This design comes from an exercise in tuning for small area and few clock cycles on the open sky130 flow, not from production work.
The RTL was checked by simulation tests, not by an equivalence proof against the original design.
The series may have gaps, and a smaller design here may also do less where the tests do not look.
The clock cells of runs 8 to 13 come from the design's own scripts or RTL, not from TritonCTS.
The clock port is modelled as an ideal driver, which makes a skipped or thinned clock tree look cheaper than it is; a real chip needs a root buffer or a tree.

<file path="design/flow/design.v">
module BRIDGE #(
    parameter ADDR_WIDTH = 32,
    parameter DATA_WIDTH = 32,
    parameter IDLE        = 3'b000,
    parameter READ        = 3'b001,
    parameter RENABLE     = 3'b010,
    parameter WWAIT       = 3'b011,
    parameter WRITE       = 3'b100,
    parameter WRITE_P     = 3'b101,
    parameter WENABLE     = 3'b110,
    parameter WENABLE_P   = 3'b111
)(
    input                        hclk,
    input                        hresetn,
    input                        hselapb,
    input                        hwrite,
    input       [1:0]            htrans,
    input       [ADDR_WIDTH-1:0] haddr,
    input       [DATA_WIDTH-1:0] hwdata,
    input       [DATA_WIDTH-1:0] prdata,
    output reg  [ADDR_WIDTH-1:0] paddr,
    output reg  [DATA_WIDTH-1:0] pwdata,
    output reg                   psel,
    output reg                   penable,
    output reg                   pwrite,
    output reg                   hresp,
    output reg                   hready,
    output reg  [DATA_WIDTH-1:0] hrdata
);
    reg [2:0] present_state, next_state;
    reg [ADDR_WIDTH-1:0] haddr_temp;
    reg [DATA_WIDTH-1:0] hwdata_temp;
    reg [ADDR_WIDTH-1:0] haddr_pend;
    reg hwrite_temp;
    reg valid;
    reg load_addr, load_pend, load_data, pend_to_addr;
    always @(*) begin
        valid = (hselapb == 1'b1) && (htrans == 2'b10 || htrans == 2'b11);
    end
    always @(posedge hclk or negedge hresetn) begin
        if (!hresetn)
            present_state <= IDLE;
        else
            present_state <= next_state;
    end
    always @(posedge hclk) begin
        if (load_addr)
            haddr_temp <= haddr;
        else if (pend_to_addr)
            haddr_temp <= haddr_pend;
        if (load_pend) begin
            haddr_pend  <= haddr;
            hwrite_temp <= hwrite;
        end
        if (load_data)
            hwdata_temp <= hwdata;
    end
    always @(*) begin
        next_state   = present_state;
        psel         = 1'b0;
        penable      = 1'b0;
        pwrite       = 1'b0;
        hready       = 1'b1;
        hresp        = 1'b0;
        paddr        = {ADDR_WIDTH{1'b0}};
        pwdata       = {DATA_WIDTH{1'b0}};
        hrdata       = {DATA_WIDTH{1'b0}};
        load_addr    = 1'b0;
        load_pend    = 1'b0;
        load_data    = 1'b0;
        pend_to_addr = 1'b0;
        case (present_state)
            IDLE: begin
                hready = 1'b1;
                if (valid) begin
                    load_addr = 1'b1;
                    if (!hwrite)
                        next_state = READ;
                    else
                        next_state = WWAIT;
                end
            end
            READ: begin
                psel   = 1'b1;
                paddr  = haddr_temp;
                pwrite = 1'b0;
                hready = 1'b0;
                next_state = RENABLE;
            end
            RENABLE: begin
                psel    = 1'b1;
                penable = 1'b1;
                paddr   = haddr_temp;
                hrdata  = prdata;
                hready  = 1'b1;
                if (valid) begin
                    load_addr = 1'b1;
                    if (!hwrite)
                        next_state = READ;
                    else
                        next_state = WWAIT;
                end else begin
                    next_state = IDLE;
                end
            end
            WWAIT: begin
                load_data = 1'b1;
                if (valid) begin
                    load_pend  = 1'b1;
                    next_state = WRITE_P;
                end else
                    next_state = WRITE;
            end
            WRITE: begin
                psel   = 1'b1;
                paddr  = haddr_temp;
                pwdata = hwdata_temp;
                pwrite = 1'b1;
                hready = 1'b0;
                next_state = WENABLE;
            end
            WRITE_P: begin
                psel   = 1'b1;
                paddr  = haddr_temp;
                pwdata = hwdata_temp;
                pwrite = 1'b1;
                hready = 1'b0;
                next_state = WENABLE_P;
            end
            WENABLE: begin
                psel    = 1'b1;
                penable = 1'b1;
                paddr   = haddr_temp;
                pwdata  = hwdata_temp;
                pwrite  = 1'b1;
                hready  = 1'b1;
                if (valid) begin
                    load_addr = 1'b1;
                    if (!hwrite)
                        next_state = READ;
                    else
                        next_state = WWAIT;
                end else begin
                    next_state = IDLE;
                end
            end
            WENABLE_P: begin
                psel         = 1'b1;
                penable      = 1'b1;
                paddr        = haddr_temp;
                pwdata       = hwdata_temp;
                pwrite       = 1'b1;
                pend_to_addr = 1'b1;
                if (hwrite_temp) begin
                    hready    = 1'b1;
                    load_data = 1'b1;
                    if (valid) begin
                        load_pend  = 1'b1;
                        next_state = WRITE_P;
                    end else
                        next_state = WRITE;
                end else begin
                    hready     = 1'b0;
                    next_state = READ;
                end
            end
            default: next_state = IDLE;
        endcase
    end
endmodule
</file>
<file path="design/flow/run.sh">
#!/bin/bash
# synth_recipe.tcl (not shown) runs the flow's synth.tcl, then flattens the netlist and writes it again
# the make line also repeats each setting of config.mk as NAME=value (left out here)
make -C /OpenROAD-flow-scripts/flow DESIGN_CONFIG=/design/flow/config.mk WORK_HOME=/design/flow/orfs CLKGATE_MAP_FILE= SYNTH_SCRIPT=/design/flow/synth_recipe.tcl finish
</file>
<file path="design/flow/config.mk">
export PLATFORM = sky130hd
export DESIGN_NAME = BRIDGE
export DESIGN_NICKNAME = BRIDGE
export VERILOG_FILES = /design/flow/design.v
export SDC_FILE = /design/flow/constraint.sdc
export NUM_CORES = 8
export LEC_CHECK = 0
export CAP_MARGIN = 20
export CORE_MARGIN = 2
export CORE_UTILIZATION = 40
export SLEW_MARGIN = 20
</file>
<file path="design/flow/constraint.sdc">
create_clock -name core_clock -period 5.0 [get_ports {hclk}]
set_input_delay 1.0000 -clock core_clock [delete_from_list [all_inputs] [get_ports {hclk}]]
set_output_delay 1.0000 -clock core_clock [all_outputs]
set_load 0.01 [all_outputs]
</file>
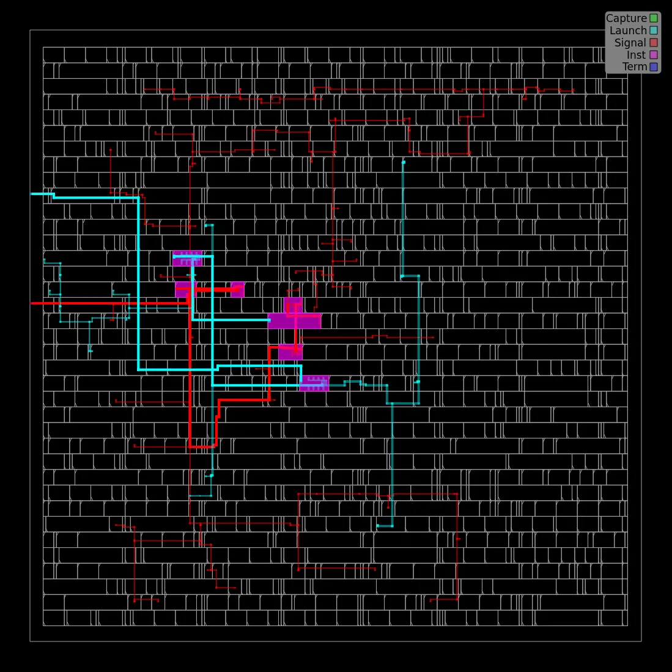
run_1/worst_path.png
Post-Route Setup TNS: 0 ns
fin cells: 608

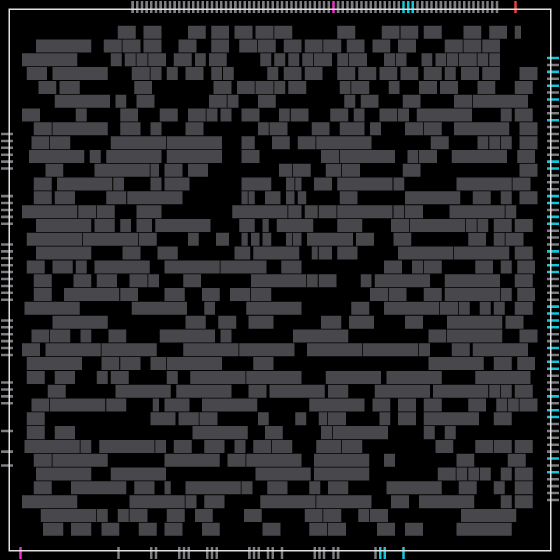
run_1/io_placement.png
Pins as bars across the die edge, other pins in grey.
- `htrans`: magenta (pins 2; direction input; edge 1 bottom, 1 top)
- `hwdata`: cyan (pins 32; direction input; edge 26 right, 3 bottom, 3 top)
- `hresp`: red (pins 1; direction output; edge top)
- all pins by edge: 80 top, 65 right, 33 left, 25 bottom
PortBufs: 200
Die Wd: 106.4 um
Die H: 106.4 um

==> flow_summary.toml, run 1 <==
[status]
status = "finished clean"

[final_layout]
clock_area_share_pct = 2.699
seq_cells = 100
clkbuf_count = 9
layout_commonest_cell = "clkdlybuf4s50_1"
layout.nets = 569
multi_input_area_share_pct = 17.10
reg.largest.list = "haddr_pend (32), haddr_temp (32), hwdata_temp (32)"
final_util_pct = 63.43

[route]
drc = 0
firstDrtPassIters = 4
top_layer_used = "met4"
num_vias = 2840
dr_wl_met3_um = 881

[hold_path]
hold_class = "flop to flop"
hold_depth = 1

[synth]
synth_fa_ha_area_share_pct = 0
synth_xor_area_share_pct = 0.2090
synth_edf_count = 97
synth.net_count = 374
syn_avg_cell_area_um2 = 15.41
syn_area_um2 = 4192
synth.top_cell.area_share_pct = 69.49
syn_inst = 272
synth_most_common_cell = "edfxtp_1"
yosys.area_share.simple_pct = 15.58

[sta]
whs_ns = 0.5374
fin_skew_ns = 0.009590
setup_ws_ns = 1.099
post-route-period-util_pct = 78.02
rsz0062_at_grt = "no"
fmax_mhz = 256.3
setup_viol = 0

[setup_path]
cp_cell_sequence = "xor2_1 > nor2_4 > nor2b_1 > clkdlybuf4s50_1"
cp.depth = 4
cp_num_buf_inv = 1
cp.arrival_ns = 2.90
endpoint_kind = "primary output"
rr_startpoint = "present_state[1]"
cp_slowest_cell = "dfrtp_1"
crit_family = "flip-flops"
crit_end = "paddr[14]"
cp.required_ns = 4.00

[floorplan]
coreArea_um2 = 10230
ios = 203
die_area_um2 = 11310
initial_core_util_pct = 40.97

[grt]
antenna_found_initial = 0
top_usage_layer = "met2"
grtUsageTotal_pct = 16.92
grt_max_degree = 42

[cts]
ctsHoldBuffers = 0
cts_resized = 0
htreeDepth = 3
cts_buffer_depth = 2
clk_pin_slew_ns = 0.10
root_buffer = "clkbuf_8"
cts_buffers = 9
cts_tree = "yes"

[placed_design]
place.gp.congestion = 0.7195
dp.cells = 592
Testbench counts for the RTL of run 1, summed over its fixed seeds: cycles 10,769.
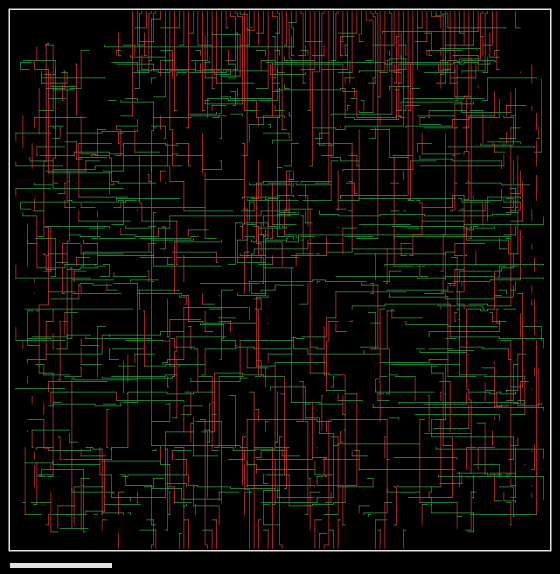
run_1/wires.png
Bar = 20 um. Only two layers are drawn.
- metal 2: red (wire length 4560 um)
- metal 1: green (wire length 4150 um)

run_1/clk_routes.png
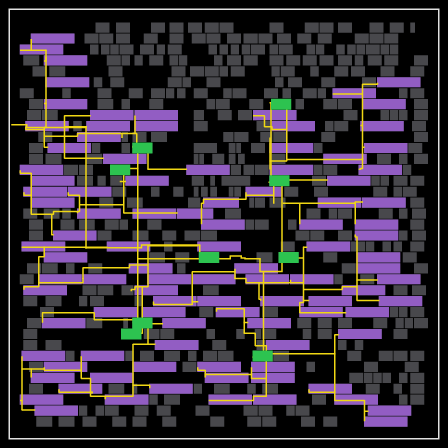

==> run 2, diff against run 1 <==
==> design/flow/design.v (replaced) <==
module BRIDGE #(
    parameter ADDR_WIDTH = 32,
    parameter DATA_WIDTH = 32
)(
    input                        hclk,
    input                        hresetn,
    input                        hselapb,
    input                        hwrite,
    input       [1:0]            htrans,
    input       [ADDR_WIDTH-1:0] haddr,
    input       [DATA_WIDTH-1:0] hwdata,
    input       [DATA_WIDTH-1:0] prdata,
    output reg  [ADDR_WIDTH-1:0] paddr,
    output      [DATA_WIDTH-1:0] pwdata,
    output reg                   psel,
    output reg                   penable,
    output reg                   pwrite,
    output                       hresp,
    output                       hready,
    output      [DATA_WIDTH-1:0] hrdata
);
    wire valid = hselapb & htrans[1];
    assign hready = ~psel | penable;
    assign hresp  = 1'b0;
    assign pwdata = hwdata;
    assign hrdata = prdata;
    always @(posedge hclk or negedge hresetn) begin
        if (!hresetn) begin
            psel    <= 1'b0;
            penable <= 1'b0;
        end else begin
            psel    <= (hready & valid) | (psel & ~penable);
            penable <= psel & ~penable;
        end
    end
    always @(posedge hclk) begin
        if (hready) begin
            paddr  <= haddr;
            pwrite <= hwrite;
        end
    end
endmodule
==> design/flow/flow/run.sh (new file) <==
#!/bin/bash
# Standard ORFS layout with the smallest buffer (buf_1) on the ports and a
# clock tree built from small clock buffers without dummy loads.
set -euo pipefail
bash standard.sh finish \
  BUFFER_PORTS_ARGS="-buffer_cell sky130_fd_sc_hd__buf_1" \
  CTS_ARGS="-sink_clustering_enable -repair_clock_nets -dont_use_dummy_load -buf_list sky130_fd_sc_hd__clkbuf_4 -root_buf sky130_fd_sc_hd__clkbuf_4" \
  > standard.log 2>&1
==> design/flow/standard.sh (new file) <==
#!/bin/bash
# synth_recipe.tcl (not shown) runs the flow's synth.tcl, then flattens the netlist and writes it again
# the make line also repeats each setting of config.mk as NAME=value (left out here)
make -C /OpenROAD-flow-scripts/flow DESIGN_CONFIG=/design/flow/config.mk WORK_HOME=/design/flow/orfs CLKGATE_MAP_FILE= SYNTH_SCRIPT=/design/flow/synth_recipe.tcl "${@:-finish}"
removed: design/flow/run.sh
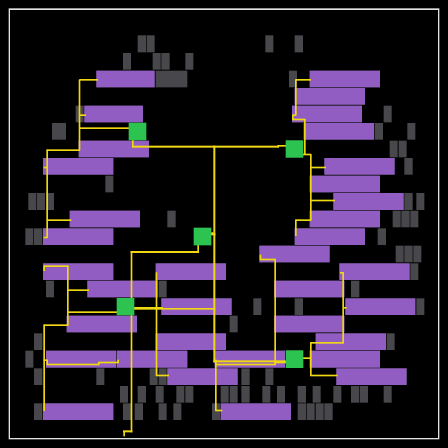
run_2/clk_routes.png
- clock wires: yellow (length 362 um)
- flip-flops: purple (count 35)
- clock drivers: green (count 5)
- routed clock nets: 6
Clk Latency, worst-skew pair: 0.33 ns
skew final: 0.02373 ns

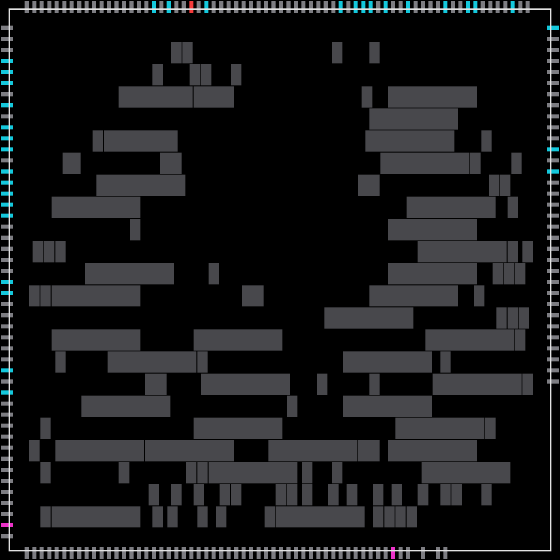
run_2/io_placement.png
Pins as bars across the die edge, other pins in grey.
- `htrans`: magenta (pins 2; direction input; edge 1 bottom, 1 left)
- `hwdata`: cyan (pins 32; direction input; edge 16 left, 13 top, 3 right)
- `hresp`: red (pins 1; direction output; edge top)
- all pins by edge: 68 top, 55 bottom, 47 left, 33 right
Die Wd: 66.46 um
PortBufs: 72
Die H: 66.46 um

==> flow_summary.toml, run 2 <==
[route]
top_layer_used = "met4"
via_per_inst = 4.521
first_iter_violations = 47
wl_met2_um = 2327
ant_nets = 0
met1Wirelength_um = 747
firstDrtPassIters = 4
drc = 0
dr_wl_met3_um = 634

[setup_path]
r2r_end = "paddr[18]"
worstPathMaxFanout = 36
crit_family = "flip-flops"
cp.depth = 2
rr_startpoint = "psel"
cp.arrival_ns = 1.32
r2r_setup_slack_ns = 3.84
cp_num_buf_inv = 1
r2r_cells = 1
max_stage_delay_ns = 0.41
cp_cell_sequence = "nand2b_4 > buf_1"
crit_end = "hready"
cp.required_ns = 4.00
worstSetupPathType = "flop to primary output"
startpoint = "psel"
endpoint_kind = "primary output"
cp_slowest_cell = "dfrtp_1"
startpoint_type = "flop"

[final_layout]
final_area_um2 = 1440
inv_count = 1
layout_commonest_cell = "buf_1"
n_antenna_cell = 0
clkbuf_count = 5
layout.nets = 221
nMultiInputCombCells = 4
regMostFlops = "paddr"
area_growth_pct = -7.699
largest_register_ffs = 32
multi_input_area_share_pct = 1.911
multi_input_area_um2 = 27.53
final_util_pct = 38.75
buffers = 72
regArea_um2 = 1041
fin_cells = 165
num-fill-cells = 375
clock_area_share_pct = 2.606
seq_cells = 35
mostFrequentLayoutCells = "buf_1 (72), edfxtp_1 (33), clkbuf_4 (5)"
largest_class = "registers"
layout.nonclk_buf_share_pct = 18.77
seq_area_share_pct = 72.29
drive_above_1_share_pct = 6.838

[sta]
rsz0062_at_grt = "no"
final_hold_viol_count = 0
setup_tns_ns = 0
whs_ns = 0.4614
finalMaxSlewViolations = 0
fmax_mhz = 431.6
min_period_ns = 2.317
setup_ws_ns = 2.683
post-route-period-util_pct = 46.34
setup_viol = 0

[synth]
ys_warn_count = 1
ys_async_sr_fraction_pct = 5.714
synth.net_count = 207
synth_edf_count = 33
synth.distinct_cells = 8
synth-main-ff-cell = "edfxtp_1"
yosysTopAreaCell = "edfxtp_1"
synth-seq-cells = 35
syn_area_um2 = 1560
synth_xor_area_share_pct = 0
synth_area_leaders = "edfxtp_1 (64%), buf_4 (31%), dfrtp_1 (3.2%)"
syn_inst = 105
synth.area.mux_share_pct = 0
syn_avg_cell_area_um2 = 14.86
synth_top_family_by_area = "buffers and inverters"
synth_fa_ha_area_share_pct = 0
synth_most_common_cell = "buf_4"
yosys.area_share.simple_pct = 1.524
yosysSeqAreaShare_pct = 66.72
synth.top_cell.area_share_pct = 63.51
synth-compound-area-share_pct = 0
synth_common_cells = "buf_4 (65), edfxtp_1 (33), dfrtp_1 (2)"

[floorplan]
initial_core_util_pct = 41.99
tap_cells = 48
fp-row-count = 22
ios = 203
coreArea_um2 = 3716
die_area_um2 = 4416

[grt]
grt.met1_usage_pct = 9.592
grt_max_degree = 37
grt_overflow = 0
grtUsageTotal_pct = 17.44
grt_use_met3_pct = 13.68
grt_pass1_wl_um = 4878
gr-usage-met2_pct = 33.88
top_usage_layer = "met2"
first_global_vias = 763
antenna_found_initial = 0

[placed_design]
dp_worst_setup_slack_ns = 2.999
place.gp.congestion = 0.7208
placed_area_um2 = 1403
dp.cells = 160

[cts]
cts_buffers = 5
cts_buffer_depth = 2
cts_resized = 0
cts_tree = "yes"
clock-sinks = 35
clk_pin_slew_ns = 0.07
post_cts_buffers = 0
ctsHoldBuffers = 0
htreeDepth = 2
root_buffer = "clkbuf_4"

[flow_run]
max-cap-violations = 0

[hold_path]
hold_class = "primary input to async pin"

[status]
status = "finished clean"
Testbench counts for the RTL of run 2, summed over its fixed seeds: cycles 9,608.
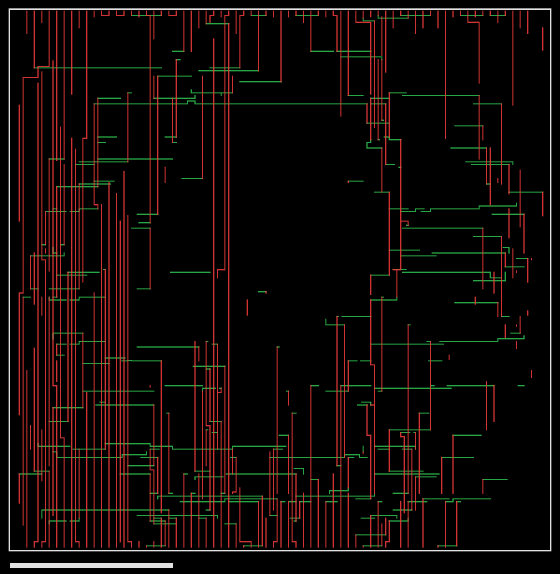
run_2/wires.png
Bar = 20 um. Only two layers are drawn.
- metal 1: green (wire length 747 um)
- metal 2: red (wire length 2330 um)
WL final: 3882 um
via count: 746
DR WL/cell: 23.53 um

run_2/layer_met3.png
Bar = 20 um.
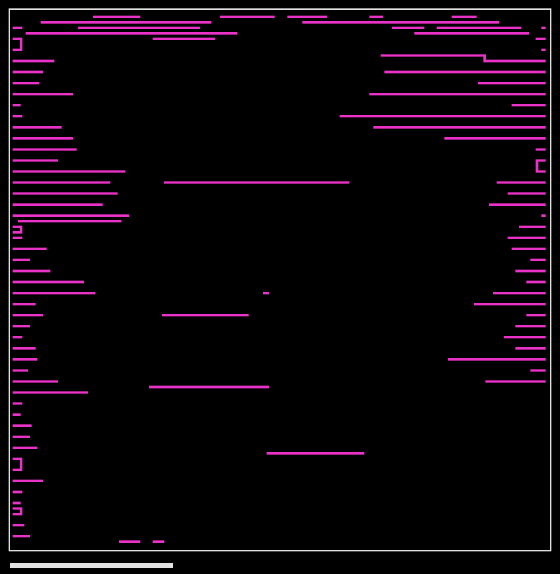

==> run 3, diff against run 2 <==
==> design/flow/flow/run.sh (replaced) <==
#!/bin/bash
# Standard ORFS layout with the smallest buffer (buf_1) on the ports and a
# small clock tree without dummy loads.
set -euo pipefail
bash standard.sh finish \
  BUFFER_PORTS_ARGS="-buffer_cell sky130_fd_sc_hd__buf_1" \
  CTS_ARGS="-sink_clustering_enable -sink_clustering_size 50 -sink_clustering_max_diameter 500 -repair_clock_nets -dont_use_dummy_load -buf_list sky130_fd_sc_hd__clkbuf_8 -root_buf sky130_fd_sc_hd__clkbuf_8" \
  > standard.log 2>&1
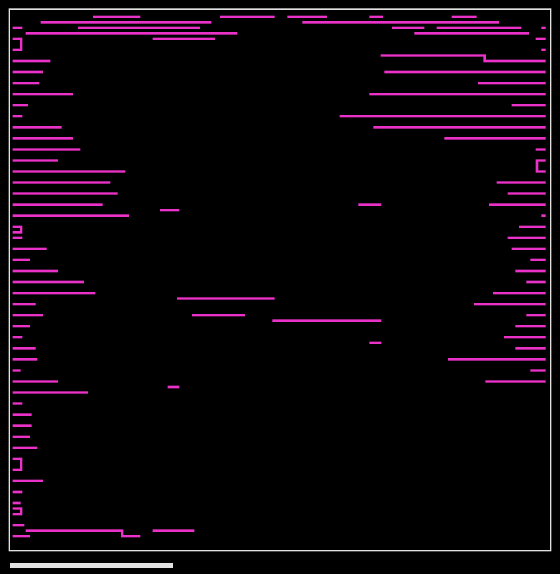
run_3/layer_met3.png
Bar = 20 um.
- longest straight run: 25.8 um
- share of all routed wire: 16%
- wire length on this layer: 619 um
- main direction: horizontal
- nets with wire on the layer: 82

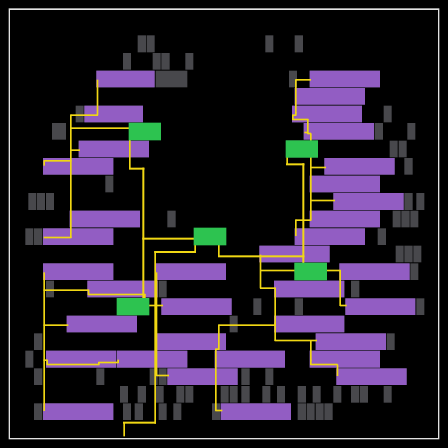
run_3/clk_routes.png
- flip-flops: purple (count 35)
- clock wires: yellow (length 367 um)
- clock drivers: green (count 5)
- routed clock nets: 6

==> flow_summary.toml, run 3 <==
[status]
status = "finished clean"

[grt]
grt_overflow = 0
grt.met1_usage_pct = 9.923
top_usage_layer = "met2"
grt_pass1_wl_um = 4864

[final_layout]
layout.nets = 221
drive_above_1_share_pct = 6.838
regArea_um2 = 1041
layout.nonclk_buf_share_pct = 18.37
nMultiInputCombCells = 4
seq_cells = 35
area_growth_pct = -5.694
n_antenna_cell = 0
num-fill-cells = 369
layout_commonest_cell = "buf_1"
inv_count = 1
seq_area_share_pct = 70.75
largest_register_ffs = 32
final_util_pct = 39.60
multi_input_area_share_pct = 1.871

[setup_path]
cp.depth = 2
worstPathMaxFanout = 36
cp_cell_sequence = "nand2b_4 > buf_1"
crit_end = "hready"
rr_startpoint = "psel"
startpoint_type = "flop"
cp_num_buf_inv = 1
max_stage_delay_ns = 0.40

[floorplan]
initial_core_util_pct = 41.99
die_x_um = 66.46
fp-row-count = 22
ios = 203

[sta]
post-route-period-util_pct = 45.35
whs_ns = 0.5092
setup_viol = 0
rsz0062_at_grt = "no"
min_period_ns = 2.268
setup_tns_ns = 0

[synth]
synth.distinct_cells = 8
yosysTopAreaCell = "edfxtp_1"
syn_avg_cell_area_um2 = 14.86
synth_area_leaders = "edfxtp_1 (64%), buf_4 (31%), dfrtp_1 (3.2%)"
syn_inst = 105
ys_warn_count = 1
synth-seq-cells = 35
ys_async_sr_fraction_pct = 5.714
synth_common_cells = "buf_4 (65), edfxtp_1 (33), dfrtp_1 (2)"
synth_fa_ha_area_share_pct = 0
synth_xor_area_share_pct = 0
synth.area.mux_share_pct = 0
synth-main-ff-cell = "edfxtp_1"
synth.top_cell.area_share_pct = 63.51

[hold_path]
hold_class = "primary input to async pin"

[route]
firstDrtPassIters = 4
top_layer_used = "met4"
dr_wl_met3_um = 618
wl_met2_um = 2334
via_per_inst = 4.515
num_vias = 745
wl_per_cell_um = 23.63
ant_nets = 0
drc = 0

[placed_design]
place.gp.congestion = 0.7208
io_buffers = 72
placed_area_um2 = 1403
dp.cells = 160

[cts]
ctsHoldBuffers = 0
root_buffer = "clkbuf_8"
cts_buffer_depth = 2
clk_pin_slew_ns = 0.05

[flow_run]
max-cap-violations = 0
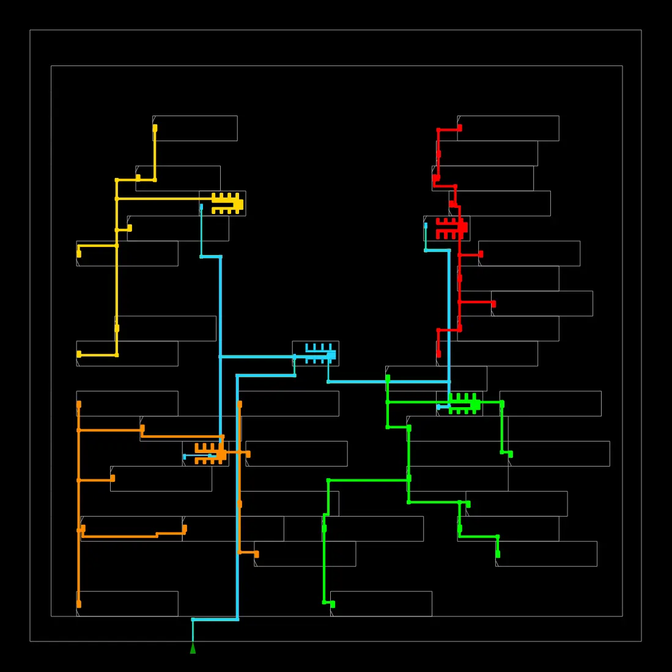
run_3/clock_tree.png
number of CTS-inserted buffers: 5
clk sink count: 35
H-tree Lvls: 2

run_3/wires.png
Bar = 20 um. Only two layers are drawn.
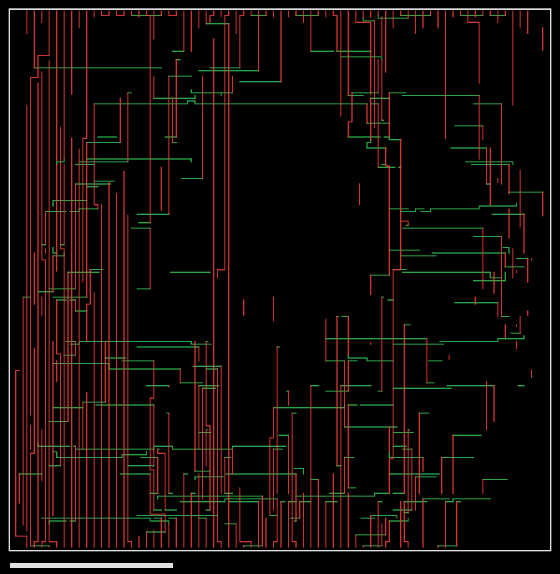

==> run 4, diff against run 3 <==
==> design/flow/flow/run.sh (replaced) <==
#!/bin/bash
# Standard ORFS layout with the smallest buffer (buf_1) on the ports and a
# small clock tree without dummy loads.
set -euo pipefail
bash standard.sh finish \
  BUFFER_PORTS_ARGS="-buffer_cell sky130_fd_sc_hd__buf_1" \
  CTS_ARGS="-repair_clock_nets -dont_use_dummy_load -wire_unit 100 -buf_list sky130_fd_sc_hd__clkbuf_8 -root_buf sky130_fd_sc_hd__clkbuf_8" \
  > standard.log 2>&1
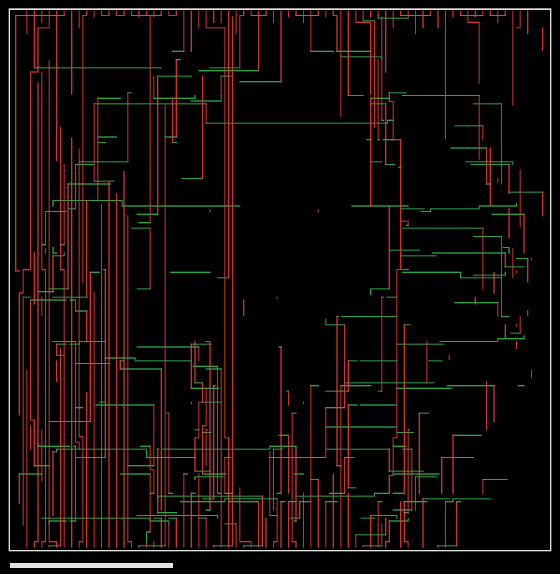
run_4/wires.png
Bar = 20 um. Only two layers are drawn.
- metal 1: green (wire length 759 um)
- metal 2: red (wire length 2330 um)
via count: 741
WL final: 3870 um
DR WL/cell: 23.45 um
all-layer global routing usage: 17.01%

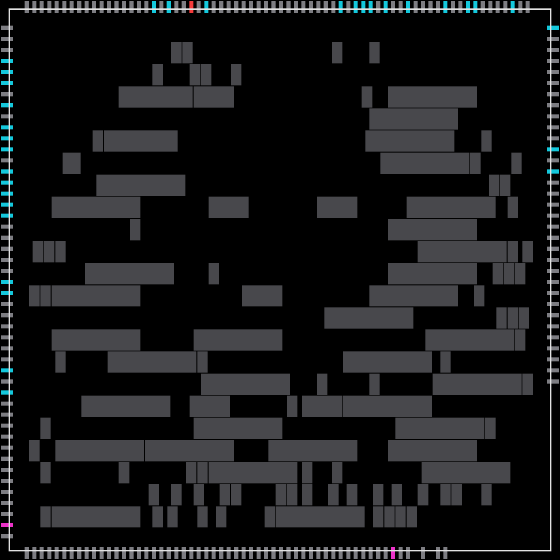
run_4/io_placement.png
Pins as bars across the die edge, other pins in grey.
- `hwdata`: cyan (pins 32; direction input; edge 16 left, 13 top, 3 right)
- `hresp`: red (pins 1; direction output; edge top)
- `htrans`: magenta (pins 2; direction input; edge 1 bottom, 1 left)
- all pins by edge: 68 top, 55 bottom, 47 left, 33 right

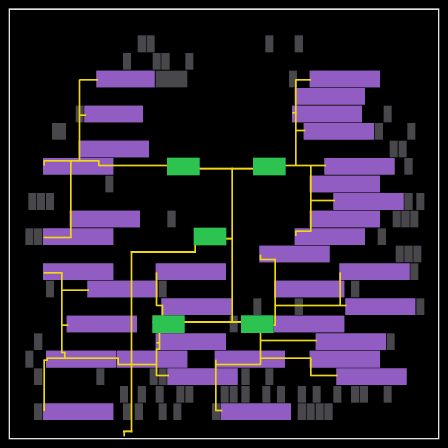
run_4/clk_routes.png
- flip-flops: purple (count 35)
- clock wires: yellow (length 340 um)
- clock drivers: green (count 5)
- routed clock nets: 6
Clk Latency, worst-skew pair: 0.27 ns

==> flow_summary.toml, run 4 <==
[route]
wl_met2_um = 2329
drc = 0
ant_nets = 0
firstDrtPassIters = 4
via_per_inst = 4.491
top_layer_used = "met4"
first_iter_violations = 46
dr_wl_met3_um = 617

[synth]
syn_avg_cell_area_um2 = 14.86
synth.top_cell.area_share_pct = 63.51
synth_fa_ha_area_share_pct = 0
synth_area_leaders = "edfxtp_1 (64%), buf_4 (31%), dfrtp_1 (3.2%)"
yosysTopAreaCell = "edfxtp_1"
syn_inst = 105
synth_xor_area_share_pct = 0
synth-main-ff-cell = "edfxtp_1"
synth-seq-cells = 35
synth_common_cells = "buf_4 (65), edfxtp_1 (33), dfrtp_1 (2)"
synth.area.mux_share_pct = 0
synth.distinct_cells = 8

[status]
status = "finished clean"

[setup_path]
max_stage_delay_ns = 0.40
cp.arrival_ns = 1.26
crit_end = "hready"
rr_startpoint = "psel"
startpoint_type = "flop"
worstPathMaxFanout = 36
cp_num_buf_inv = 1
cp_cell_sequence = "nand2b_4 > buf_1"

[floorplan]
ios = 203
die_x_um = 66.46
fp-row-count = 22
initial_core_util_pct = 41.99

[final_layout]
drive_above_1_share_pct = 6.838
final_util_pct = 39.60
nMultiInputCombCells = 4
n_antenna_cell = 0
layout.nonclk_buf_share_pct = 18.37
layout.nets = 221
layout_commonest_cell = "buf_1"
seq_area_share_pct = 70.75
area_growth_pct = -5.694
largest_register_ffs = 32
inv_count = 1
seq_cells = 35
num-fill-cells = 374
regArea_um2 = 1041

[sta]
setup_tns_ns = 0
whs_ns = 0.5163
rsz0062_at_grt = "no"
setup_viol = 0
min_period_ns = 2.259
final_hold_viol_count = 0
post-route-period-util_pct = 45.18

[cts]
post_cts_buffers = 0
cts_buffers = 5
root_buffer = "clkbuf_8"
cts_buffer_depth = 2
clk_pin_slew_ns = 0.05
clock-sinks = 35

[placed_design]
dp_worst_setup_slack_ns = 2.999
place.gp.congestion = 0.7208
dp.cells = 160
placed_area_um2 = 1403
io_buffers = 72

[grt]
grt_overflow = 0
grt.met1_usage_pct = 9.372
top_usage_layer = "met2"
first_global_vias = 761
grt_pass1_wl_um = 4823

[hold_path]
hold_class = "primary input to async pin"

[flow_run]
max-cap-violations = 0
==> run 5, diff against run 4 <==
==> design/flow/flow/run.sh (replaced) <==
#!/bin/bash
# Standard ORFS layout with the smallest buffer (buf_1) on the ports and a
# small clock tree without dummy loads.
set -euo pipefail
bash standard.sh finish \
  BUFFER_PORTS_ARGS="-buffer_cell sky130_fd_sc_hd__buf_1" \
  CTS_ARGS="-sink_clustering_enable -sink_clustering_size 50 -sink_clustering_max_diameter 500 -repair_clock_nets -dont_use_dummy_load -wire_unit 100 -buf_list sky130_fd_sc_hd__clkbuf_8 -root_buf sky130_fd_sc_hd__clkbuf_8" \
  > standard.log 2>&1
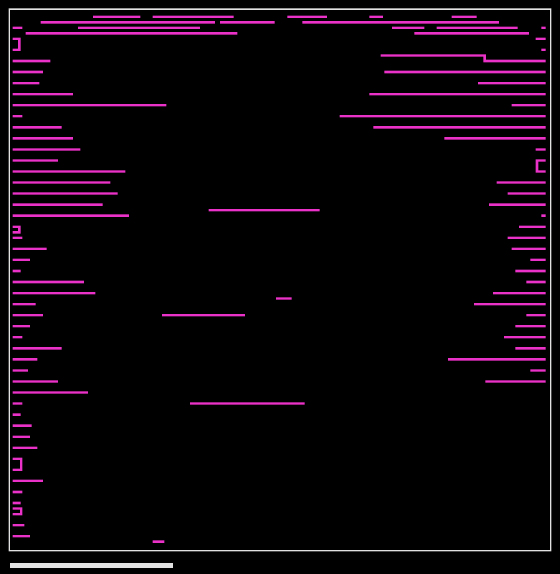
run_5/layer_met3.png
Bar = 20 um.
- wire length on this layer: 618 um
- nets with wire on the layer: 82
- share of all routed wire: 16%
met3 GRT Util: 12.16%

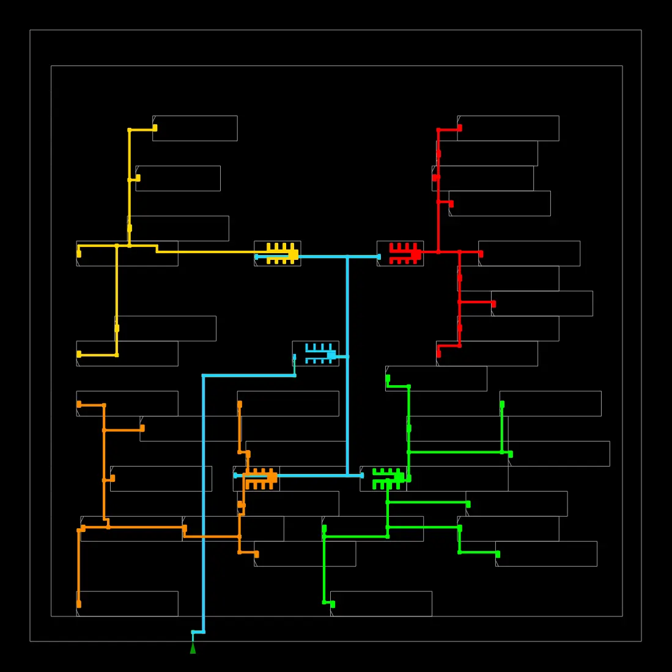
run_5/clock_tree.png
num sequential: 35
CTS Root Buffer Type: clkbuf_8

==> flow_summary.toml, run 5 <==
[cts]
clkLatencyLatePin_ns = 0.27
cts_buffers = 5
clk_pin_slew_ns = 0.05
htreeDepth = 2
clock-sinks = 35
cts_buffer_depth = 2
ctsHoldBuffers = 0
cts_resized = 0
post_cts_buffers = 0

[sta]
whs_ns = 0.5163
final_hold_viol_count = 0
setup_tns_ns = 0
rsz0062_at_grt = "no"
setup_viol = 0
finalMaxSlewViolations = 0
post-route-period-util_pct = 45.18
fmax_mhz = 442.6

[synth]
synth-main-ff-cell = "edfxtp_1"
synth_xor_area_share_pct = 0
synth-compound-area-share_pct = 0
synth.area.mux_share_pct = 0
synth.net_count = 207
ys_warn_count = 1
syn_inst = 105
yosysTopAreaCell = "edfxtp_1"
synth_top_family_by_area = "buffers and inverters"
syn_avg_cell_area_um2 = 14.86
synth.distinct_cells = 8
syn_area_um2 = 1560
synth_common_cells = "buf_4 (65), edfxtp_1 (33), dfrtp_1 (2)"
synth-seq-cells = 35
synth.top_cell.area_share_pct = 63.51
ys_async_sr_fraction_pct = 5.714
synth_fa_ha_area_share_pct = 0
yosys.area_share.simple_pct = 1.524
synth_edf_count = 33
synth_most_common_cell = "buf_4"
yosysSeqAreaShare_pct = 66.72
synth_area_leaders = "edfxtp_1 (64%), buf_4 (31%), dfrtp_1 (3.2%)"

[final_layout]
nMultiInputCombCells = 4
largest_register_ffs = 32
layout_commonest_cell = "buf_1"
drive_above_1_share_pct = 6.838
num-fill-cells = 374
regArea_um2 = 1041
area_growth_pct = -5.694
layout.nonclk_buf_share_pct = 18.37
multi_input_area_share_pct = 1.871
seq_area_share_pct = 70.75
inv_count = 1
buffers = 72
n_antenna_cell = 0
largest_class = "registers"
mostFrequentLayoutCells = "buf_1 (72), edfxtp_1 (33), clkbuf_8 (5)"
layout.nets = 221
multi_input_area_um2 = 27.53
clkbuf_count = 5

[flow_run]
max-cap-violations = 0

[route]
drc = 0
via_per_inst = 4.491
firstDrtPassIters = 4
wl_per_cell_um = 23.45
ant_nets = 0
met1Wirelength_um = 758
top_layer_used = "met4"
first_iter_violations = 46
num_vias = 741
dr_wl_met3_um = 617
wl_met2_um = 2329
drt-total-wl_um = 3870

[setup_path]
worstSetupPathType = "flop to primary output"
r2r_setup_slack_ns = 3.84
r2r_cells = 1
cp_num_buf_inv = 1
rr_startpoint = "psel"
cp.arrival_ns = 1.26
crit_end = "hready"
endpoint_kind = "primary output"
startpoint = "psel"
cp.required_ns = 4.00
startpoint_type = "flop"
max_stage_delay_ns = 0.40
worstPathMaxFanout = 36
cp_cell_sequence = "nand2b_4 > buf_1"

[placed_design]
io_buffers = 72
place.gp.congestion = 0.7208
dp_worst_setup_slack_ns = 2.999
dp.cells = 160
placed_area_um2 = 1403

[grt]
grt.met1_usage_pct = 9.372
first_global_vias = 761
antenna_found_initial = 0
grt_overflow = 0
grt_pass1_wl_um = 4823
grt_max_degree = 37
grtUsageTotal_pct = 17.01
top_usage_layer = "met2"
gr-usage-met2_pct = 34.13

[hold_path]
hold_class = "primary input to async pin"

[floorplan]
ios = 203
initial_core_util_pct = 41.99
die_h_um = 66.46
die_area_um2 = 4416
fp-row-count = 22
die_x_um = 66.46

[status]
status = "finished clean"
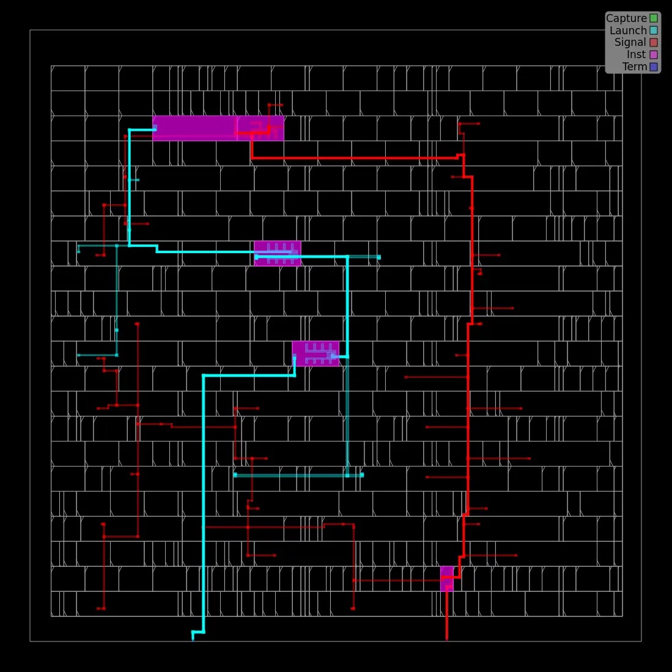
run_5/worst_path.png
Final min period: 2.259 ns
fin cells: 165
final worst slack: 2.741 ns
post-layout util: 39.60%

==> run 6, diff against run 5 <==
==> design/flow/run.sh (new file) <==
#!/bin/bash
# synth_recipe.tcl (not shown) runs the flow's synth.tcl, then flattens the netlist and writes it again
# the make line also repeats each setting of config.mk as NAME=value (left out here)
make -C /OpenROAD-flow-scripts/flow DESIGN_CONFIG=/design/flow/config.mk WORK_HOME=/design/flow/orfs CLKGATE_MAP_FILE= SYNTH_SCRIPT=/design/flow/synth_recipe.tcl finish
removed: design/flow/flow/run.sh
removed: design/flow/standard.sh
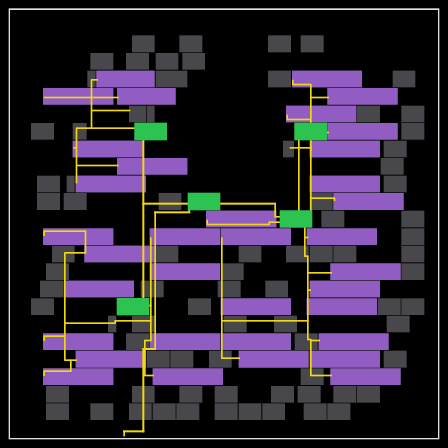
run_6/clk_routes.png
- flip-flops: purple (count 35)
- clock drivers: green (count 5)
- clock wires: yellow (length 382 um)
- routed clock nets: 6
Clk Latency, worst-skew pair: 0.28 ns
skew final: 0.006220 ns

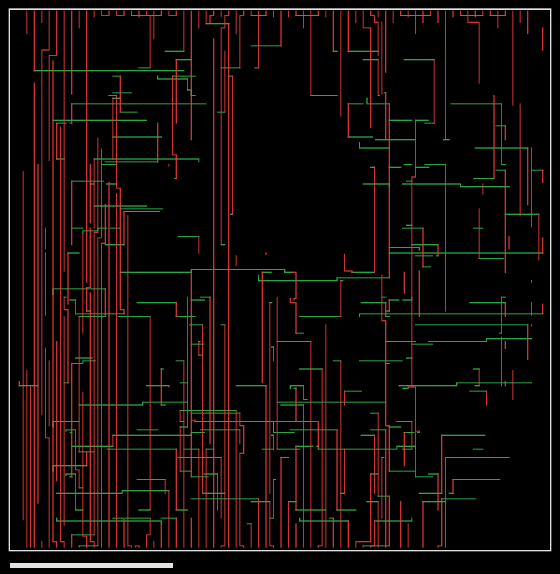
run_6/wires.png
Bar = 20 um. Only two layers are drawn.
- metal 2: red (wire length 2400 um)
- metal 1: green (wire length 773 um)

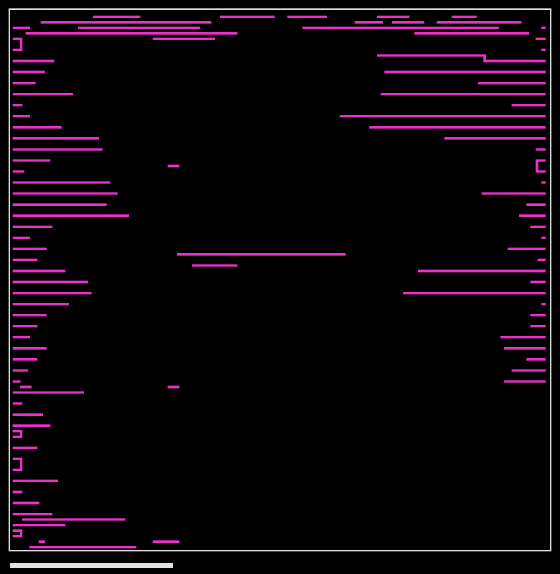
run_6/layer_met3.png
Bar = 20 um.
- main direction: horizontal
- longest straight run: 25.8 um
- nets with wire on the layer: 83
met3 GRT Util: 11.99%
WL final: 4084 um
via count: 754

==> flow_summary.toml, run 6 <==
[final_layout]
multi_input_area_um2 = 27.53
largest_register_ffs = 32
inv_count = 1
layout.nets = 221
area_growth_pct = 24.22
nMultiInputCombCells = 4
final_util_pct = 52.15
n_antenna_cell = 0
drive_above_1_share_pct = 8.333
layout_commonest_cell = "clkdlybuf4s50_1"
buffers = 72
seq_cells = 35
regMostFlops = "paddr"
seq_area_share_pct = 53.71
layout.nonclk_buf_share_pct = 37.19
clkbuf_count = 6
regArea_um2 = 1041
largest_class = "registers"
fin_cells = 168
num-fill-cells = 314
mostFrequentLayoutCells = "clkdlybuf4s50_1 (72), edfxtp_1 (33), clkbuf_8 (5)"
multi_input_area_share_pct = 1.420

[floorplan]
fp-row-count = 22
die_area_um2 = 4416
initial_core_util_pct = 41.99
die_x_um = 66.46
die_h_um = 66.46
ios = 203

[setup_path]
rr_startpoint = "psel"
r2r_setup_slack_ns = 3.84
worstSetupPathType = "flop to primary output"
endpoint_kind = "primary output"
cp_num_buf_inv = 1
cp.required_ns = 4.00
worstPathMaxFanout = 36
r2r_cells = 1
cp.arrival_ns = 1.71
cp_slowest_cell = "clkdlybuf4s50_1"
startpoint = "psel"
cp_cell_sequence = "nand2b_4 > clkdlybuf4s50_1"
crit_end = "hready"

[synth]
synth_area_leaders = "edfxtp_1 (64%), buf_4 (31%), dfrtp_1 (3.2%)"
ys_async_sr_fraction_pct = 5.714
synth_common_cells = "buf_4 (65), edfxtp_1 (33), dfrtp_1 (2)"
synth-main-ff-cell = "edfxtp_1"
yosys.area_share.simple_pct = 1.524
syn_inst = 105
synth-compound-area-share_pct = 0
synth_xor_area_share_pct = 0
yosysTopAreaCell = "edfxtp_1"
synth-seq-cells = 35
synth.area.mux_share_pct = 0
synth.net_count = 207
yosysSeqAreaShare_pct = 66.72
synth_edf_count = 33
synth.distinct_cells = 8
synth_top_family_by_area = "buffers and inverters"
syn_avg_cell_area_um2 = 14.86
ys_warn_count = 1
syn_area_um2 = 1560
synth.top_cell.area_share_pct = 63.51
synth_fa_ha_area_share_pct = 0

[grt]
grtUsageTotal_pct = 18.26
grt_overflow = 0
grt.met1_usage_pct = 9.231
grt_max_degree = 37
first_global_vias = 787
antenna_found_initial = 0
top_usage_layer = "met2"
gr-usage-met2_pct = 36.00
grt_pass1_wl_um = 5106

[route]
met1Wirelength_um = 772
firstDrtPassIters = 4
dr_wl_met3_um = 637
wl_met2_um = 2404
top_layer_used = "met4"
via_per_inst = 4.488
ant_nets = 0
drc = 0
wl_per_cell_um = 24.31

[cts]
cts_buffer_depth = 2
clock-sinks = 35
cts_resized = 0
cts_buffers = 5
root_buffer = "clkbuf_8"
post_cts_buffers = 0
clk_pin_slew_ns = 0.06
htreeDepth = 2
ctsHoldBuffers = 0
cts_tree = "yes"

[status]
status = "finished clean"

[placed_design]
place.gp.congestion = 0.8141
dp_worst_setup_slack_ns = 2.578

[sta]
setup_tns_ns = 0
final_hold_viol_count = 0
fmax_mhz = 369.0
setup_viol = 0
rsz0062_at_grt = "no"
min_period_ns = 2.710
whs_ns = 0.8173
post-route-period-util_pct = 54.21
setup_ws_ns = 2.290
finalMaxSlewViolations = 0

[hold_path]
hold_class = "flop to flop"

[flow_run]
max-cap-violations = 0
==> run 7, diff against run 6 <==
==> design/flow/flow/run.sh (new file) <==
#!/bin/bash
# Standard ORFS layout with the smallest buffer (buf_1) on the ports and the
# clock driven from a single clock buffer (see post_cts.tcl).
set -euo pipefail
here=$(pwd)
export CLOCK_ROOT_CELL=${CLOCK_ROOT_CELL:-sky130_fd_sc_hd__clkbuf_16}
bash standard.sh finish \
  BUFFER_PORTS_ARGS="-buffer_cell sky130_fd_sc_hd__buf_1" \
  CTS_ARGS="-sink_clustering_enable -repair_clock_nets -dont_use_dummy_load -buf_list sky130_fd_sc_hd__clkbuf_8 -root_buf sky130_fd_sc_hd__clkbuf_8" \
  POST_CTS_TCL="$here/flow/post_cts.tcl" \
  > standard.log 2>&1
==> design/flow/flow/post_cts.tcl (new file) <==
# Collapse the clock tree that CTS built to its root buffer: every sink of a
# leaf buffer moves to the root buffer's output net, the leaf buffers are
# deleted and the root buffer is resized to drive all the flip-flops.
set root_cell $::env(CLOCK_ROOT_CELL)
set block [ord::get_db_block]
set root [$block findInst clkbuf_0_hclk]
set root_net [[$root findITerm X] getNet]
foreach it [$root_net getITerms] {
  set inst [$it getInst]
  if { $inst == $root } { continue }
  set master [[$inst getMaster] getName]
  if { [string match "sky130_fd_sc_hd__clkbuf_*" $master] } {
    set leaf_net [[$inst findITerm X] getNet]
    foreach lit [$leaf_net getITerms] {
      if { [$lit getInst] == $inst } { continue }
      $lit disconnect
      $lit connect $root_net
    }
    $it disconnect
    [$inst findITerm X] disconnect
    odb::dbInst_destroy $inst
    odb::dbNet_destroy $leaf_net
  }
}
replace_cell clkbuf_0_hclk $root_cell
detailed_placement
check_placement -verbose
estimate_parasitics -placement
report_clock_skew
==> design/flow/standard.sh (new file) <==
#!/bin/bash
# synth_recipe.tcl (not shown) runs the flow's synth.tcl, then flattens the netlist and writes it again
# the make line also repeats each setting of config.mk as NAME=value (left out here)
make -C /OpenROAD-flow-scripts/flow DESIGN_CONFIG=/design/flow/config.mk WORK_HOME=/design/flow/orfs CLKGATE_MAP_FILE= SYNTH_SCRIPT=/design/flow/synth_recipe.tcl "${@:-finish}"
--- a/design/flow/config.mk
+++ b/design/flow/config.mk
@@ -8,4 +8,4 @@
 export CAP_MARGIN = 20
 export CORE_MARGIN = 2
-export CORE_UTILIZATION = 40
+export CORE_UTILIZATION = 70
 export SLEW_MARGIN = 20
removed: design/flow/run.sh
==> flow_summary.toml, run 7 <==
[synth]
synth.area.mux_share_pct = 0
syn_avg_cell_area_um2 = 14.86
synth_most_common_cell = "buf_4"
syn_inst = 105
ys_async_sr_fraction_pct = 5.714
synth_fa_ha_area_share_pct = 0
synth_common_cells = "buf_4 (65), edfxtp_1 (33), dfrtp_1 (2)"
synth_xor_area_share_pct = 0
synth-seq-cells = 35
synth_area_leaders = "edfxtp_1 (64%), buf_4 (31%), dfrtp_1 (3.2%)"
syn_area_um2 = 1560
yosys.area_share.simple_pct = 1.524
synth.net_count = 207
synth.distinct_cells = 8
yosysTopAreaCell = "edfxtp_1"
synth_top_family_by_area = "buffers and inverters"
ys_warn_count = 1
yosysSeqAreaShare_pct = 66.72
synth.top_cell.area_share_pct = 63.51
synth-main-ff-cell = "edfxtp_1"
synth-compound-area-share_pct = 0
synth_edf_count = 33

[floorplan]
fp-row-count = 17
die_h_um = 51.21
die_x_um = 51.21
initial_core_util_pct = 72.63

[status]
lastStage = "I/O pin placement (3_2_place_iop)"
firstError = "[ERROR PPL-0024] Number of IO pins (203) exceeds maximum number of available positions (176). Increase the die perimeter from 204.84um to 276.08um."
status = "aborted with a tool error"
==> run 8, diff against run 7 <==
--- a/design/flow/config.mk
+++ b/design/flow/config.mk
@@ -8,4 +8,4 @@
 export CAP_MARGIN = 20
 export CORE_MARGIN = 2
-export CORE_UTILIZATION = 70
+export CORE_UTILIZATION = 40
 export SLEW_MARGIN = 20
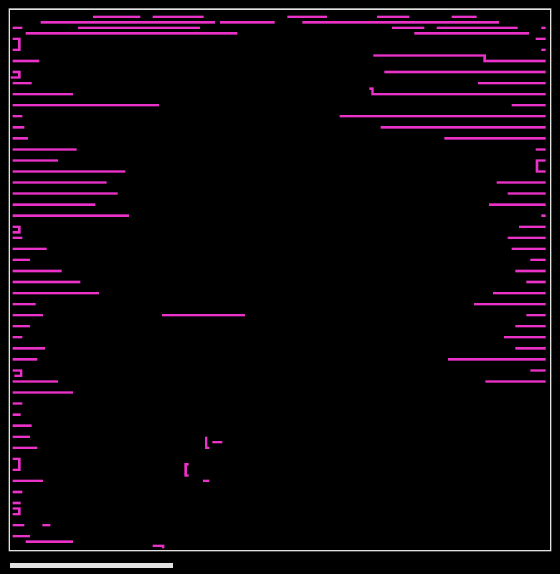
run_8/layer_met3.png
Bar = 20 um.
- wire length on this layer: 584 um
- main direction: horizontal

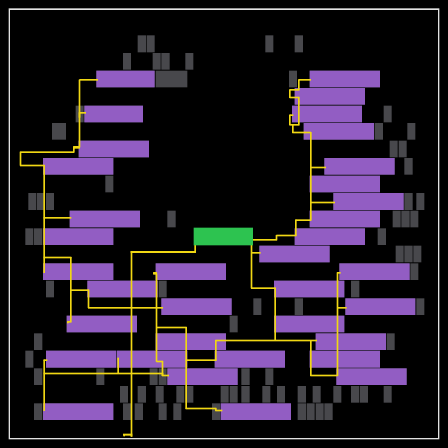
run_8/clk_routes.png
- clock drivers: green (count 1)
- clock wires: yellow (length 319 um)
- flip-flops: purple (count 35)
- routed clock nets: 2
Clk Latency, worst-skew pair: 0.18 ns

==> flow_summary.toml, run 8 <==
[route]
first_iter_violations = 127
drt-total-wl_um = 3900
via_per_inst = 4.745
drc = 0
num_vias = 764
top_layer_used = "met4"
wl_per_cell_um = 24.22

[setup_path]
endpoint_kind = "primary output"
r2r_cells = 1
cp.depth = 2
worstSetupPathType = "flop to primary output"
cp_cell_sequence = "nand2b_4 > buf_1"
max_stage_delay_ns = 0.42

[synth]
syn_inst = 105
synth-seq-cells = 35
synth.distinct_cells = 8
ys_warn_count = 1
synth.area.mux_share_pct = 0
synth.net_count = 207
yosysSeqAreaShare_pct = 66.72
synth_xor_area_share_pct = 0
syn_area_um2 = 1560
synth_top_family_by_area = "buffers and inverters"
ys_async_sr_fraction_pct = 5.714
synth_common_cells = "buf_4 (65), edfxtp_1 (33), dfrtp_1 (2)"
yosys.area_share.simple_pct = 1.524
synth_fa_ha_area_share_pct = 0
synth_edf_count = 33
yosysTopAreaCell = "edfxtp_1"
synth_most_common_cell = "buf_4"
synth.top_cell.area_share_pct = 63.51
syn_avg_cell_area_um2 = 14.86
synth-main-ff-cell = "edfxtp_1"
synth_area_leaders = "edfxtp_1 (64%), buf_4 (31%), dfrtp_1 (3.2%)"
synth-compound-area-share_pct = 0

[final_layout]
layout_commonest_cell = "buf_1"
layout.nonclk_buf_share_pct = 18.93
area_growth_pct = -8.500
n_antenna_cell = 0
nMultiInputCombCells = 4
multi_input_area_share_pct = 1.928
multi_input_area_um2 = 27.53
drive_above_1_share_pct = 3.540
seq_cells = 35
layout.nets = 217

[status]
status = "finished clean"

[placed_design]
io_buffers = 72
dp.cells = 160

[grt]
grt_pass1_wl_um = 4747
top_usage_layer = "met2"
grtUsageTotal_pct = 18.60
grt.met1_usage_pct = 12.90
grt_use_met3_pct = 9.628

[floorplan]
die_area_um2 = 4416
die_h_um = 66.46
ios = 203
fp-row-count = 22
initial_core_util_pct = 41.99
die_x_um = 66.46
coreArea_um2 = 3716

[sta]
fmax_mhz = 452.6
whs_ns = 0.5794
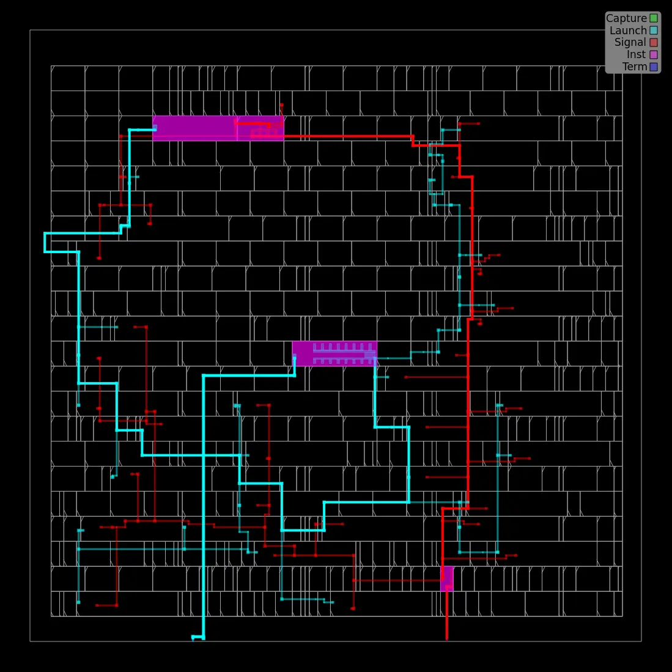
run_8/worst_path.png
post-layout util: 38.42%
Final min period: 2.210 ns
fin cells: 161
final worst slack: 2.790 ns

run_8/io_placement.png
Pins as bars across the die edge, other pins in grey.
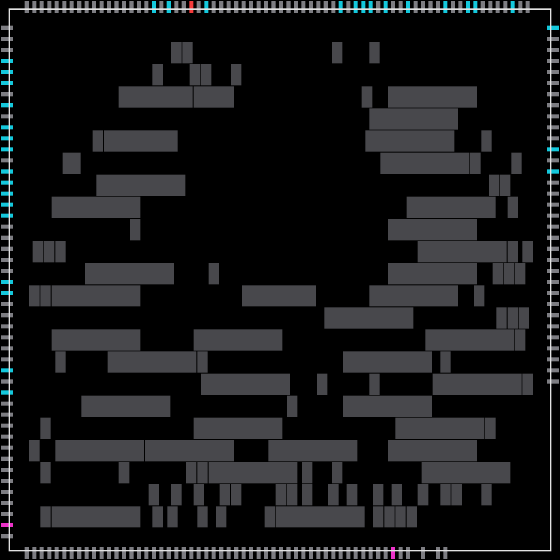

==> run 9, diff against run 8 <==
--- a/design/flow/design.v
+++ b/design/flow/design.v
@@ -13,13 +13,13 @@
     output reg  [ADDR_WIDTH-1:0] paddr,
     output      [DATA_WIDTH-1:0] pwdata,
-    output reg                   psel,
+    output                       psel,
     output reg                   penable,
     output reg                   pwrite,
     output                       hresp,
-    output                       hready,
+    output reg                   hready,
     output      [DATA_WIDTH-1:0] hrdata
 );
     wire valid = hselapb & htrans[1];
-    assign hready = ~psel | penable;
+    assign psel   = ~hready | penable;
     assign hresp  = 1'b0;
     assign pwdata = hwdata;
@@ -27,9 +27,9 @@
     always @(posedge hclk or negedge hresetn) begin
         if (!hresetn) begin
-            psel    <= 1'b0;
+            hready  <= 1'b1;
             penable <= 1'b0;
         end else begin
-            psel    <= (hready & valid) | (psel & ~penable);
-            penable <= psel & ~penable;
+            hready  <= ~(hready & valid);
+            penable <= ~hready;
         end
     end
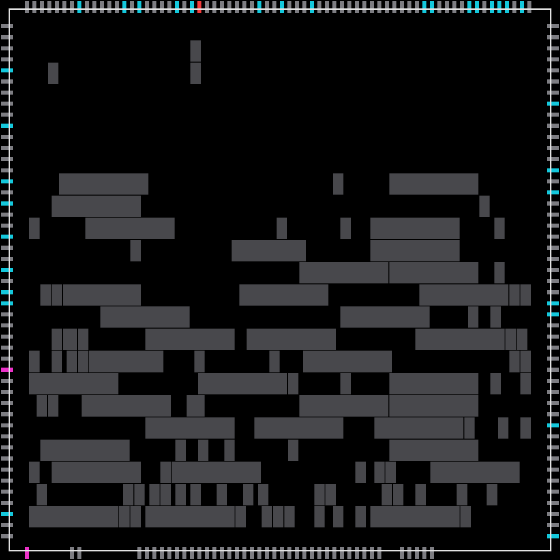
run_9/io_placement.png
Pins as bars across the die edge, other pins in grey.
- `hresp`: red (pins 1; direction output; edge top)
- `htrans`: magenta (pins 2; direction input; edge 1 bottom, 1 left)
- `hwdata`: cyan (pins 32; direction input; edge 16 top, 9 left, 7 right)
- all pins by edge: 68 top, 47 left, 47 right, 41 bottom
Die Wd: 66.23 um
Die H: 66.23 um

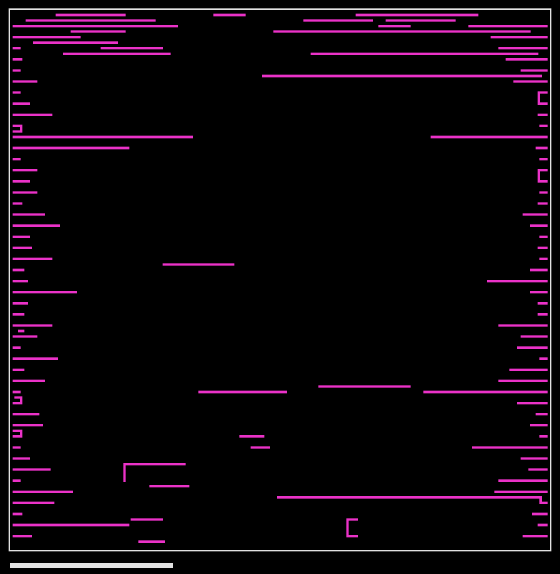
run_9/layer_met3.png
Bar = 20 um.
- longest straight run: 34.0 um
- main direction: horizontal
- share of all routed wire: 18%
- nets with wire on the layer: 89
met3 GRT Util: 8.859%
via count: 744
WL final: 3427 um

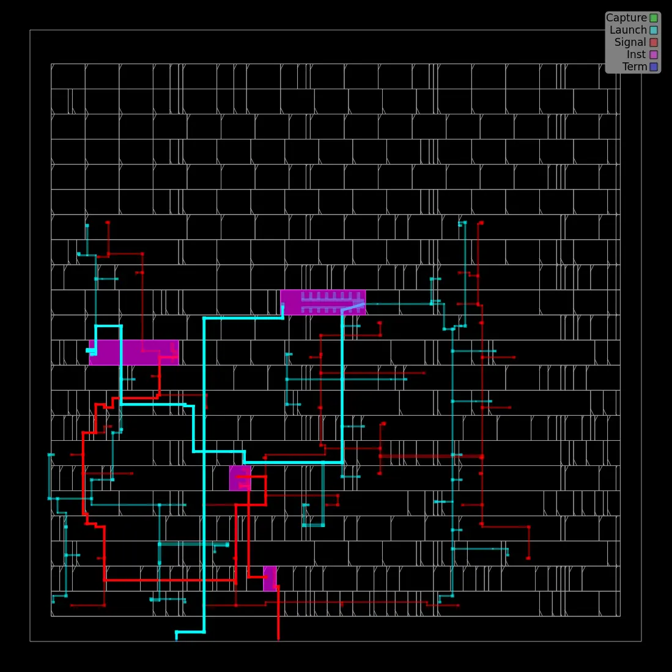
run_9/worst_path.png
Final min period: 2.531 ns
post-layout util: 38.40%
fin cells: 160
final worst slack: 2.469 ns

==> flow_summary.toml, run 9 <==
[status]
status = "finished clean"

[final_layout]
n_antenna_cell = 0
seq_area_share_pct = 73.59
drive_above_1_share_pct = 1.786
layout_commonest_cell = "buf_1"
multi_input_area_um2 = 15.01
nMultiInputCombCells = 3
area_growth_pct = -8.562
seq_cells = 35
num-fill-cells = 368
layout.nets = 216
multi_input_area_share_pct = 1.060
layout.nonclk_buf_share_pct = 19.08

[synth]
ys_async_sr_fraction_pct = 5.714
yosys.area_share.simple_pct = 0.7270
syn_area_um2 = 1549
synth-compound-area-share_pct = 0
synth_edf_count = 33
synth-seq-cells = 35
yosysTopAreaCell = "edfxtp_1"
synth_common_cells = "buf_4 (65), edfxtp_1 (33)"
yosysSeqAreaShare_pct = 67.29
synth.distinct_cells = 8
synth_fa_ha_area_share_pct = 0
synth_top_family_by_area = "buffers and inverters"
synth.top_cell.area_share_pct = 63.97
synth.net_count = 206
synth_most_common_cell = "buf_4"
synth.area.mux_share_pct = 0
ys_warn_count = 1
synth_xor_area_share_pct = 0
synth-main-ff-cell = "edfxtp_1"
syn_avg_cell_area_um2 = 14.89
synth_area_leaders = "edfxtp_1 (64%), buf_4 (32%), dfstp_2 (1.7%)"
syn_inst = 104

[route]
via_per_inst = 4.650
ant_nets = 0
wl_met2_um = 1716
wl_per_cell_um = 21.42
first_iter_violations = 88
met1Wirelength_um = 745
top_layer_used = "met4"
drc = 0

[grt]
grt_pass1_wl_um = 4278
grt_max_degree = 38
top_usage_layer = "met2"
grt.met1_usage_pct = 12.91
gr-usage-met2_pct = 27.50
grt_overflow = 0
grtUsageTotal_pct = 16.18

[sta]
setup_viol = 0
whs_ns = 0.5822
setup_tns_ns = 0
final_hold_viol_count = 0
fin_skew_ns = 0.004116
fmax_mhz = 395.0

[setup_path]
r2r_end = "paddr[21]"
worstSetupPathType = "flop to primary output"
rr_startpoint = "hready"
max_stage_delay_ns = 1.06
r2r_cells = 0
cp.arrival_ns = 1.53
crit_family = "flip-flops"
endpoint_kind = "primary output"
startpoint = "hready"
cp_cell_sequence = "nand2b_1 > buf_1"
cp.depth = 2

[floorplan]
ios = 203
fp-row-count = 22
coreArea_um2 = 3689
die_area_um2 = 4386
initial_core_util_pct = 41.99
tap_cells = 48

[placed_design]
placed_area_um2 = 1391
place.gp.congestion = 0.6727
dp.cells = 159
io_buffers = 72
dp_worst_setup_slack_ns = 2.659

[cts]
clkLatencyLatePin_ns = 0.17
clk_pin_slew_ns = 0.12

[flow_run]
max-cap-violations = 0
Testbench counts for the RTL of run 9, summed over its fixed seeds: cycles 9,608.
run_9/clk_routes.png
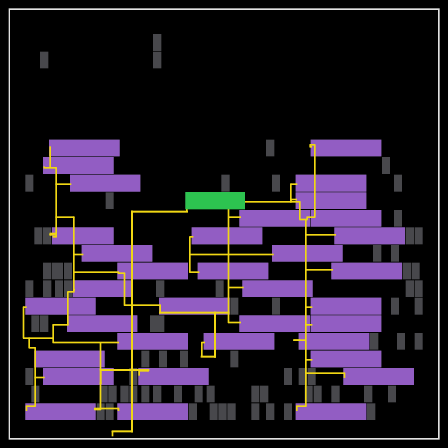

==> run 10, diff against run 9 <==
--- a/design/flow/flow/run.sh
+++ b/design/flow/flow/run.sh
@@ -4,5 +4,5 @@
 set -euo pipefail
 here=$(pwd)
-export CLOCK_ROOT_CELL=${CLOCK_ROOT_CELL:-sky130_fd_sc_hd__clkbuf_16}
+export CLOCK_ROOT_CELL=${CLOCK_ROOT_CELL:-sky130_fd_sc_hd__buf_12}
 bash standard.sh finish \
   BUFFER_PORTS_ARGS="-buffer_cell sky130_fd_sc_hd__buf_1" \
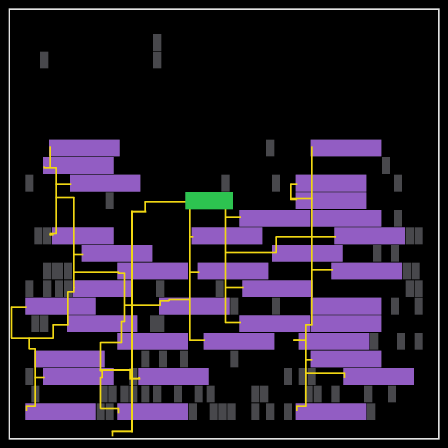
run_10/clk_routes.png
- flip-flops: purple (count 35)
- clock wires: yellow (length 318 um)
- clock drivers: green (count 1)
- routed clock nets: 2

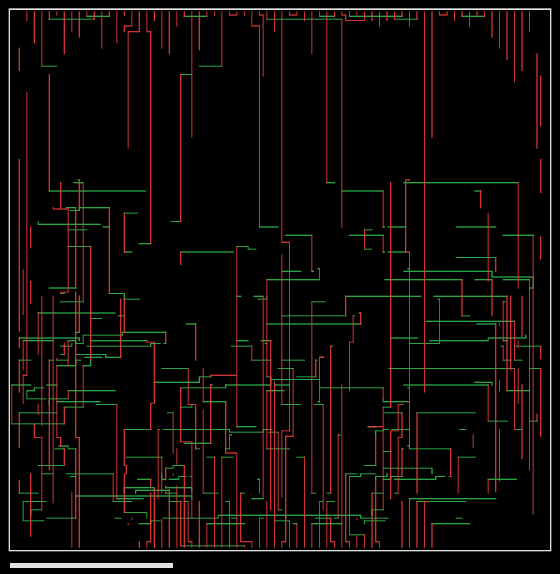
run_10/wires.png
Bar = 20 um. Only two layers are drawn.
- metal 2: red (wire length 1740 um)
- metal 1: green (wire length 749 um)

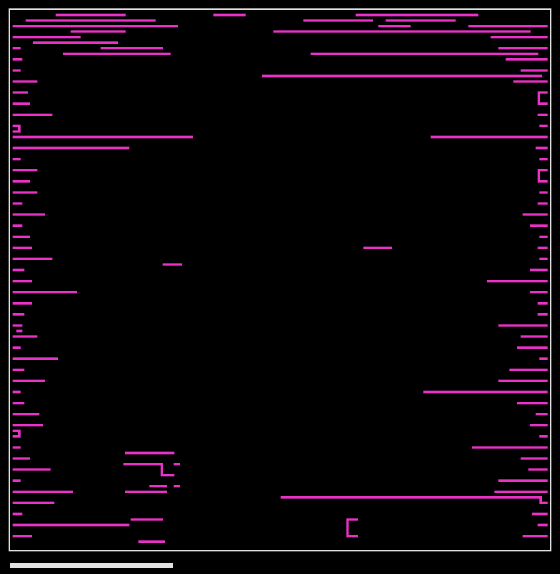
run_10/layer_met3.png
Bar = 20 um.
- longest straight run: 34.0 um
- share of all routed wire: 17%

==> flow_summary.toml, run 10 <==
[synth]
ys_async_sr_fraction_pct = 5.714
yosysTopAreaCell = "edfxtp_1"
synth.distinct_cells = 8
syn_inst = 104
synth-main-ff-cell = "edfxtp_1"
yosysSeqAreaShare_pct = 67.29
synth.top_cell.area_share_pct = 63.97
synth_edf_count = 33
synth-seq-cells = 35
synth_area_leaders = "edfxtp_1 (64%), buf_4 (32%), dfstp_2 (1.7%)"
synth-compound-area-share_pct = 0
synth.net_count = 206
yosys.area_share.simple_pct = 0.7270
synth_common_cells = "buf_4 (65), edfxtp_1 (33)"
synth_xor_area_share_pct = 0
syn_area_um2 = 1549
synth.area.mux_share_pct = 0
synth_top_family_by_area = "buffers and inverters"
synth_fa_ha_area_share_pct = 0
ys_warn_count = 1
synth_most_common_cell = "buf_4"
syn_avg_cell_area_um2 = 14.89

[placed_design]
io_buffers = 72
dp.cells = 159
placed_area_um2 = 1391
dp_worst_setup_slack_ns = 2.659
place.gp.congestion = 0.6727

[cts]
clkLatencyLatePin_ns = 0.15
clk_pin_slew_ns = 0.12
clock-sinks = 35

[setup_path]
cp.required_ns = 4.00
cp.arrival_ns = 1.50
cp_cell_sequence = "nand2b_1 > buf_1"
startpoint_type = "flop"
r2r_end = "paddr[18]"
endpoint_kind = "primary output"
cp.depth = 2
startpoint = "hready"
worstSetupPathType = "flop to primary output"
rr_startpoint = "hready"
cp_num_buf_inv = 1
crit_family = "flip-flops"
worstPathMaxFanout = 37
cp_slowest_cell = "dfstp_2"
crit_end = "psel"
r2r_cells = 0
max_stage_delay_ns = 1.06
r2r_setup_slack_ns = 3.56

[route]
wl_per_cell_um = 21.38
drc = 0
num_vias = 750
ant_nets = 0
wl_met2_um = 1740
drt-total-wl_um = 3421
first_iter_violations = 90
top_layer_used = "met4"
firstDrtPassIters = 4
dr_wl_met3_um = 593
via_per_inst = 4.688
met1Wirelength_um = 748

[grt]
grt.met1_usage_pct = 12.91
top_usage_layer = "met2"
grt_max_degree = 38
grt_use_met3_pct = 8.859
antenna_found_initial = 0
gr-usage-met2_pct = 27.50
grtUsageTotal_pct = 16.18
grt_pass1_wl_um = 4278
first_global_vias = 758
grt_overflow = 0

[final_layout]
largest_register_ffs = 32
multi_input_area_um2 = 15.01
fin_cells = 160
buffers = 72
largest_class = "registers"
inv_count = 1
layout.nets = 216
num-fill-cells = 369
nMultiInputCombCells = 3
area_growth_pct = -8.886
final_util_pct = 38.26
layout_commonest_cell = "buf_1"
final_area_um2 = 1411
multi_input_area_share_pct = 1.064
regMostFlops = "paddr"
seq_area_share_pct = 73.85
seq_cells = 35
mostFrequentLayoutCells = "buf_1 (72), edfxtp_1 (33)"
regArea_um2 = 1042
n_antenna_cell = 0
clkbuf_count = 1
drive_above_1_share_pct = 1.786
clock_area_share_pct = 1.418
layout.nonclk_buf_share_pct = 19.15

[floorplan]
die_x_um = 66.23
tap_cells = 48
initial_core_util_pct = 41.99
die_h_um = 66.23
die_area_um2 = 4386
coreArea_um2 = 3689
ios = 203
fp-row-count = 22

[sta]
setup_viol = 0
fin_skew_ns = 0.003417
min_period_ns = 2.505
setup_tns_ns = 0
whs_ns = 0.6090
max-slew-margin-rel_pct = 48.22
setup_ws_ns = 2.495
rsz0062_at_grt = "no"
fmax_mhz = 399.2
tightest_slew_ns = 0.7767
finalMaxSlewViolations = 0
final_hold_viol_count = 0
post-route-period-util_pct = 50.10

[flow_run]
max-cap-violations = 0

[hold_path]
hold_class = "primary input to async pin"

[status]
status = "finished clean"
run_10/io_placement.png
Pins as bars across the die edge, other pins in grey.
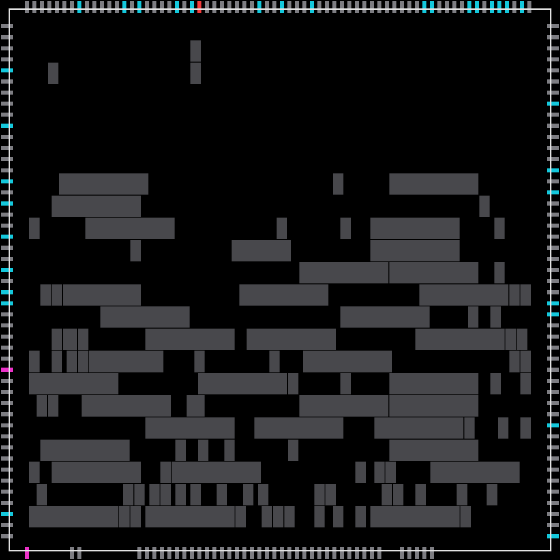

==> run 11, diff against run 10 <==
--- a/design/flow/design.v
+++ b/design/flow/design.v
@@ -14,5 +14,5 @@
     output      [DATA_WIDTH-1:0] pwdata,
     output                       psel,
-    output reg                   penable,
+    output                      penable,
     output reg                   pwrite,
     output                       hresp,
@@ -21,5 +21,7 @@
 );
     wire valid = hselapb & htrans[1];
-    assign psel   = ~hready | penable;
+    reg access_n;
+    assign psel    = ~(hready & access_n);
+    assign penable = ~access_n;
     assign hresp  = 1'b0;
     assign pwdata = hwdata;
@@ -27,9 +29,9 @@
     always @(posedge hclk or negedge hresetn) begin
         if (!hresetn) begin
-            hready  <= 1'b1;
-            penable <= 1'b0;
+            hready   <= 1'b1;
+            access_n <= 1'b1;
         end else begin
-            hready  <= ~(hready & valid);
-            penable <= ~hready;
+            hready   <= ~(hready & valid);
+            access_n <= hready;
         end
     end
--- a/design/flow/flow/run.sh
+++ b/design/flow/flow/run.sh
@@ -4,5 +4,5 @@
 set -euo pipefail
 here=$(pwd)
-export CLOCK_ROOT_CELL=${CLOCK_ROOT_CELL:-sky130_fd_sc_hd__buf_12}
+export CLOCK_ROOT_CELL=${CLOCK_ROOT_CELL:-sky130_fd_sc_hd__clkbuf_16}
 bash standard.sh finish \
   BUFFER_PORTS_ARGS="-buffer_cell sky130_fd_sc_hd__buf_1" \
--- a/design/flow/flow/post_cts.tcl
+++ b/design/flow/flow/post_cts.tcl
@@ -24,4 +24,17 @@
 }
 replace_cell clkbuf_0_hclk $root_cell
+# Put the root buffer at the centre of its flip-flops
+set n 0
+set sx 0
+set sy 0
+foreach it [$root_net getITerms] {
+  set inst [$it getInst]
+  if { $inst == $root } { continue }
+  set loc [$inst getLocation]
+  set sx [expr { $sx + [lindex $loc 0] }]
+  set sy [expr { $sy + [lindex $loc 1] }]
+  incr n
+}
+$root setLocation [expr { $sx / $n }] [expr { $sy / $n }]
 detailed_placement
 check_placement -verbose
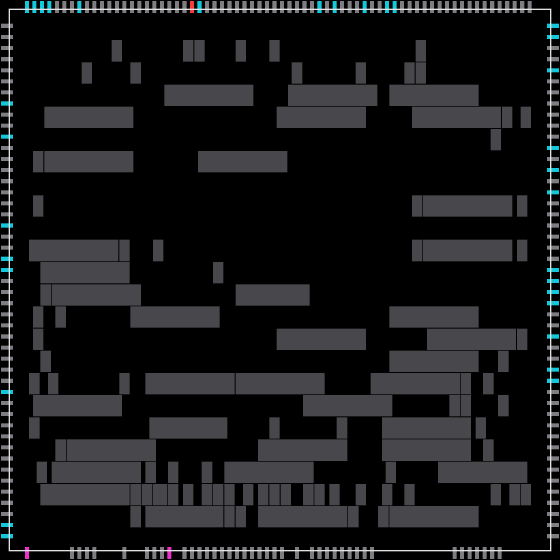
run_11/io_placement.png
Pins as bars across the die edge, other pins in grey.
- `hresp`: red (pins 1; direction output; edge top)
- `htrans`: magenta (pins 2; direction input; edge bottom)
- `hwdata`: cyan (pins 32; direction input; edge 13 right, 11 top, 8 left)
- all pins by edge: 68 top, 47 right, 47 left, 41 bottom

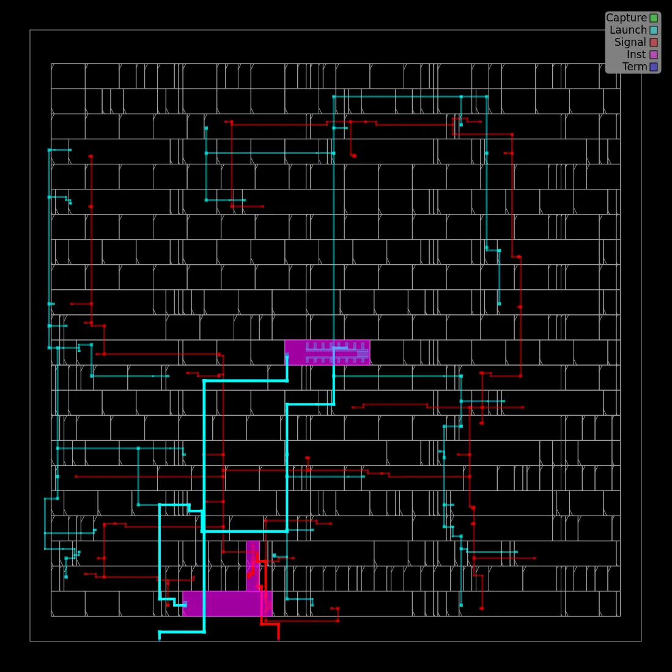
run_11/worst_path.png
post-layout util: 38.37%
final worst slack: 2.481 ns

==> flow_summary.toml, run 11 <==
[status]
status = "finished clean"

[sta]
fin_skew_ns = 0.002518
fmax_mhz = 397.0
tightest_slew_ns = 0.7995
final_hold_viol_count = 0
post-route-period-util_pct = 50.38
min_period_ns = 2.519
max-slew-margin-rel_pct = 46.70
finalMaxSlewViolations = 0
whs_ns = 0.7273
setup_viol = 0
setup_tns_ns = 0
rsz0062_at_grt = "no"

[synth]
synth.area.mux_share_pct = 0
syn_area_um2 = 1548
synth_xor_area_share_pct = 0
syn_avg_cell_area_um2 = 14.88
synth.top_cell.area_share_pct = 64.03
synth_most_common_cell = "buf_4"
ys_async_sr_fraction_pct = 5.714
synth_area_leaders = "edfxtp_1 (64%), buf_4 (32%), dfstp_2 (3.4%)"
yosys.area_share.simple_pct = 0.5659
syn_inst = 104
synth.distinct_cells = 7
yosysTopAreaCell = "edfxtp_1"
synth-compound-area-share_pct = 0
synth-main-ff-cell = "edfxtp_1"
ys_warn_count = 1
yosysSeqAreaShare_pct = 67.42
synth_top_family_by_area = "buffers and inverters"
synth_edf_count = 33
synth-seq-cells = 35
synth_fa_ha_area_share_pct = 0
synth.net_count = 206
synth_common_cells = "buf_4 (65), edfxtp_1 (33), dfstp_2 (2)"

[final_layout]
layout_commonest_cell = "buf_1"
seq_area_share_pct = 73.74
clkbuf_count = 1
layout.nonclk_buf_share_pct = 19.10
final_area_um2 = 1415
num-fill-cells = 371
largest_register_ffs = 32
regArea_um2 = 1044
layout.nets = 216
largest_class = "registers"
clock_area_share_pct = 1.768
multi_input_area_share_pct = 0.8842
drive_above_1_share_pct = 2.679
area_growth_pct = -8.569
fin_cells = 160
mostFrequentLayoutCells = "buf_1 (72), edfxtp_1 (33), dfstp_2 (2)"
buffers = 72
multi_input_area_um2 = 12.51
inv_count = 1
seq_cells = 35
regMostFlops = "paddr"
n_antenna_cell = 0
nMultiInputCombCells = 3

[cts]
clock-sinks = 35
clkLatencyLatePin_ns = 0.18
clk_pin_slew_ns = 0.12

[hold_path]
hp-start = "hready"
hold_depth = 0
hold_class = "flop to flop"
min_to = "access_n"

[setup_path]
crit_family = "flip-flops"
r2r_cells = 0
cp.depth = 2
cp_cell_sequence = "nand2_1 > buf_1"
worstPathMaxFanout = 37
crit_end = "psel"
cp_num_buf_inv = 1
startpoint = "hready"
rr_startpoint = "hready"
cp.required_ns = 4.00
max_stage_delay_ns = 1.08
r2r_end = "paddr[12]"
endpoint_kind = "primary output"
r2r_setup_slack_ns = 3.55
cp_slowest_cell = "dfstp_2"
worstSetupPathType = "flop to primary output"
startpoint_type = "flop"
cp.arrival_ns = 1.52

[grt]
grt_overflow = 0
gr-usage-met2_pct = 35.25
grt.met1_usage_pct = 13.27
grt_max_degree = 38
grt_pass1_wl_um = 4809
antenna_found_initial = 0
first_global_vias = 727
grt_use_met3_pct = 16.87
grtUsageTotal_pct = 19.24
top_usage_layer = "met2"

[route]
via_per_inst = 4.494
met1Wirelength_um = 788
drc = 0
top_layer_used = "met4"
firstDrtPassIters = 6
drt-total-wl_um = 3878
ant_nets = 0
wl_per_cell_um = 24.24
wl_met2_um = 1996
dr_wl_met3_um = 977
num_vias = 719
first_iter_violations = 135

[placed_design]
placed_area_um2 = 1390
place.gp.congestion = 0.7010
dp_worst_setup_slack_ns = 2.676
io_buffers = 72
dp.cells = 159

[floorplan]
die_h_um = 66.21
die_x_um = 66.21
fp-row-count = 22
die_area_um2 = 4383
ios = 203
tap_cells = 48
coreArea_um2 = 3689
initial_core_util_pct = 41.96

[flow_run]
max-cap-violations = 0
Testbench counts for the RTL of run 11, summed over its fixed seeds: cycles 9,608.
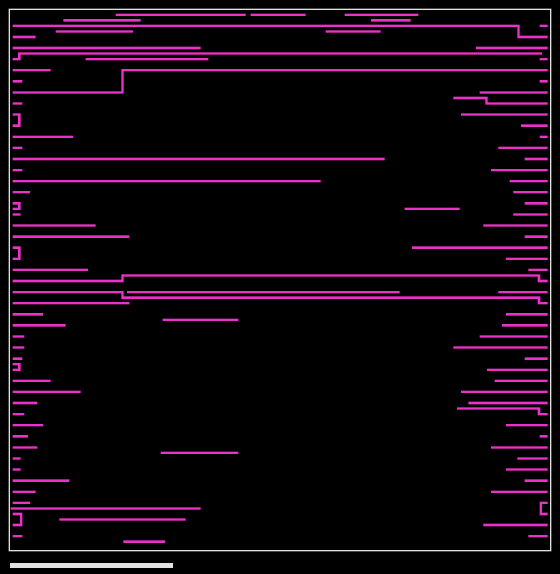
run_11/layer_met3.png
Bar = 20 um.
- nets with wire on the layer: 90
- main direction: horizontal
- wire length on this layer: 977 um
- longest straight run: 63.9 um

run_11/wires.png
Bar = 20 um. Only two layers are drawn.
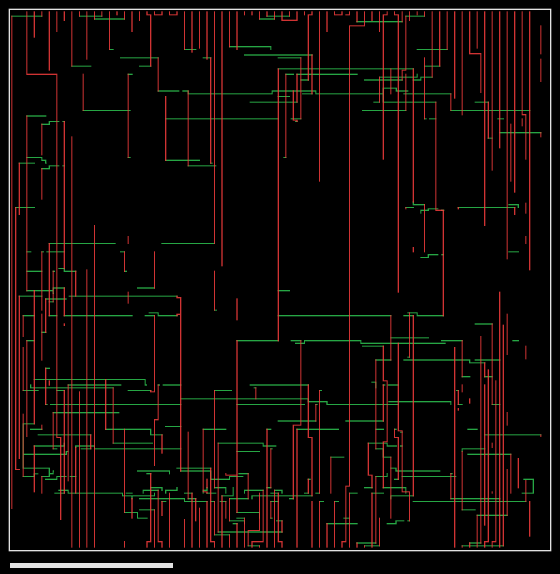

==> run 12, diff against run 11 <==
--- a/design/flow/flow/run.sh
+++ b/design/flow/flow/run.sh
@@ -4,5 +4,5 @@
 set -euo pipefail
 here=$(pwd)
-export CLOCK_ROOT_CELL=${CLOCK_ROOT_CELL:-sky130_fd_sc_hd__clkbuf_16}
+export CLOCK_ROOT_CELL=${CLOCK_ROOT_CELL:-sky130_fd_sc_hd__buf_12}
 bash standard.sh finish \
   BUFFER_PORTS_ARGS="-buffer_cell sky130_fd_sc_hd__buf_1" \
--- a/design/flow/config.mk
+++ b/design/flow/config.mk
@@ -9,3 +9,4 @@
 export CORE_MARGIN = 2
 export CORE_UTILIZATION = 40
+export PLACE_DENSITY = 0.9
 export SLEW_MARGIN = 20
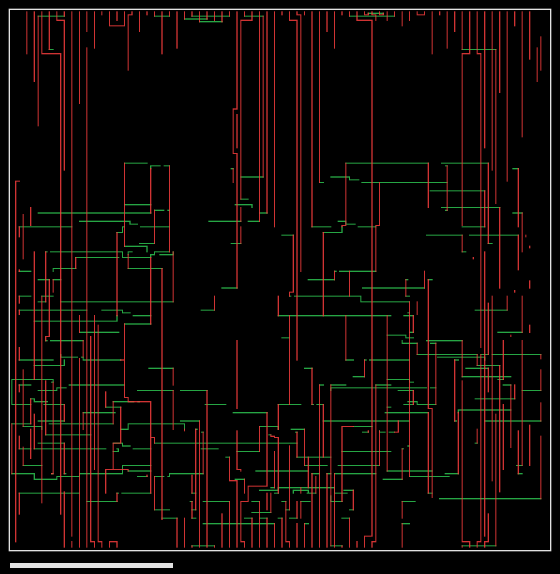
run_12/wires.png
Bar = 20 um. Only two layers are drawn.
- metal 2: red (wire length 2080 um)
- metal 1: green (wire length 751 um)

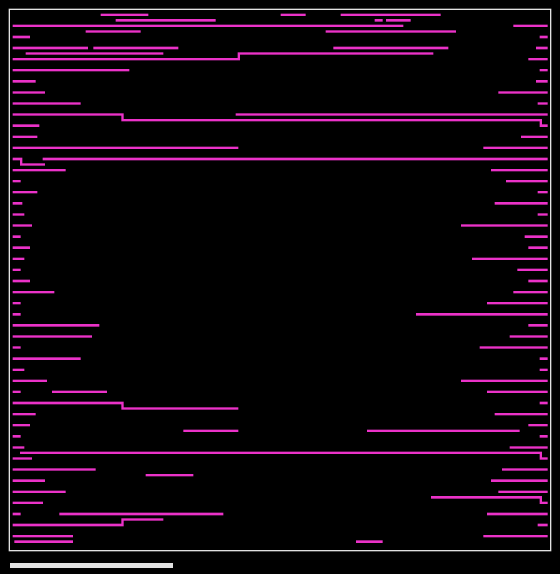
run_12/layer_met3.png
Bar = 20 um.
- wire length on this layer: 917 um
- main direction: horizontal
- share of all routed wire: 23%
- nets with wire on the layer: 96

==> flow_summary.toml, run 12 <==
[final_layout]
seq_area_share_pct = 74.00
clock_area_share_pct = 1.420
multi_input_area_um2 = 12.51
nMultiInputCombCells = 3
final_util_pct = 38.23
clkbuf_count = 1
inv_count = 1
n_antenna_cell = 0
mostFrequentLayoutCells = "buf_1 (72), edfxtp_1 (33), dfstp_2 (2)"
regMostFlops = "paddr"
buffers = 72
num-fill-cells = 378
largest_register_ffs = 32
layout_commonest_cell = "buf_1"
regArea_um2 = 1044

[synth]
yosysTopAreaCell = "edfxtp_1"
synth_common_cells = "buf_4 (65), edfxtp_1 (33), dfstp_2 (2)"
synth.top_cell.area_share_pct = 64.03
synth.distinct_cells = 7
syn_avg_cell_area_um2 = 14.88
synth_fa_ha_area_share_pct = 0
synth_top_family_by_area = "buffers and inverters"
synth-main-ff-cell = "edfxtp_1"
syn_inst = 104
synth-seq-cells = 35
synth.area.mux_share_pct = 0

[setup_path]
r2r_end = "paddr[16]"
rr_startpoint = "hready"
cp_cell_sequence = "nand2_1 > buf_1"
startpoint_type = "flop"
cp_slowest_cell = "dfstp_2"
cp.arrival_ns = 1.47
cp.required_ns = 4.00
worstPathMaxFanout = 37
crit_family = "flip-flops"

[sta]
fmax_mhz = 404.1
rsz0062_at_grt = "no"
final_hold_viol_count = 0
setup_ws_ns = 2.526
whs_ns = 0.7194

[route]
top_layer_used = "met4"
drc = 0
dr_wl_met3_um = 917
drt-total-wl_um = 3985
num_vias = 756
ant_nets = 0
met1Wirelength_um = 750

[placed_design]
placed_area_um2 = 1390

[floorplan]
die_x_um = 66.21
die_area_um2 = 4383

[grt]
antenna_found_initial = 0
grt.met1_usage_pct = 14.36
grt_pass1_wl_um = 4747
first_global_vias = 724
grt_use_met3_pct = 15.33

[hold_path]
hp-start = "hready"
hold_depth = 0

[flow_run]
max-cap-violations = 0

[status]
status = "finished clean"

[cts]
clock-sinks = 35
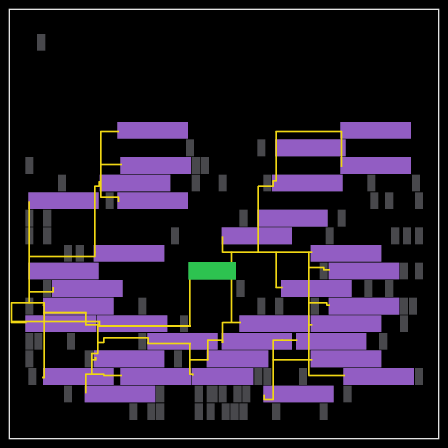
run_12/clk_routes.png
- clock drivers: green (count 1)
- clock wires: yellow (length 309 um)
- flip-flops: purple (count 35)
- routed clock nets: 2
skew final: 0.003688 ns

run_12/worst_path.png
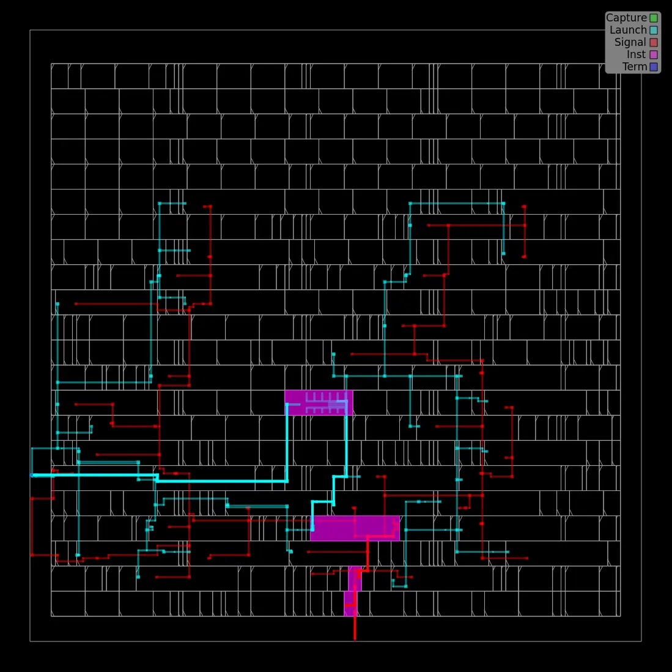

==> run 13, diff against run 12 <==
--- a/design/flow/config.mk
+++ b/design/flow/config.mk
@@ -9,4 +9,4 @@
 export CORE_MARGIN = 2
 export CORE_UTILIZATION = 40
-export PLACE_DENSITY = 0.9
+export PLACE_DENSITY = 0.7
 export SLEW_MARGIN = 20
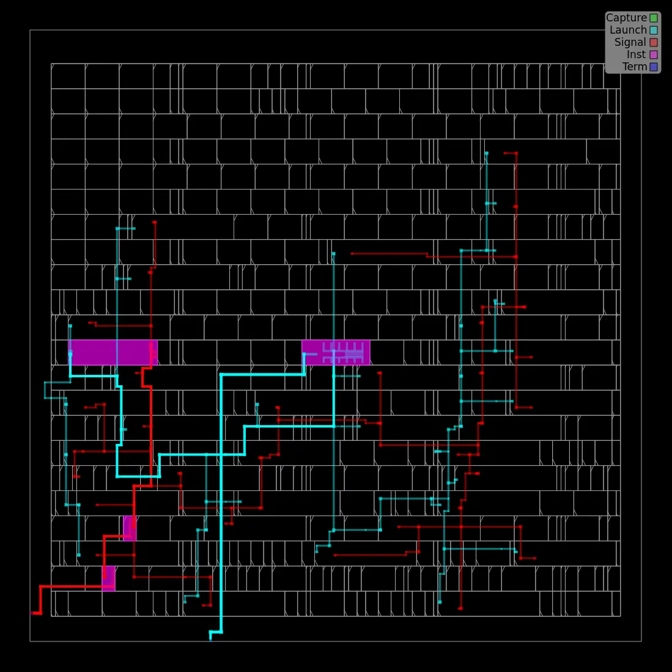
run_13/worst_path.png
post-layout util: 38.23%
Final min period: 2.488 ns
final worst slack: 2.512 ns

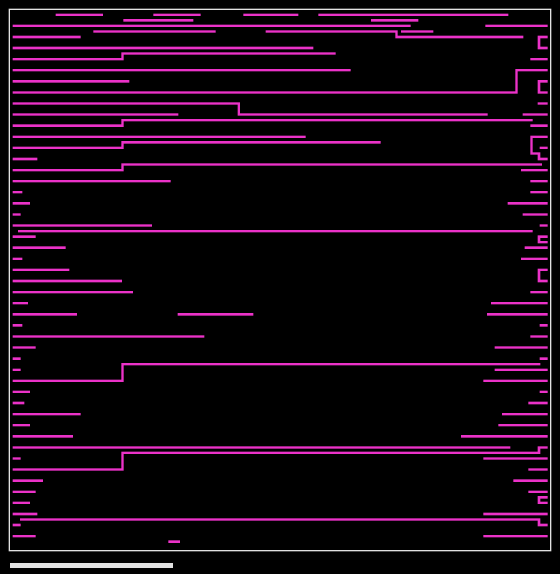
run_13/layer_met3.png
Bar = 20 um.
- main direction: horizontal
- longest straight run: 63.5 um
- nets with wire on the layer: 82

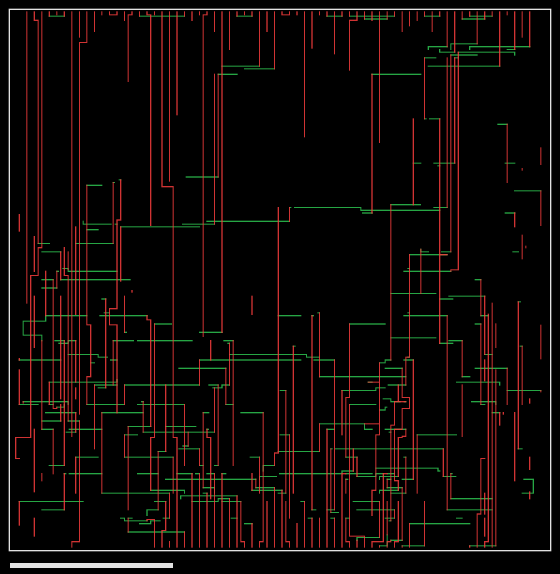
run_13/wires.png
Bar = 20 um. Only two layers are drawn.
- metal 1: green (wire length 684 um)
- metal 2: red (wire length 1960 um)

==> flow_summary.toml, run 13 <==
[status]
status = "finished clean"

[synth]
syn_area_um2 = 1548
synth-seq-cells = 35
synth_xor_area_share_pct = 0
synth_edf_count = 33
ys_async_sr_fraction_pct = 5.714
syn_inst = 104
synth_top_family_by_area = "buffers and inverters"
synth-main-ff-cell = "edfxtp_1"
synth.area.mux_share_pct = 0
synth-compound-area-share_pct = 0
yosysTopAreaCell = "edfxtp_1"
synth.net_count = 206
ys_warn_count = 1
synth_fa_ha_area_share_pct = 0
synth_area_leaders = "edfxtp_1 (64%), buf_4 (32%), dfstp_2 (3.4%)"
yosys.area_share.simple_pct = 0.5659
syn_avg_cell_area_um2 = 14.88
synth_most_common_cell = "buf_4"
yosysSeqAreaShare_pct = 67.42
synth.distinct_cells = 7
synth_common_cells = "buf_4 (65), edfxtp_1 (33), dfstp_2 (2)"
synth.top_cell.area_share_pct = 64.03

[setup_path]
cp_slowest_cell = "dfstp_2"
crit_end = "psel"
startpoint = "hready"
startpoint_type = "flop"
cp_num_buf_inv = 1
r2r_end = "paddr[8]"
crit_family = "flip-flops"
rr_startpoint = "hready"
endpoint_kind = "primary output"
cp_cell_sequence = "nand2_1 > buf_1"
cp.depth = 2
r2r_setup_slack_ns = 3.57
max_stage_delay_ns = 1.06
cp.arrival_ns = 1.49
worstPathMaxFanout = 37
r2r_cells = 0
cp.required_ns = 4.00
worstSetupPathType = "flop to primary output"

[final_layout]
layout.nets = 216
regMostFlops = "paddr"
clock_area_share_pct = 1.420
multi_input_area_share_pct = 0.8873
inv_count = 1
seq_cells = 35
drive_above_1_share_pct = 2.679
buffers = 72
seq_area_share_pct = 74.00
n_antenna_cell = 0
mostFrequentLayoutCells = "buf_1 (72), edfxtp_1 (33), dfstp_2 (2)"
regArea_um2 = 1044
layout.nonclk_buf_share_pct = 19.17
multi_input_area_um2 = 12.51
num-fill-cells = 366
largest_register_ffs = 32
fin_cells = 160
clkbuf_count = 1
final_area_um2 = 1410
nMultiInputCombCells = 3
layout_commonest_cell = "buf_1"
largest_class = "registers"
area_growth_pct = -8.893

[sta]
post-route-period-util_pct = 49.77
whs_ns = 0.7112
tightest_slew_ns = 0.7731
setup_tns_ns = 0
max-slew-margin-rel_pct = 48.46
finalMaxSlewViolations = 0
fmax_mhz = 401.9
rsz0062_at_grt = "no"
setup_viol = 0
fin_skew_ns = 0.003750
final_hold_viol_count = 0

[grt]
first_global_vias = 711
grt_max_degree = 38
grt.met1_usage_pct = 11.64
grt_overflow = 0
grt_use_met3_pct = 25.21
top_usage_layer = "met2"
gr-usage-met2_pct = 31.25
grt_pass1_wl_um = 5009
antenna_found_initial = 0
grtUsageTotal_pct = 20.09

[route]
dr_wl_met3_um = 1292
top_layer_used = "met4"
first_iter_violations = 91
wl_per_cell_um = 26.36
wl_met2_um = 1964
via_per_inst = 4.638
met1Wirelength_um = 684
num_vias = 742
firstDrtPassIters = 4
ant_nets = 0
drt-total-wl_um = 4217
drc = 0

[floorplan]
initial_core_util_pct = 41.96
fp-row-count = 22
ios = 203
die_x_um = 66.21
die_h_um = 66.21
die_area_um2 = 4383
coreArea_um2 = 3689
tap_cells = 48

[placed_design]
io_buffers = 72
place.gp.congestion = 0.6804
dp.cells = 159
dp_worst_setup_slack_ns = 2.675
placed_area_um2 = 1390

[flow_run]
max-cap-violations = 0

[cts]
clock-sinks = 35
clkLatencyLatePin_ns = 0.15
clk_pin_slew_ns = 0.12

[hold_path]
min_to = "access_n"
hold_depth = 0
hp-start = "hready"
hold_class = "flop to flop"

==> afterwards: timing with drivers on the ports <==
How much do the figures lean on ideal ports? The routed layouts below were timed once more, with nothing changed but the port constraints.
Step 1, drivers: a clkbuf_16 drives hclk and a buf_2 each remaining input, both assumed.
Step 2 adds t to the input delays and takes it off the output delays; t is the mean of the earliest and latest rising clock arrival at the registers after step 1. Input paths then give back, and output paths get back, about the clock's delay inside the block.
Slacks: ideal ports / drivers / drivers and shift; pairs: ideal ports / drivers.
run	t (ns)	setup WS [ns]	worst setup path after step 2	worst register clock-pin slew, ns	cell pins on the clock port's net
run 1	0.386	1.099 / 1.068 / 1.454	register to output	0.10 / 0.10	1
run 2	0.339	2.683 / 2.662 / 2.918	input to output	0.10 / 0.10	1
run 3	0.295	2.732 / 2.708 / 2.924	input to output	0.07 / 0.07	1
run 4	0.287	2.741 / 2.717 / 2.922	input to output	0.07 / 0.07	1
run 5	0.287	2.741 / 2.717 / 2.922	input to output	0.07 / 0.07	1
run 6	0.300	2.290 / 2.264 / 2.565	register to output	0.07 / 0.07	1
run 8	0.200	2.790 / 2.762 / 2.924	input to output	0.12 / 0.12	1
run 9	0.202	2.469 / 2.440 / 2.641	register to output	0.12 / 0.12	1
run 10	0.177	2.495 / 2.464 / 2.641	register to output	0.12 / 0.12	1
run 11	0.205	2.481 / 2.453 / 2.658	register to output	0.12 / 0.12	1
run 12	0.175	2.526 / 2.496 / 2.672	register to output	0.12 / 0.12	1
run 13	0.174	2.512 / 2.481 / 2.655	register to output	0.12 / 0.12	1
After both steps setup and hold are still met in every run listed.
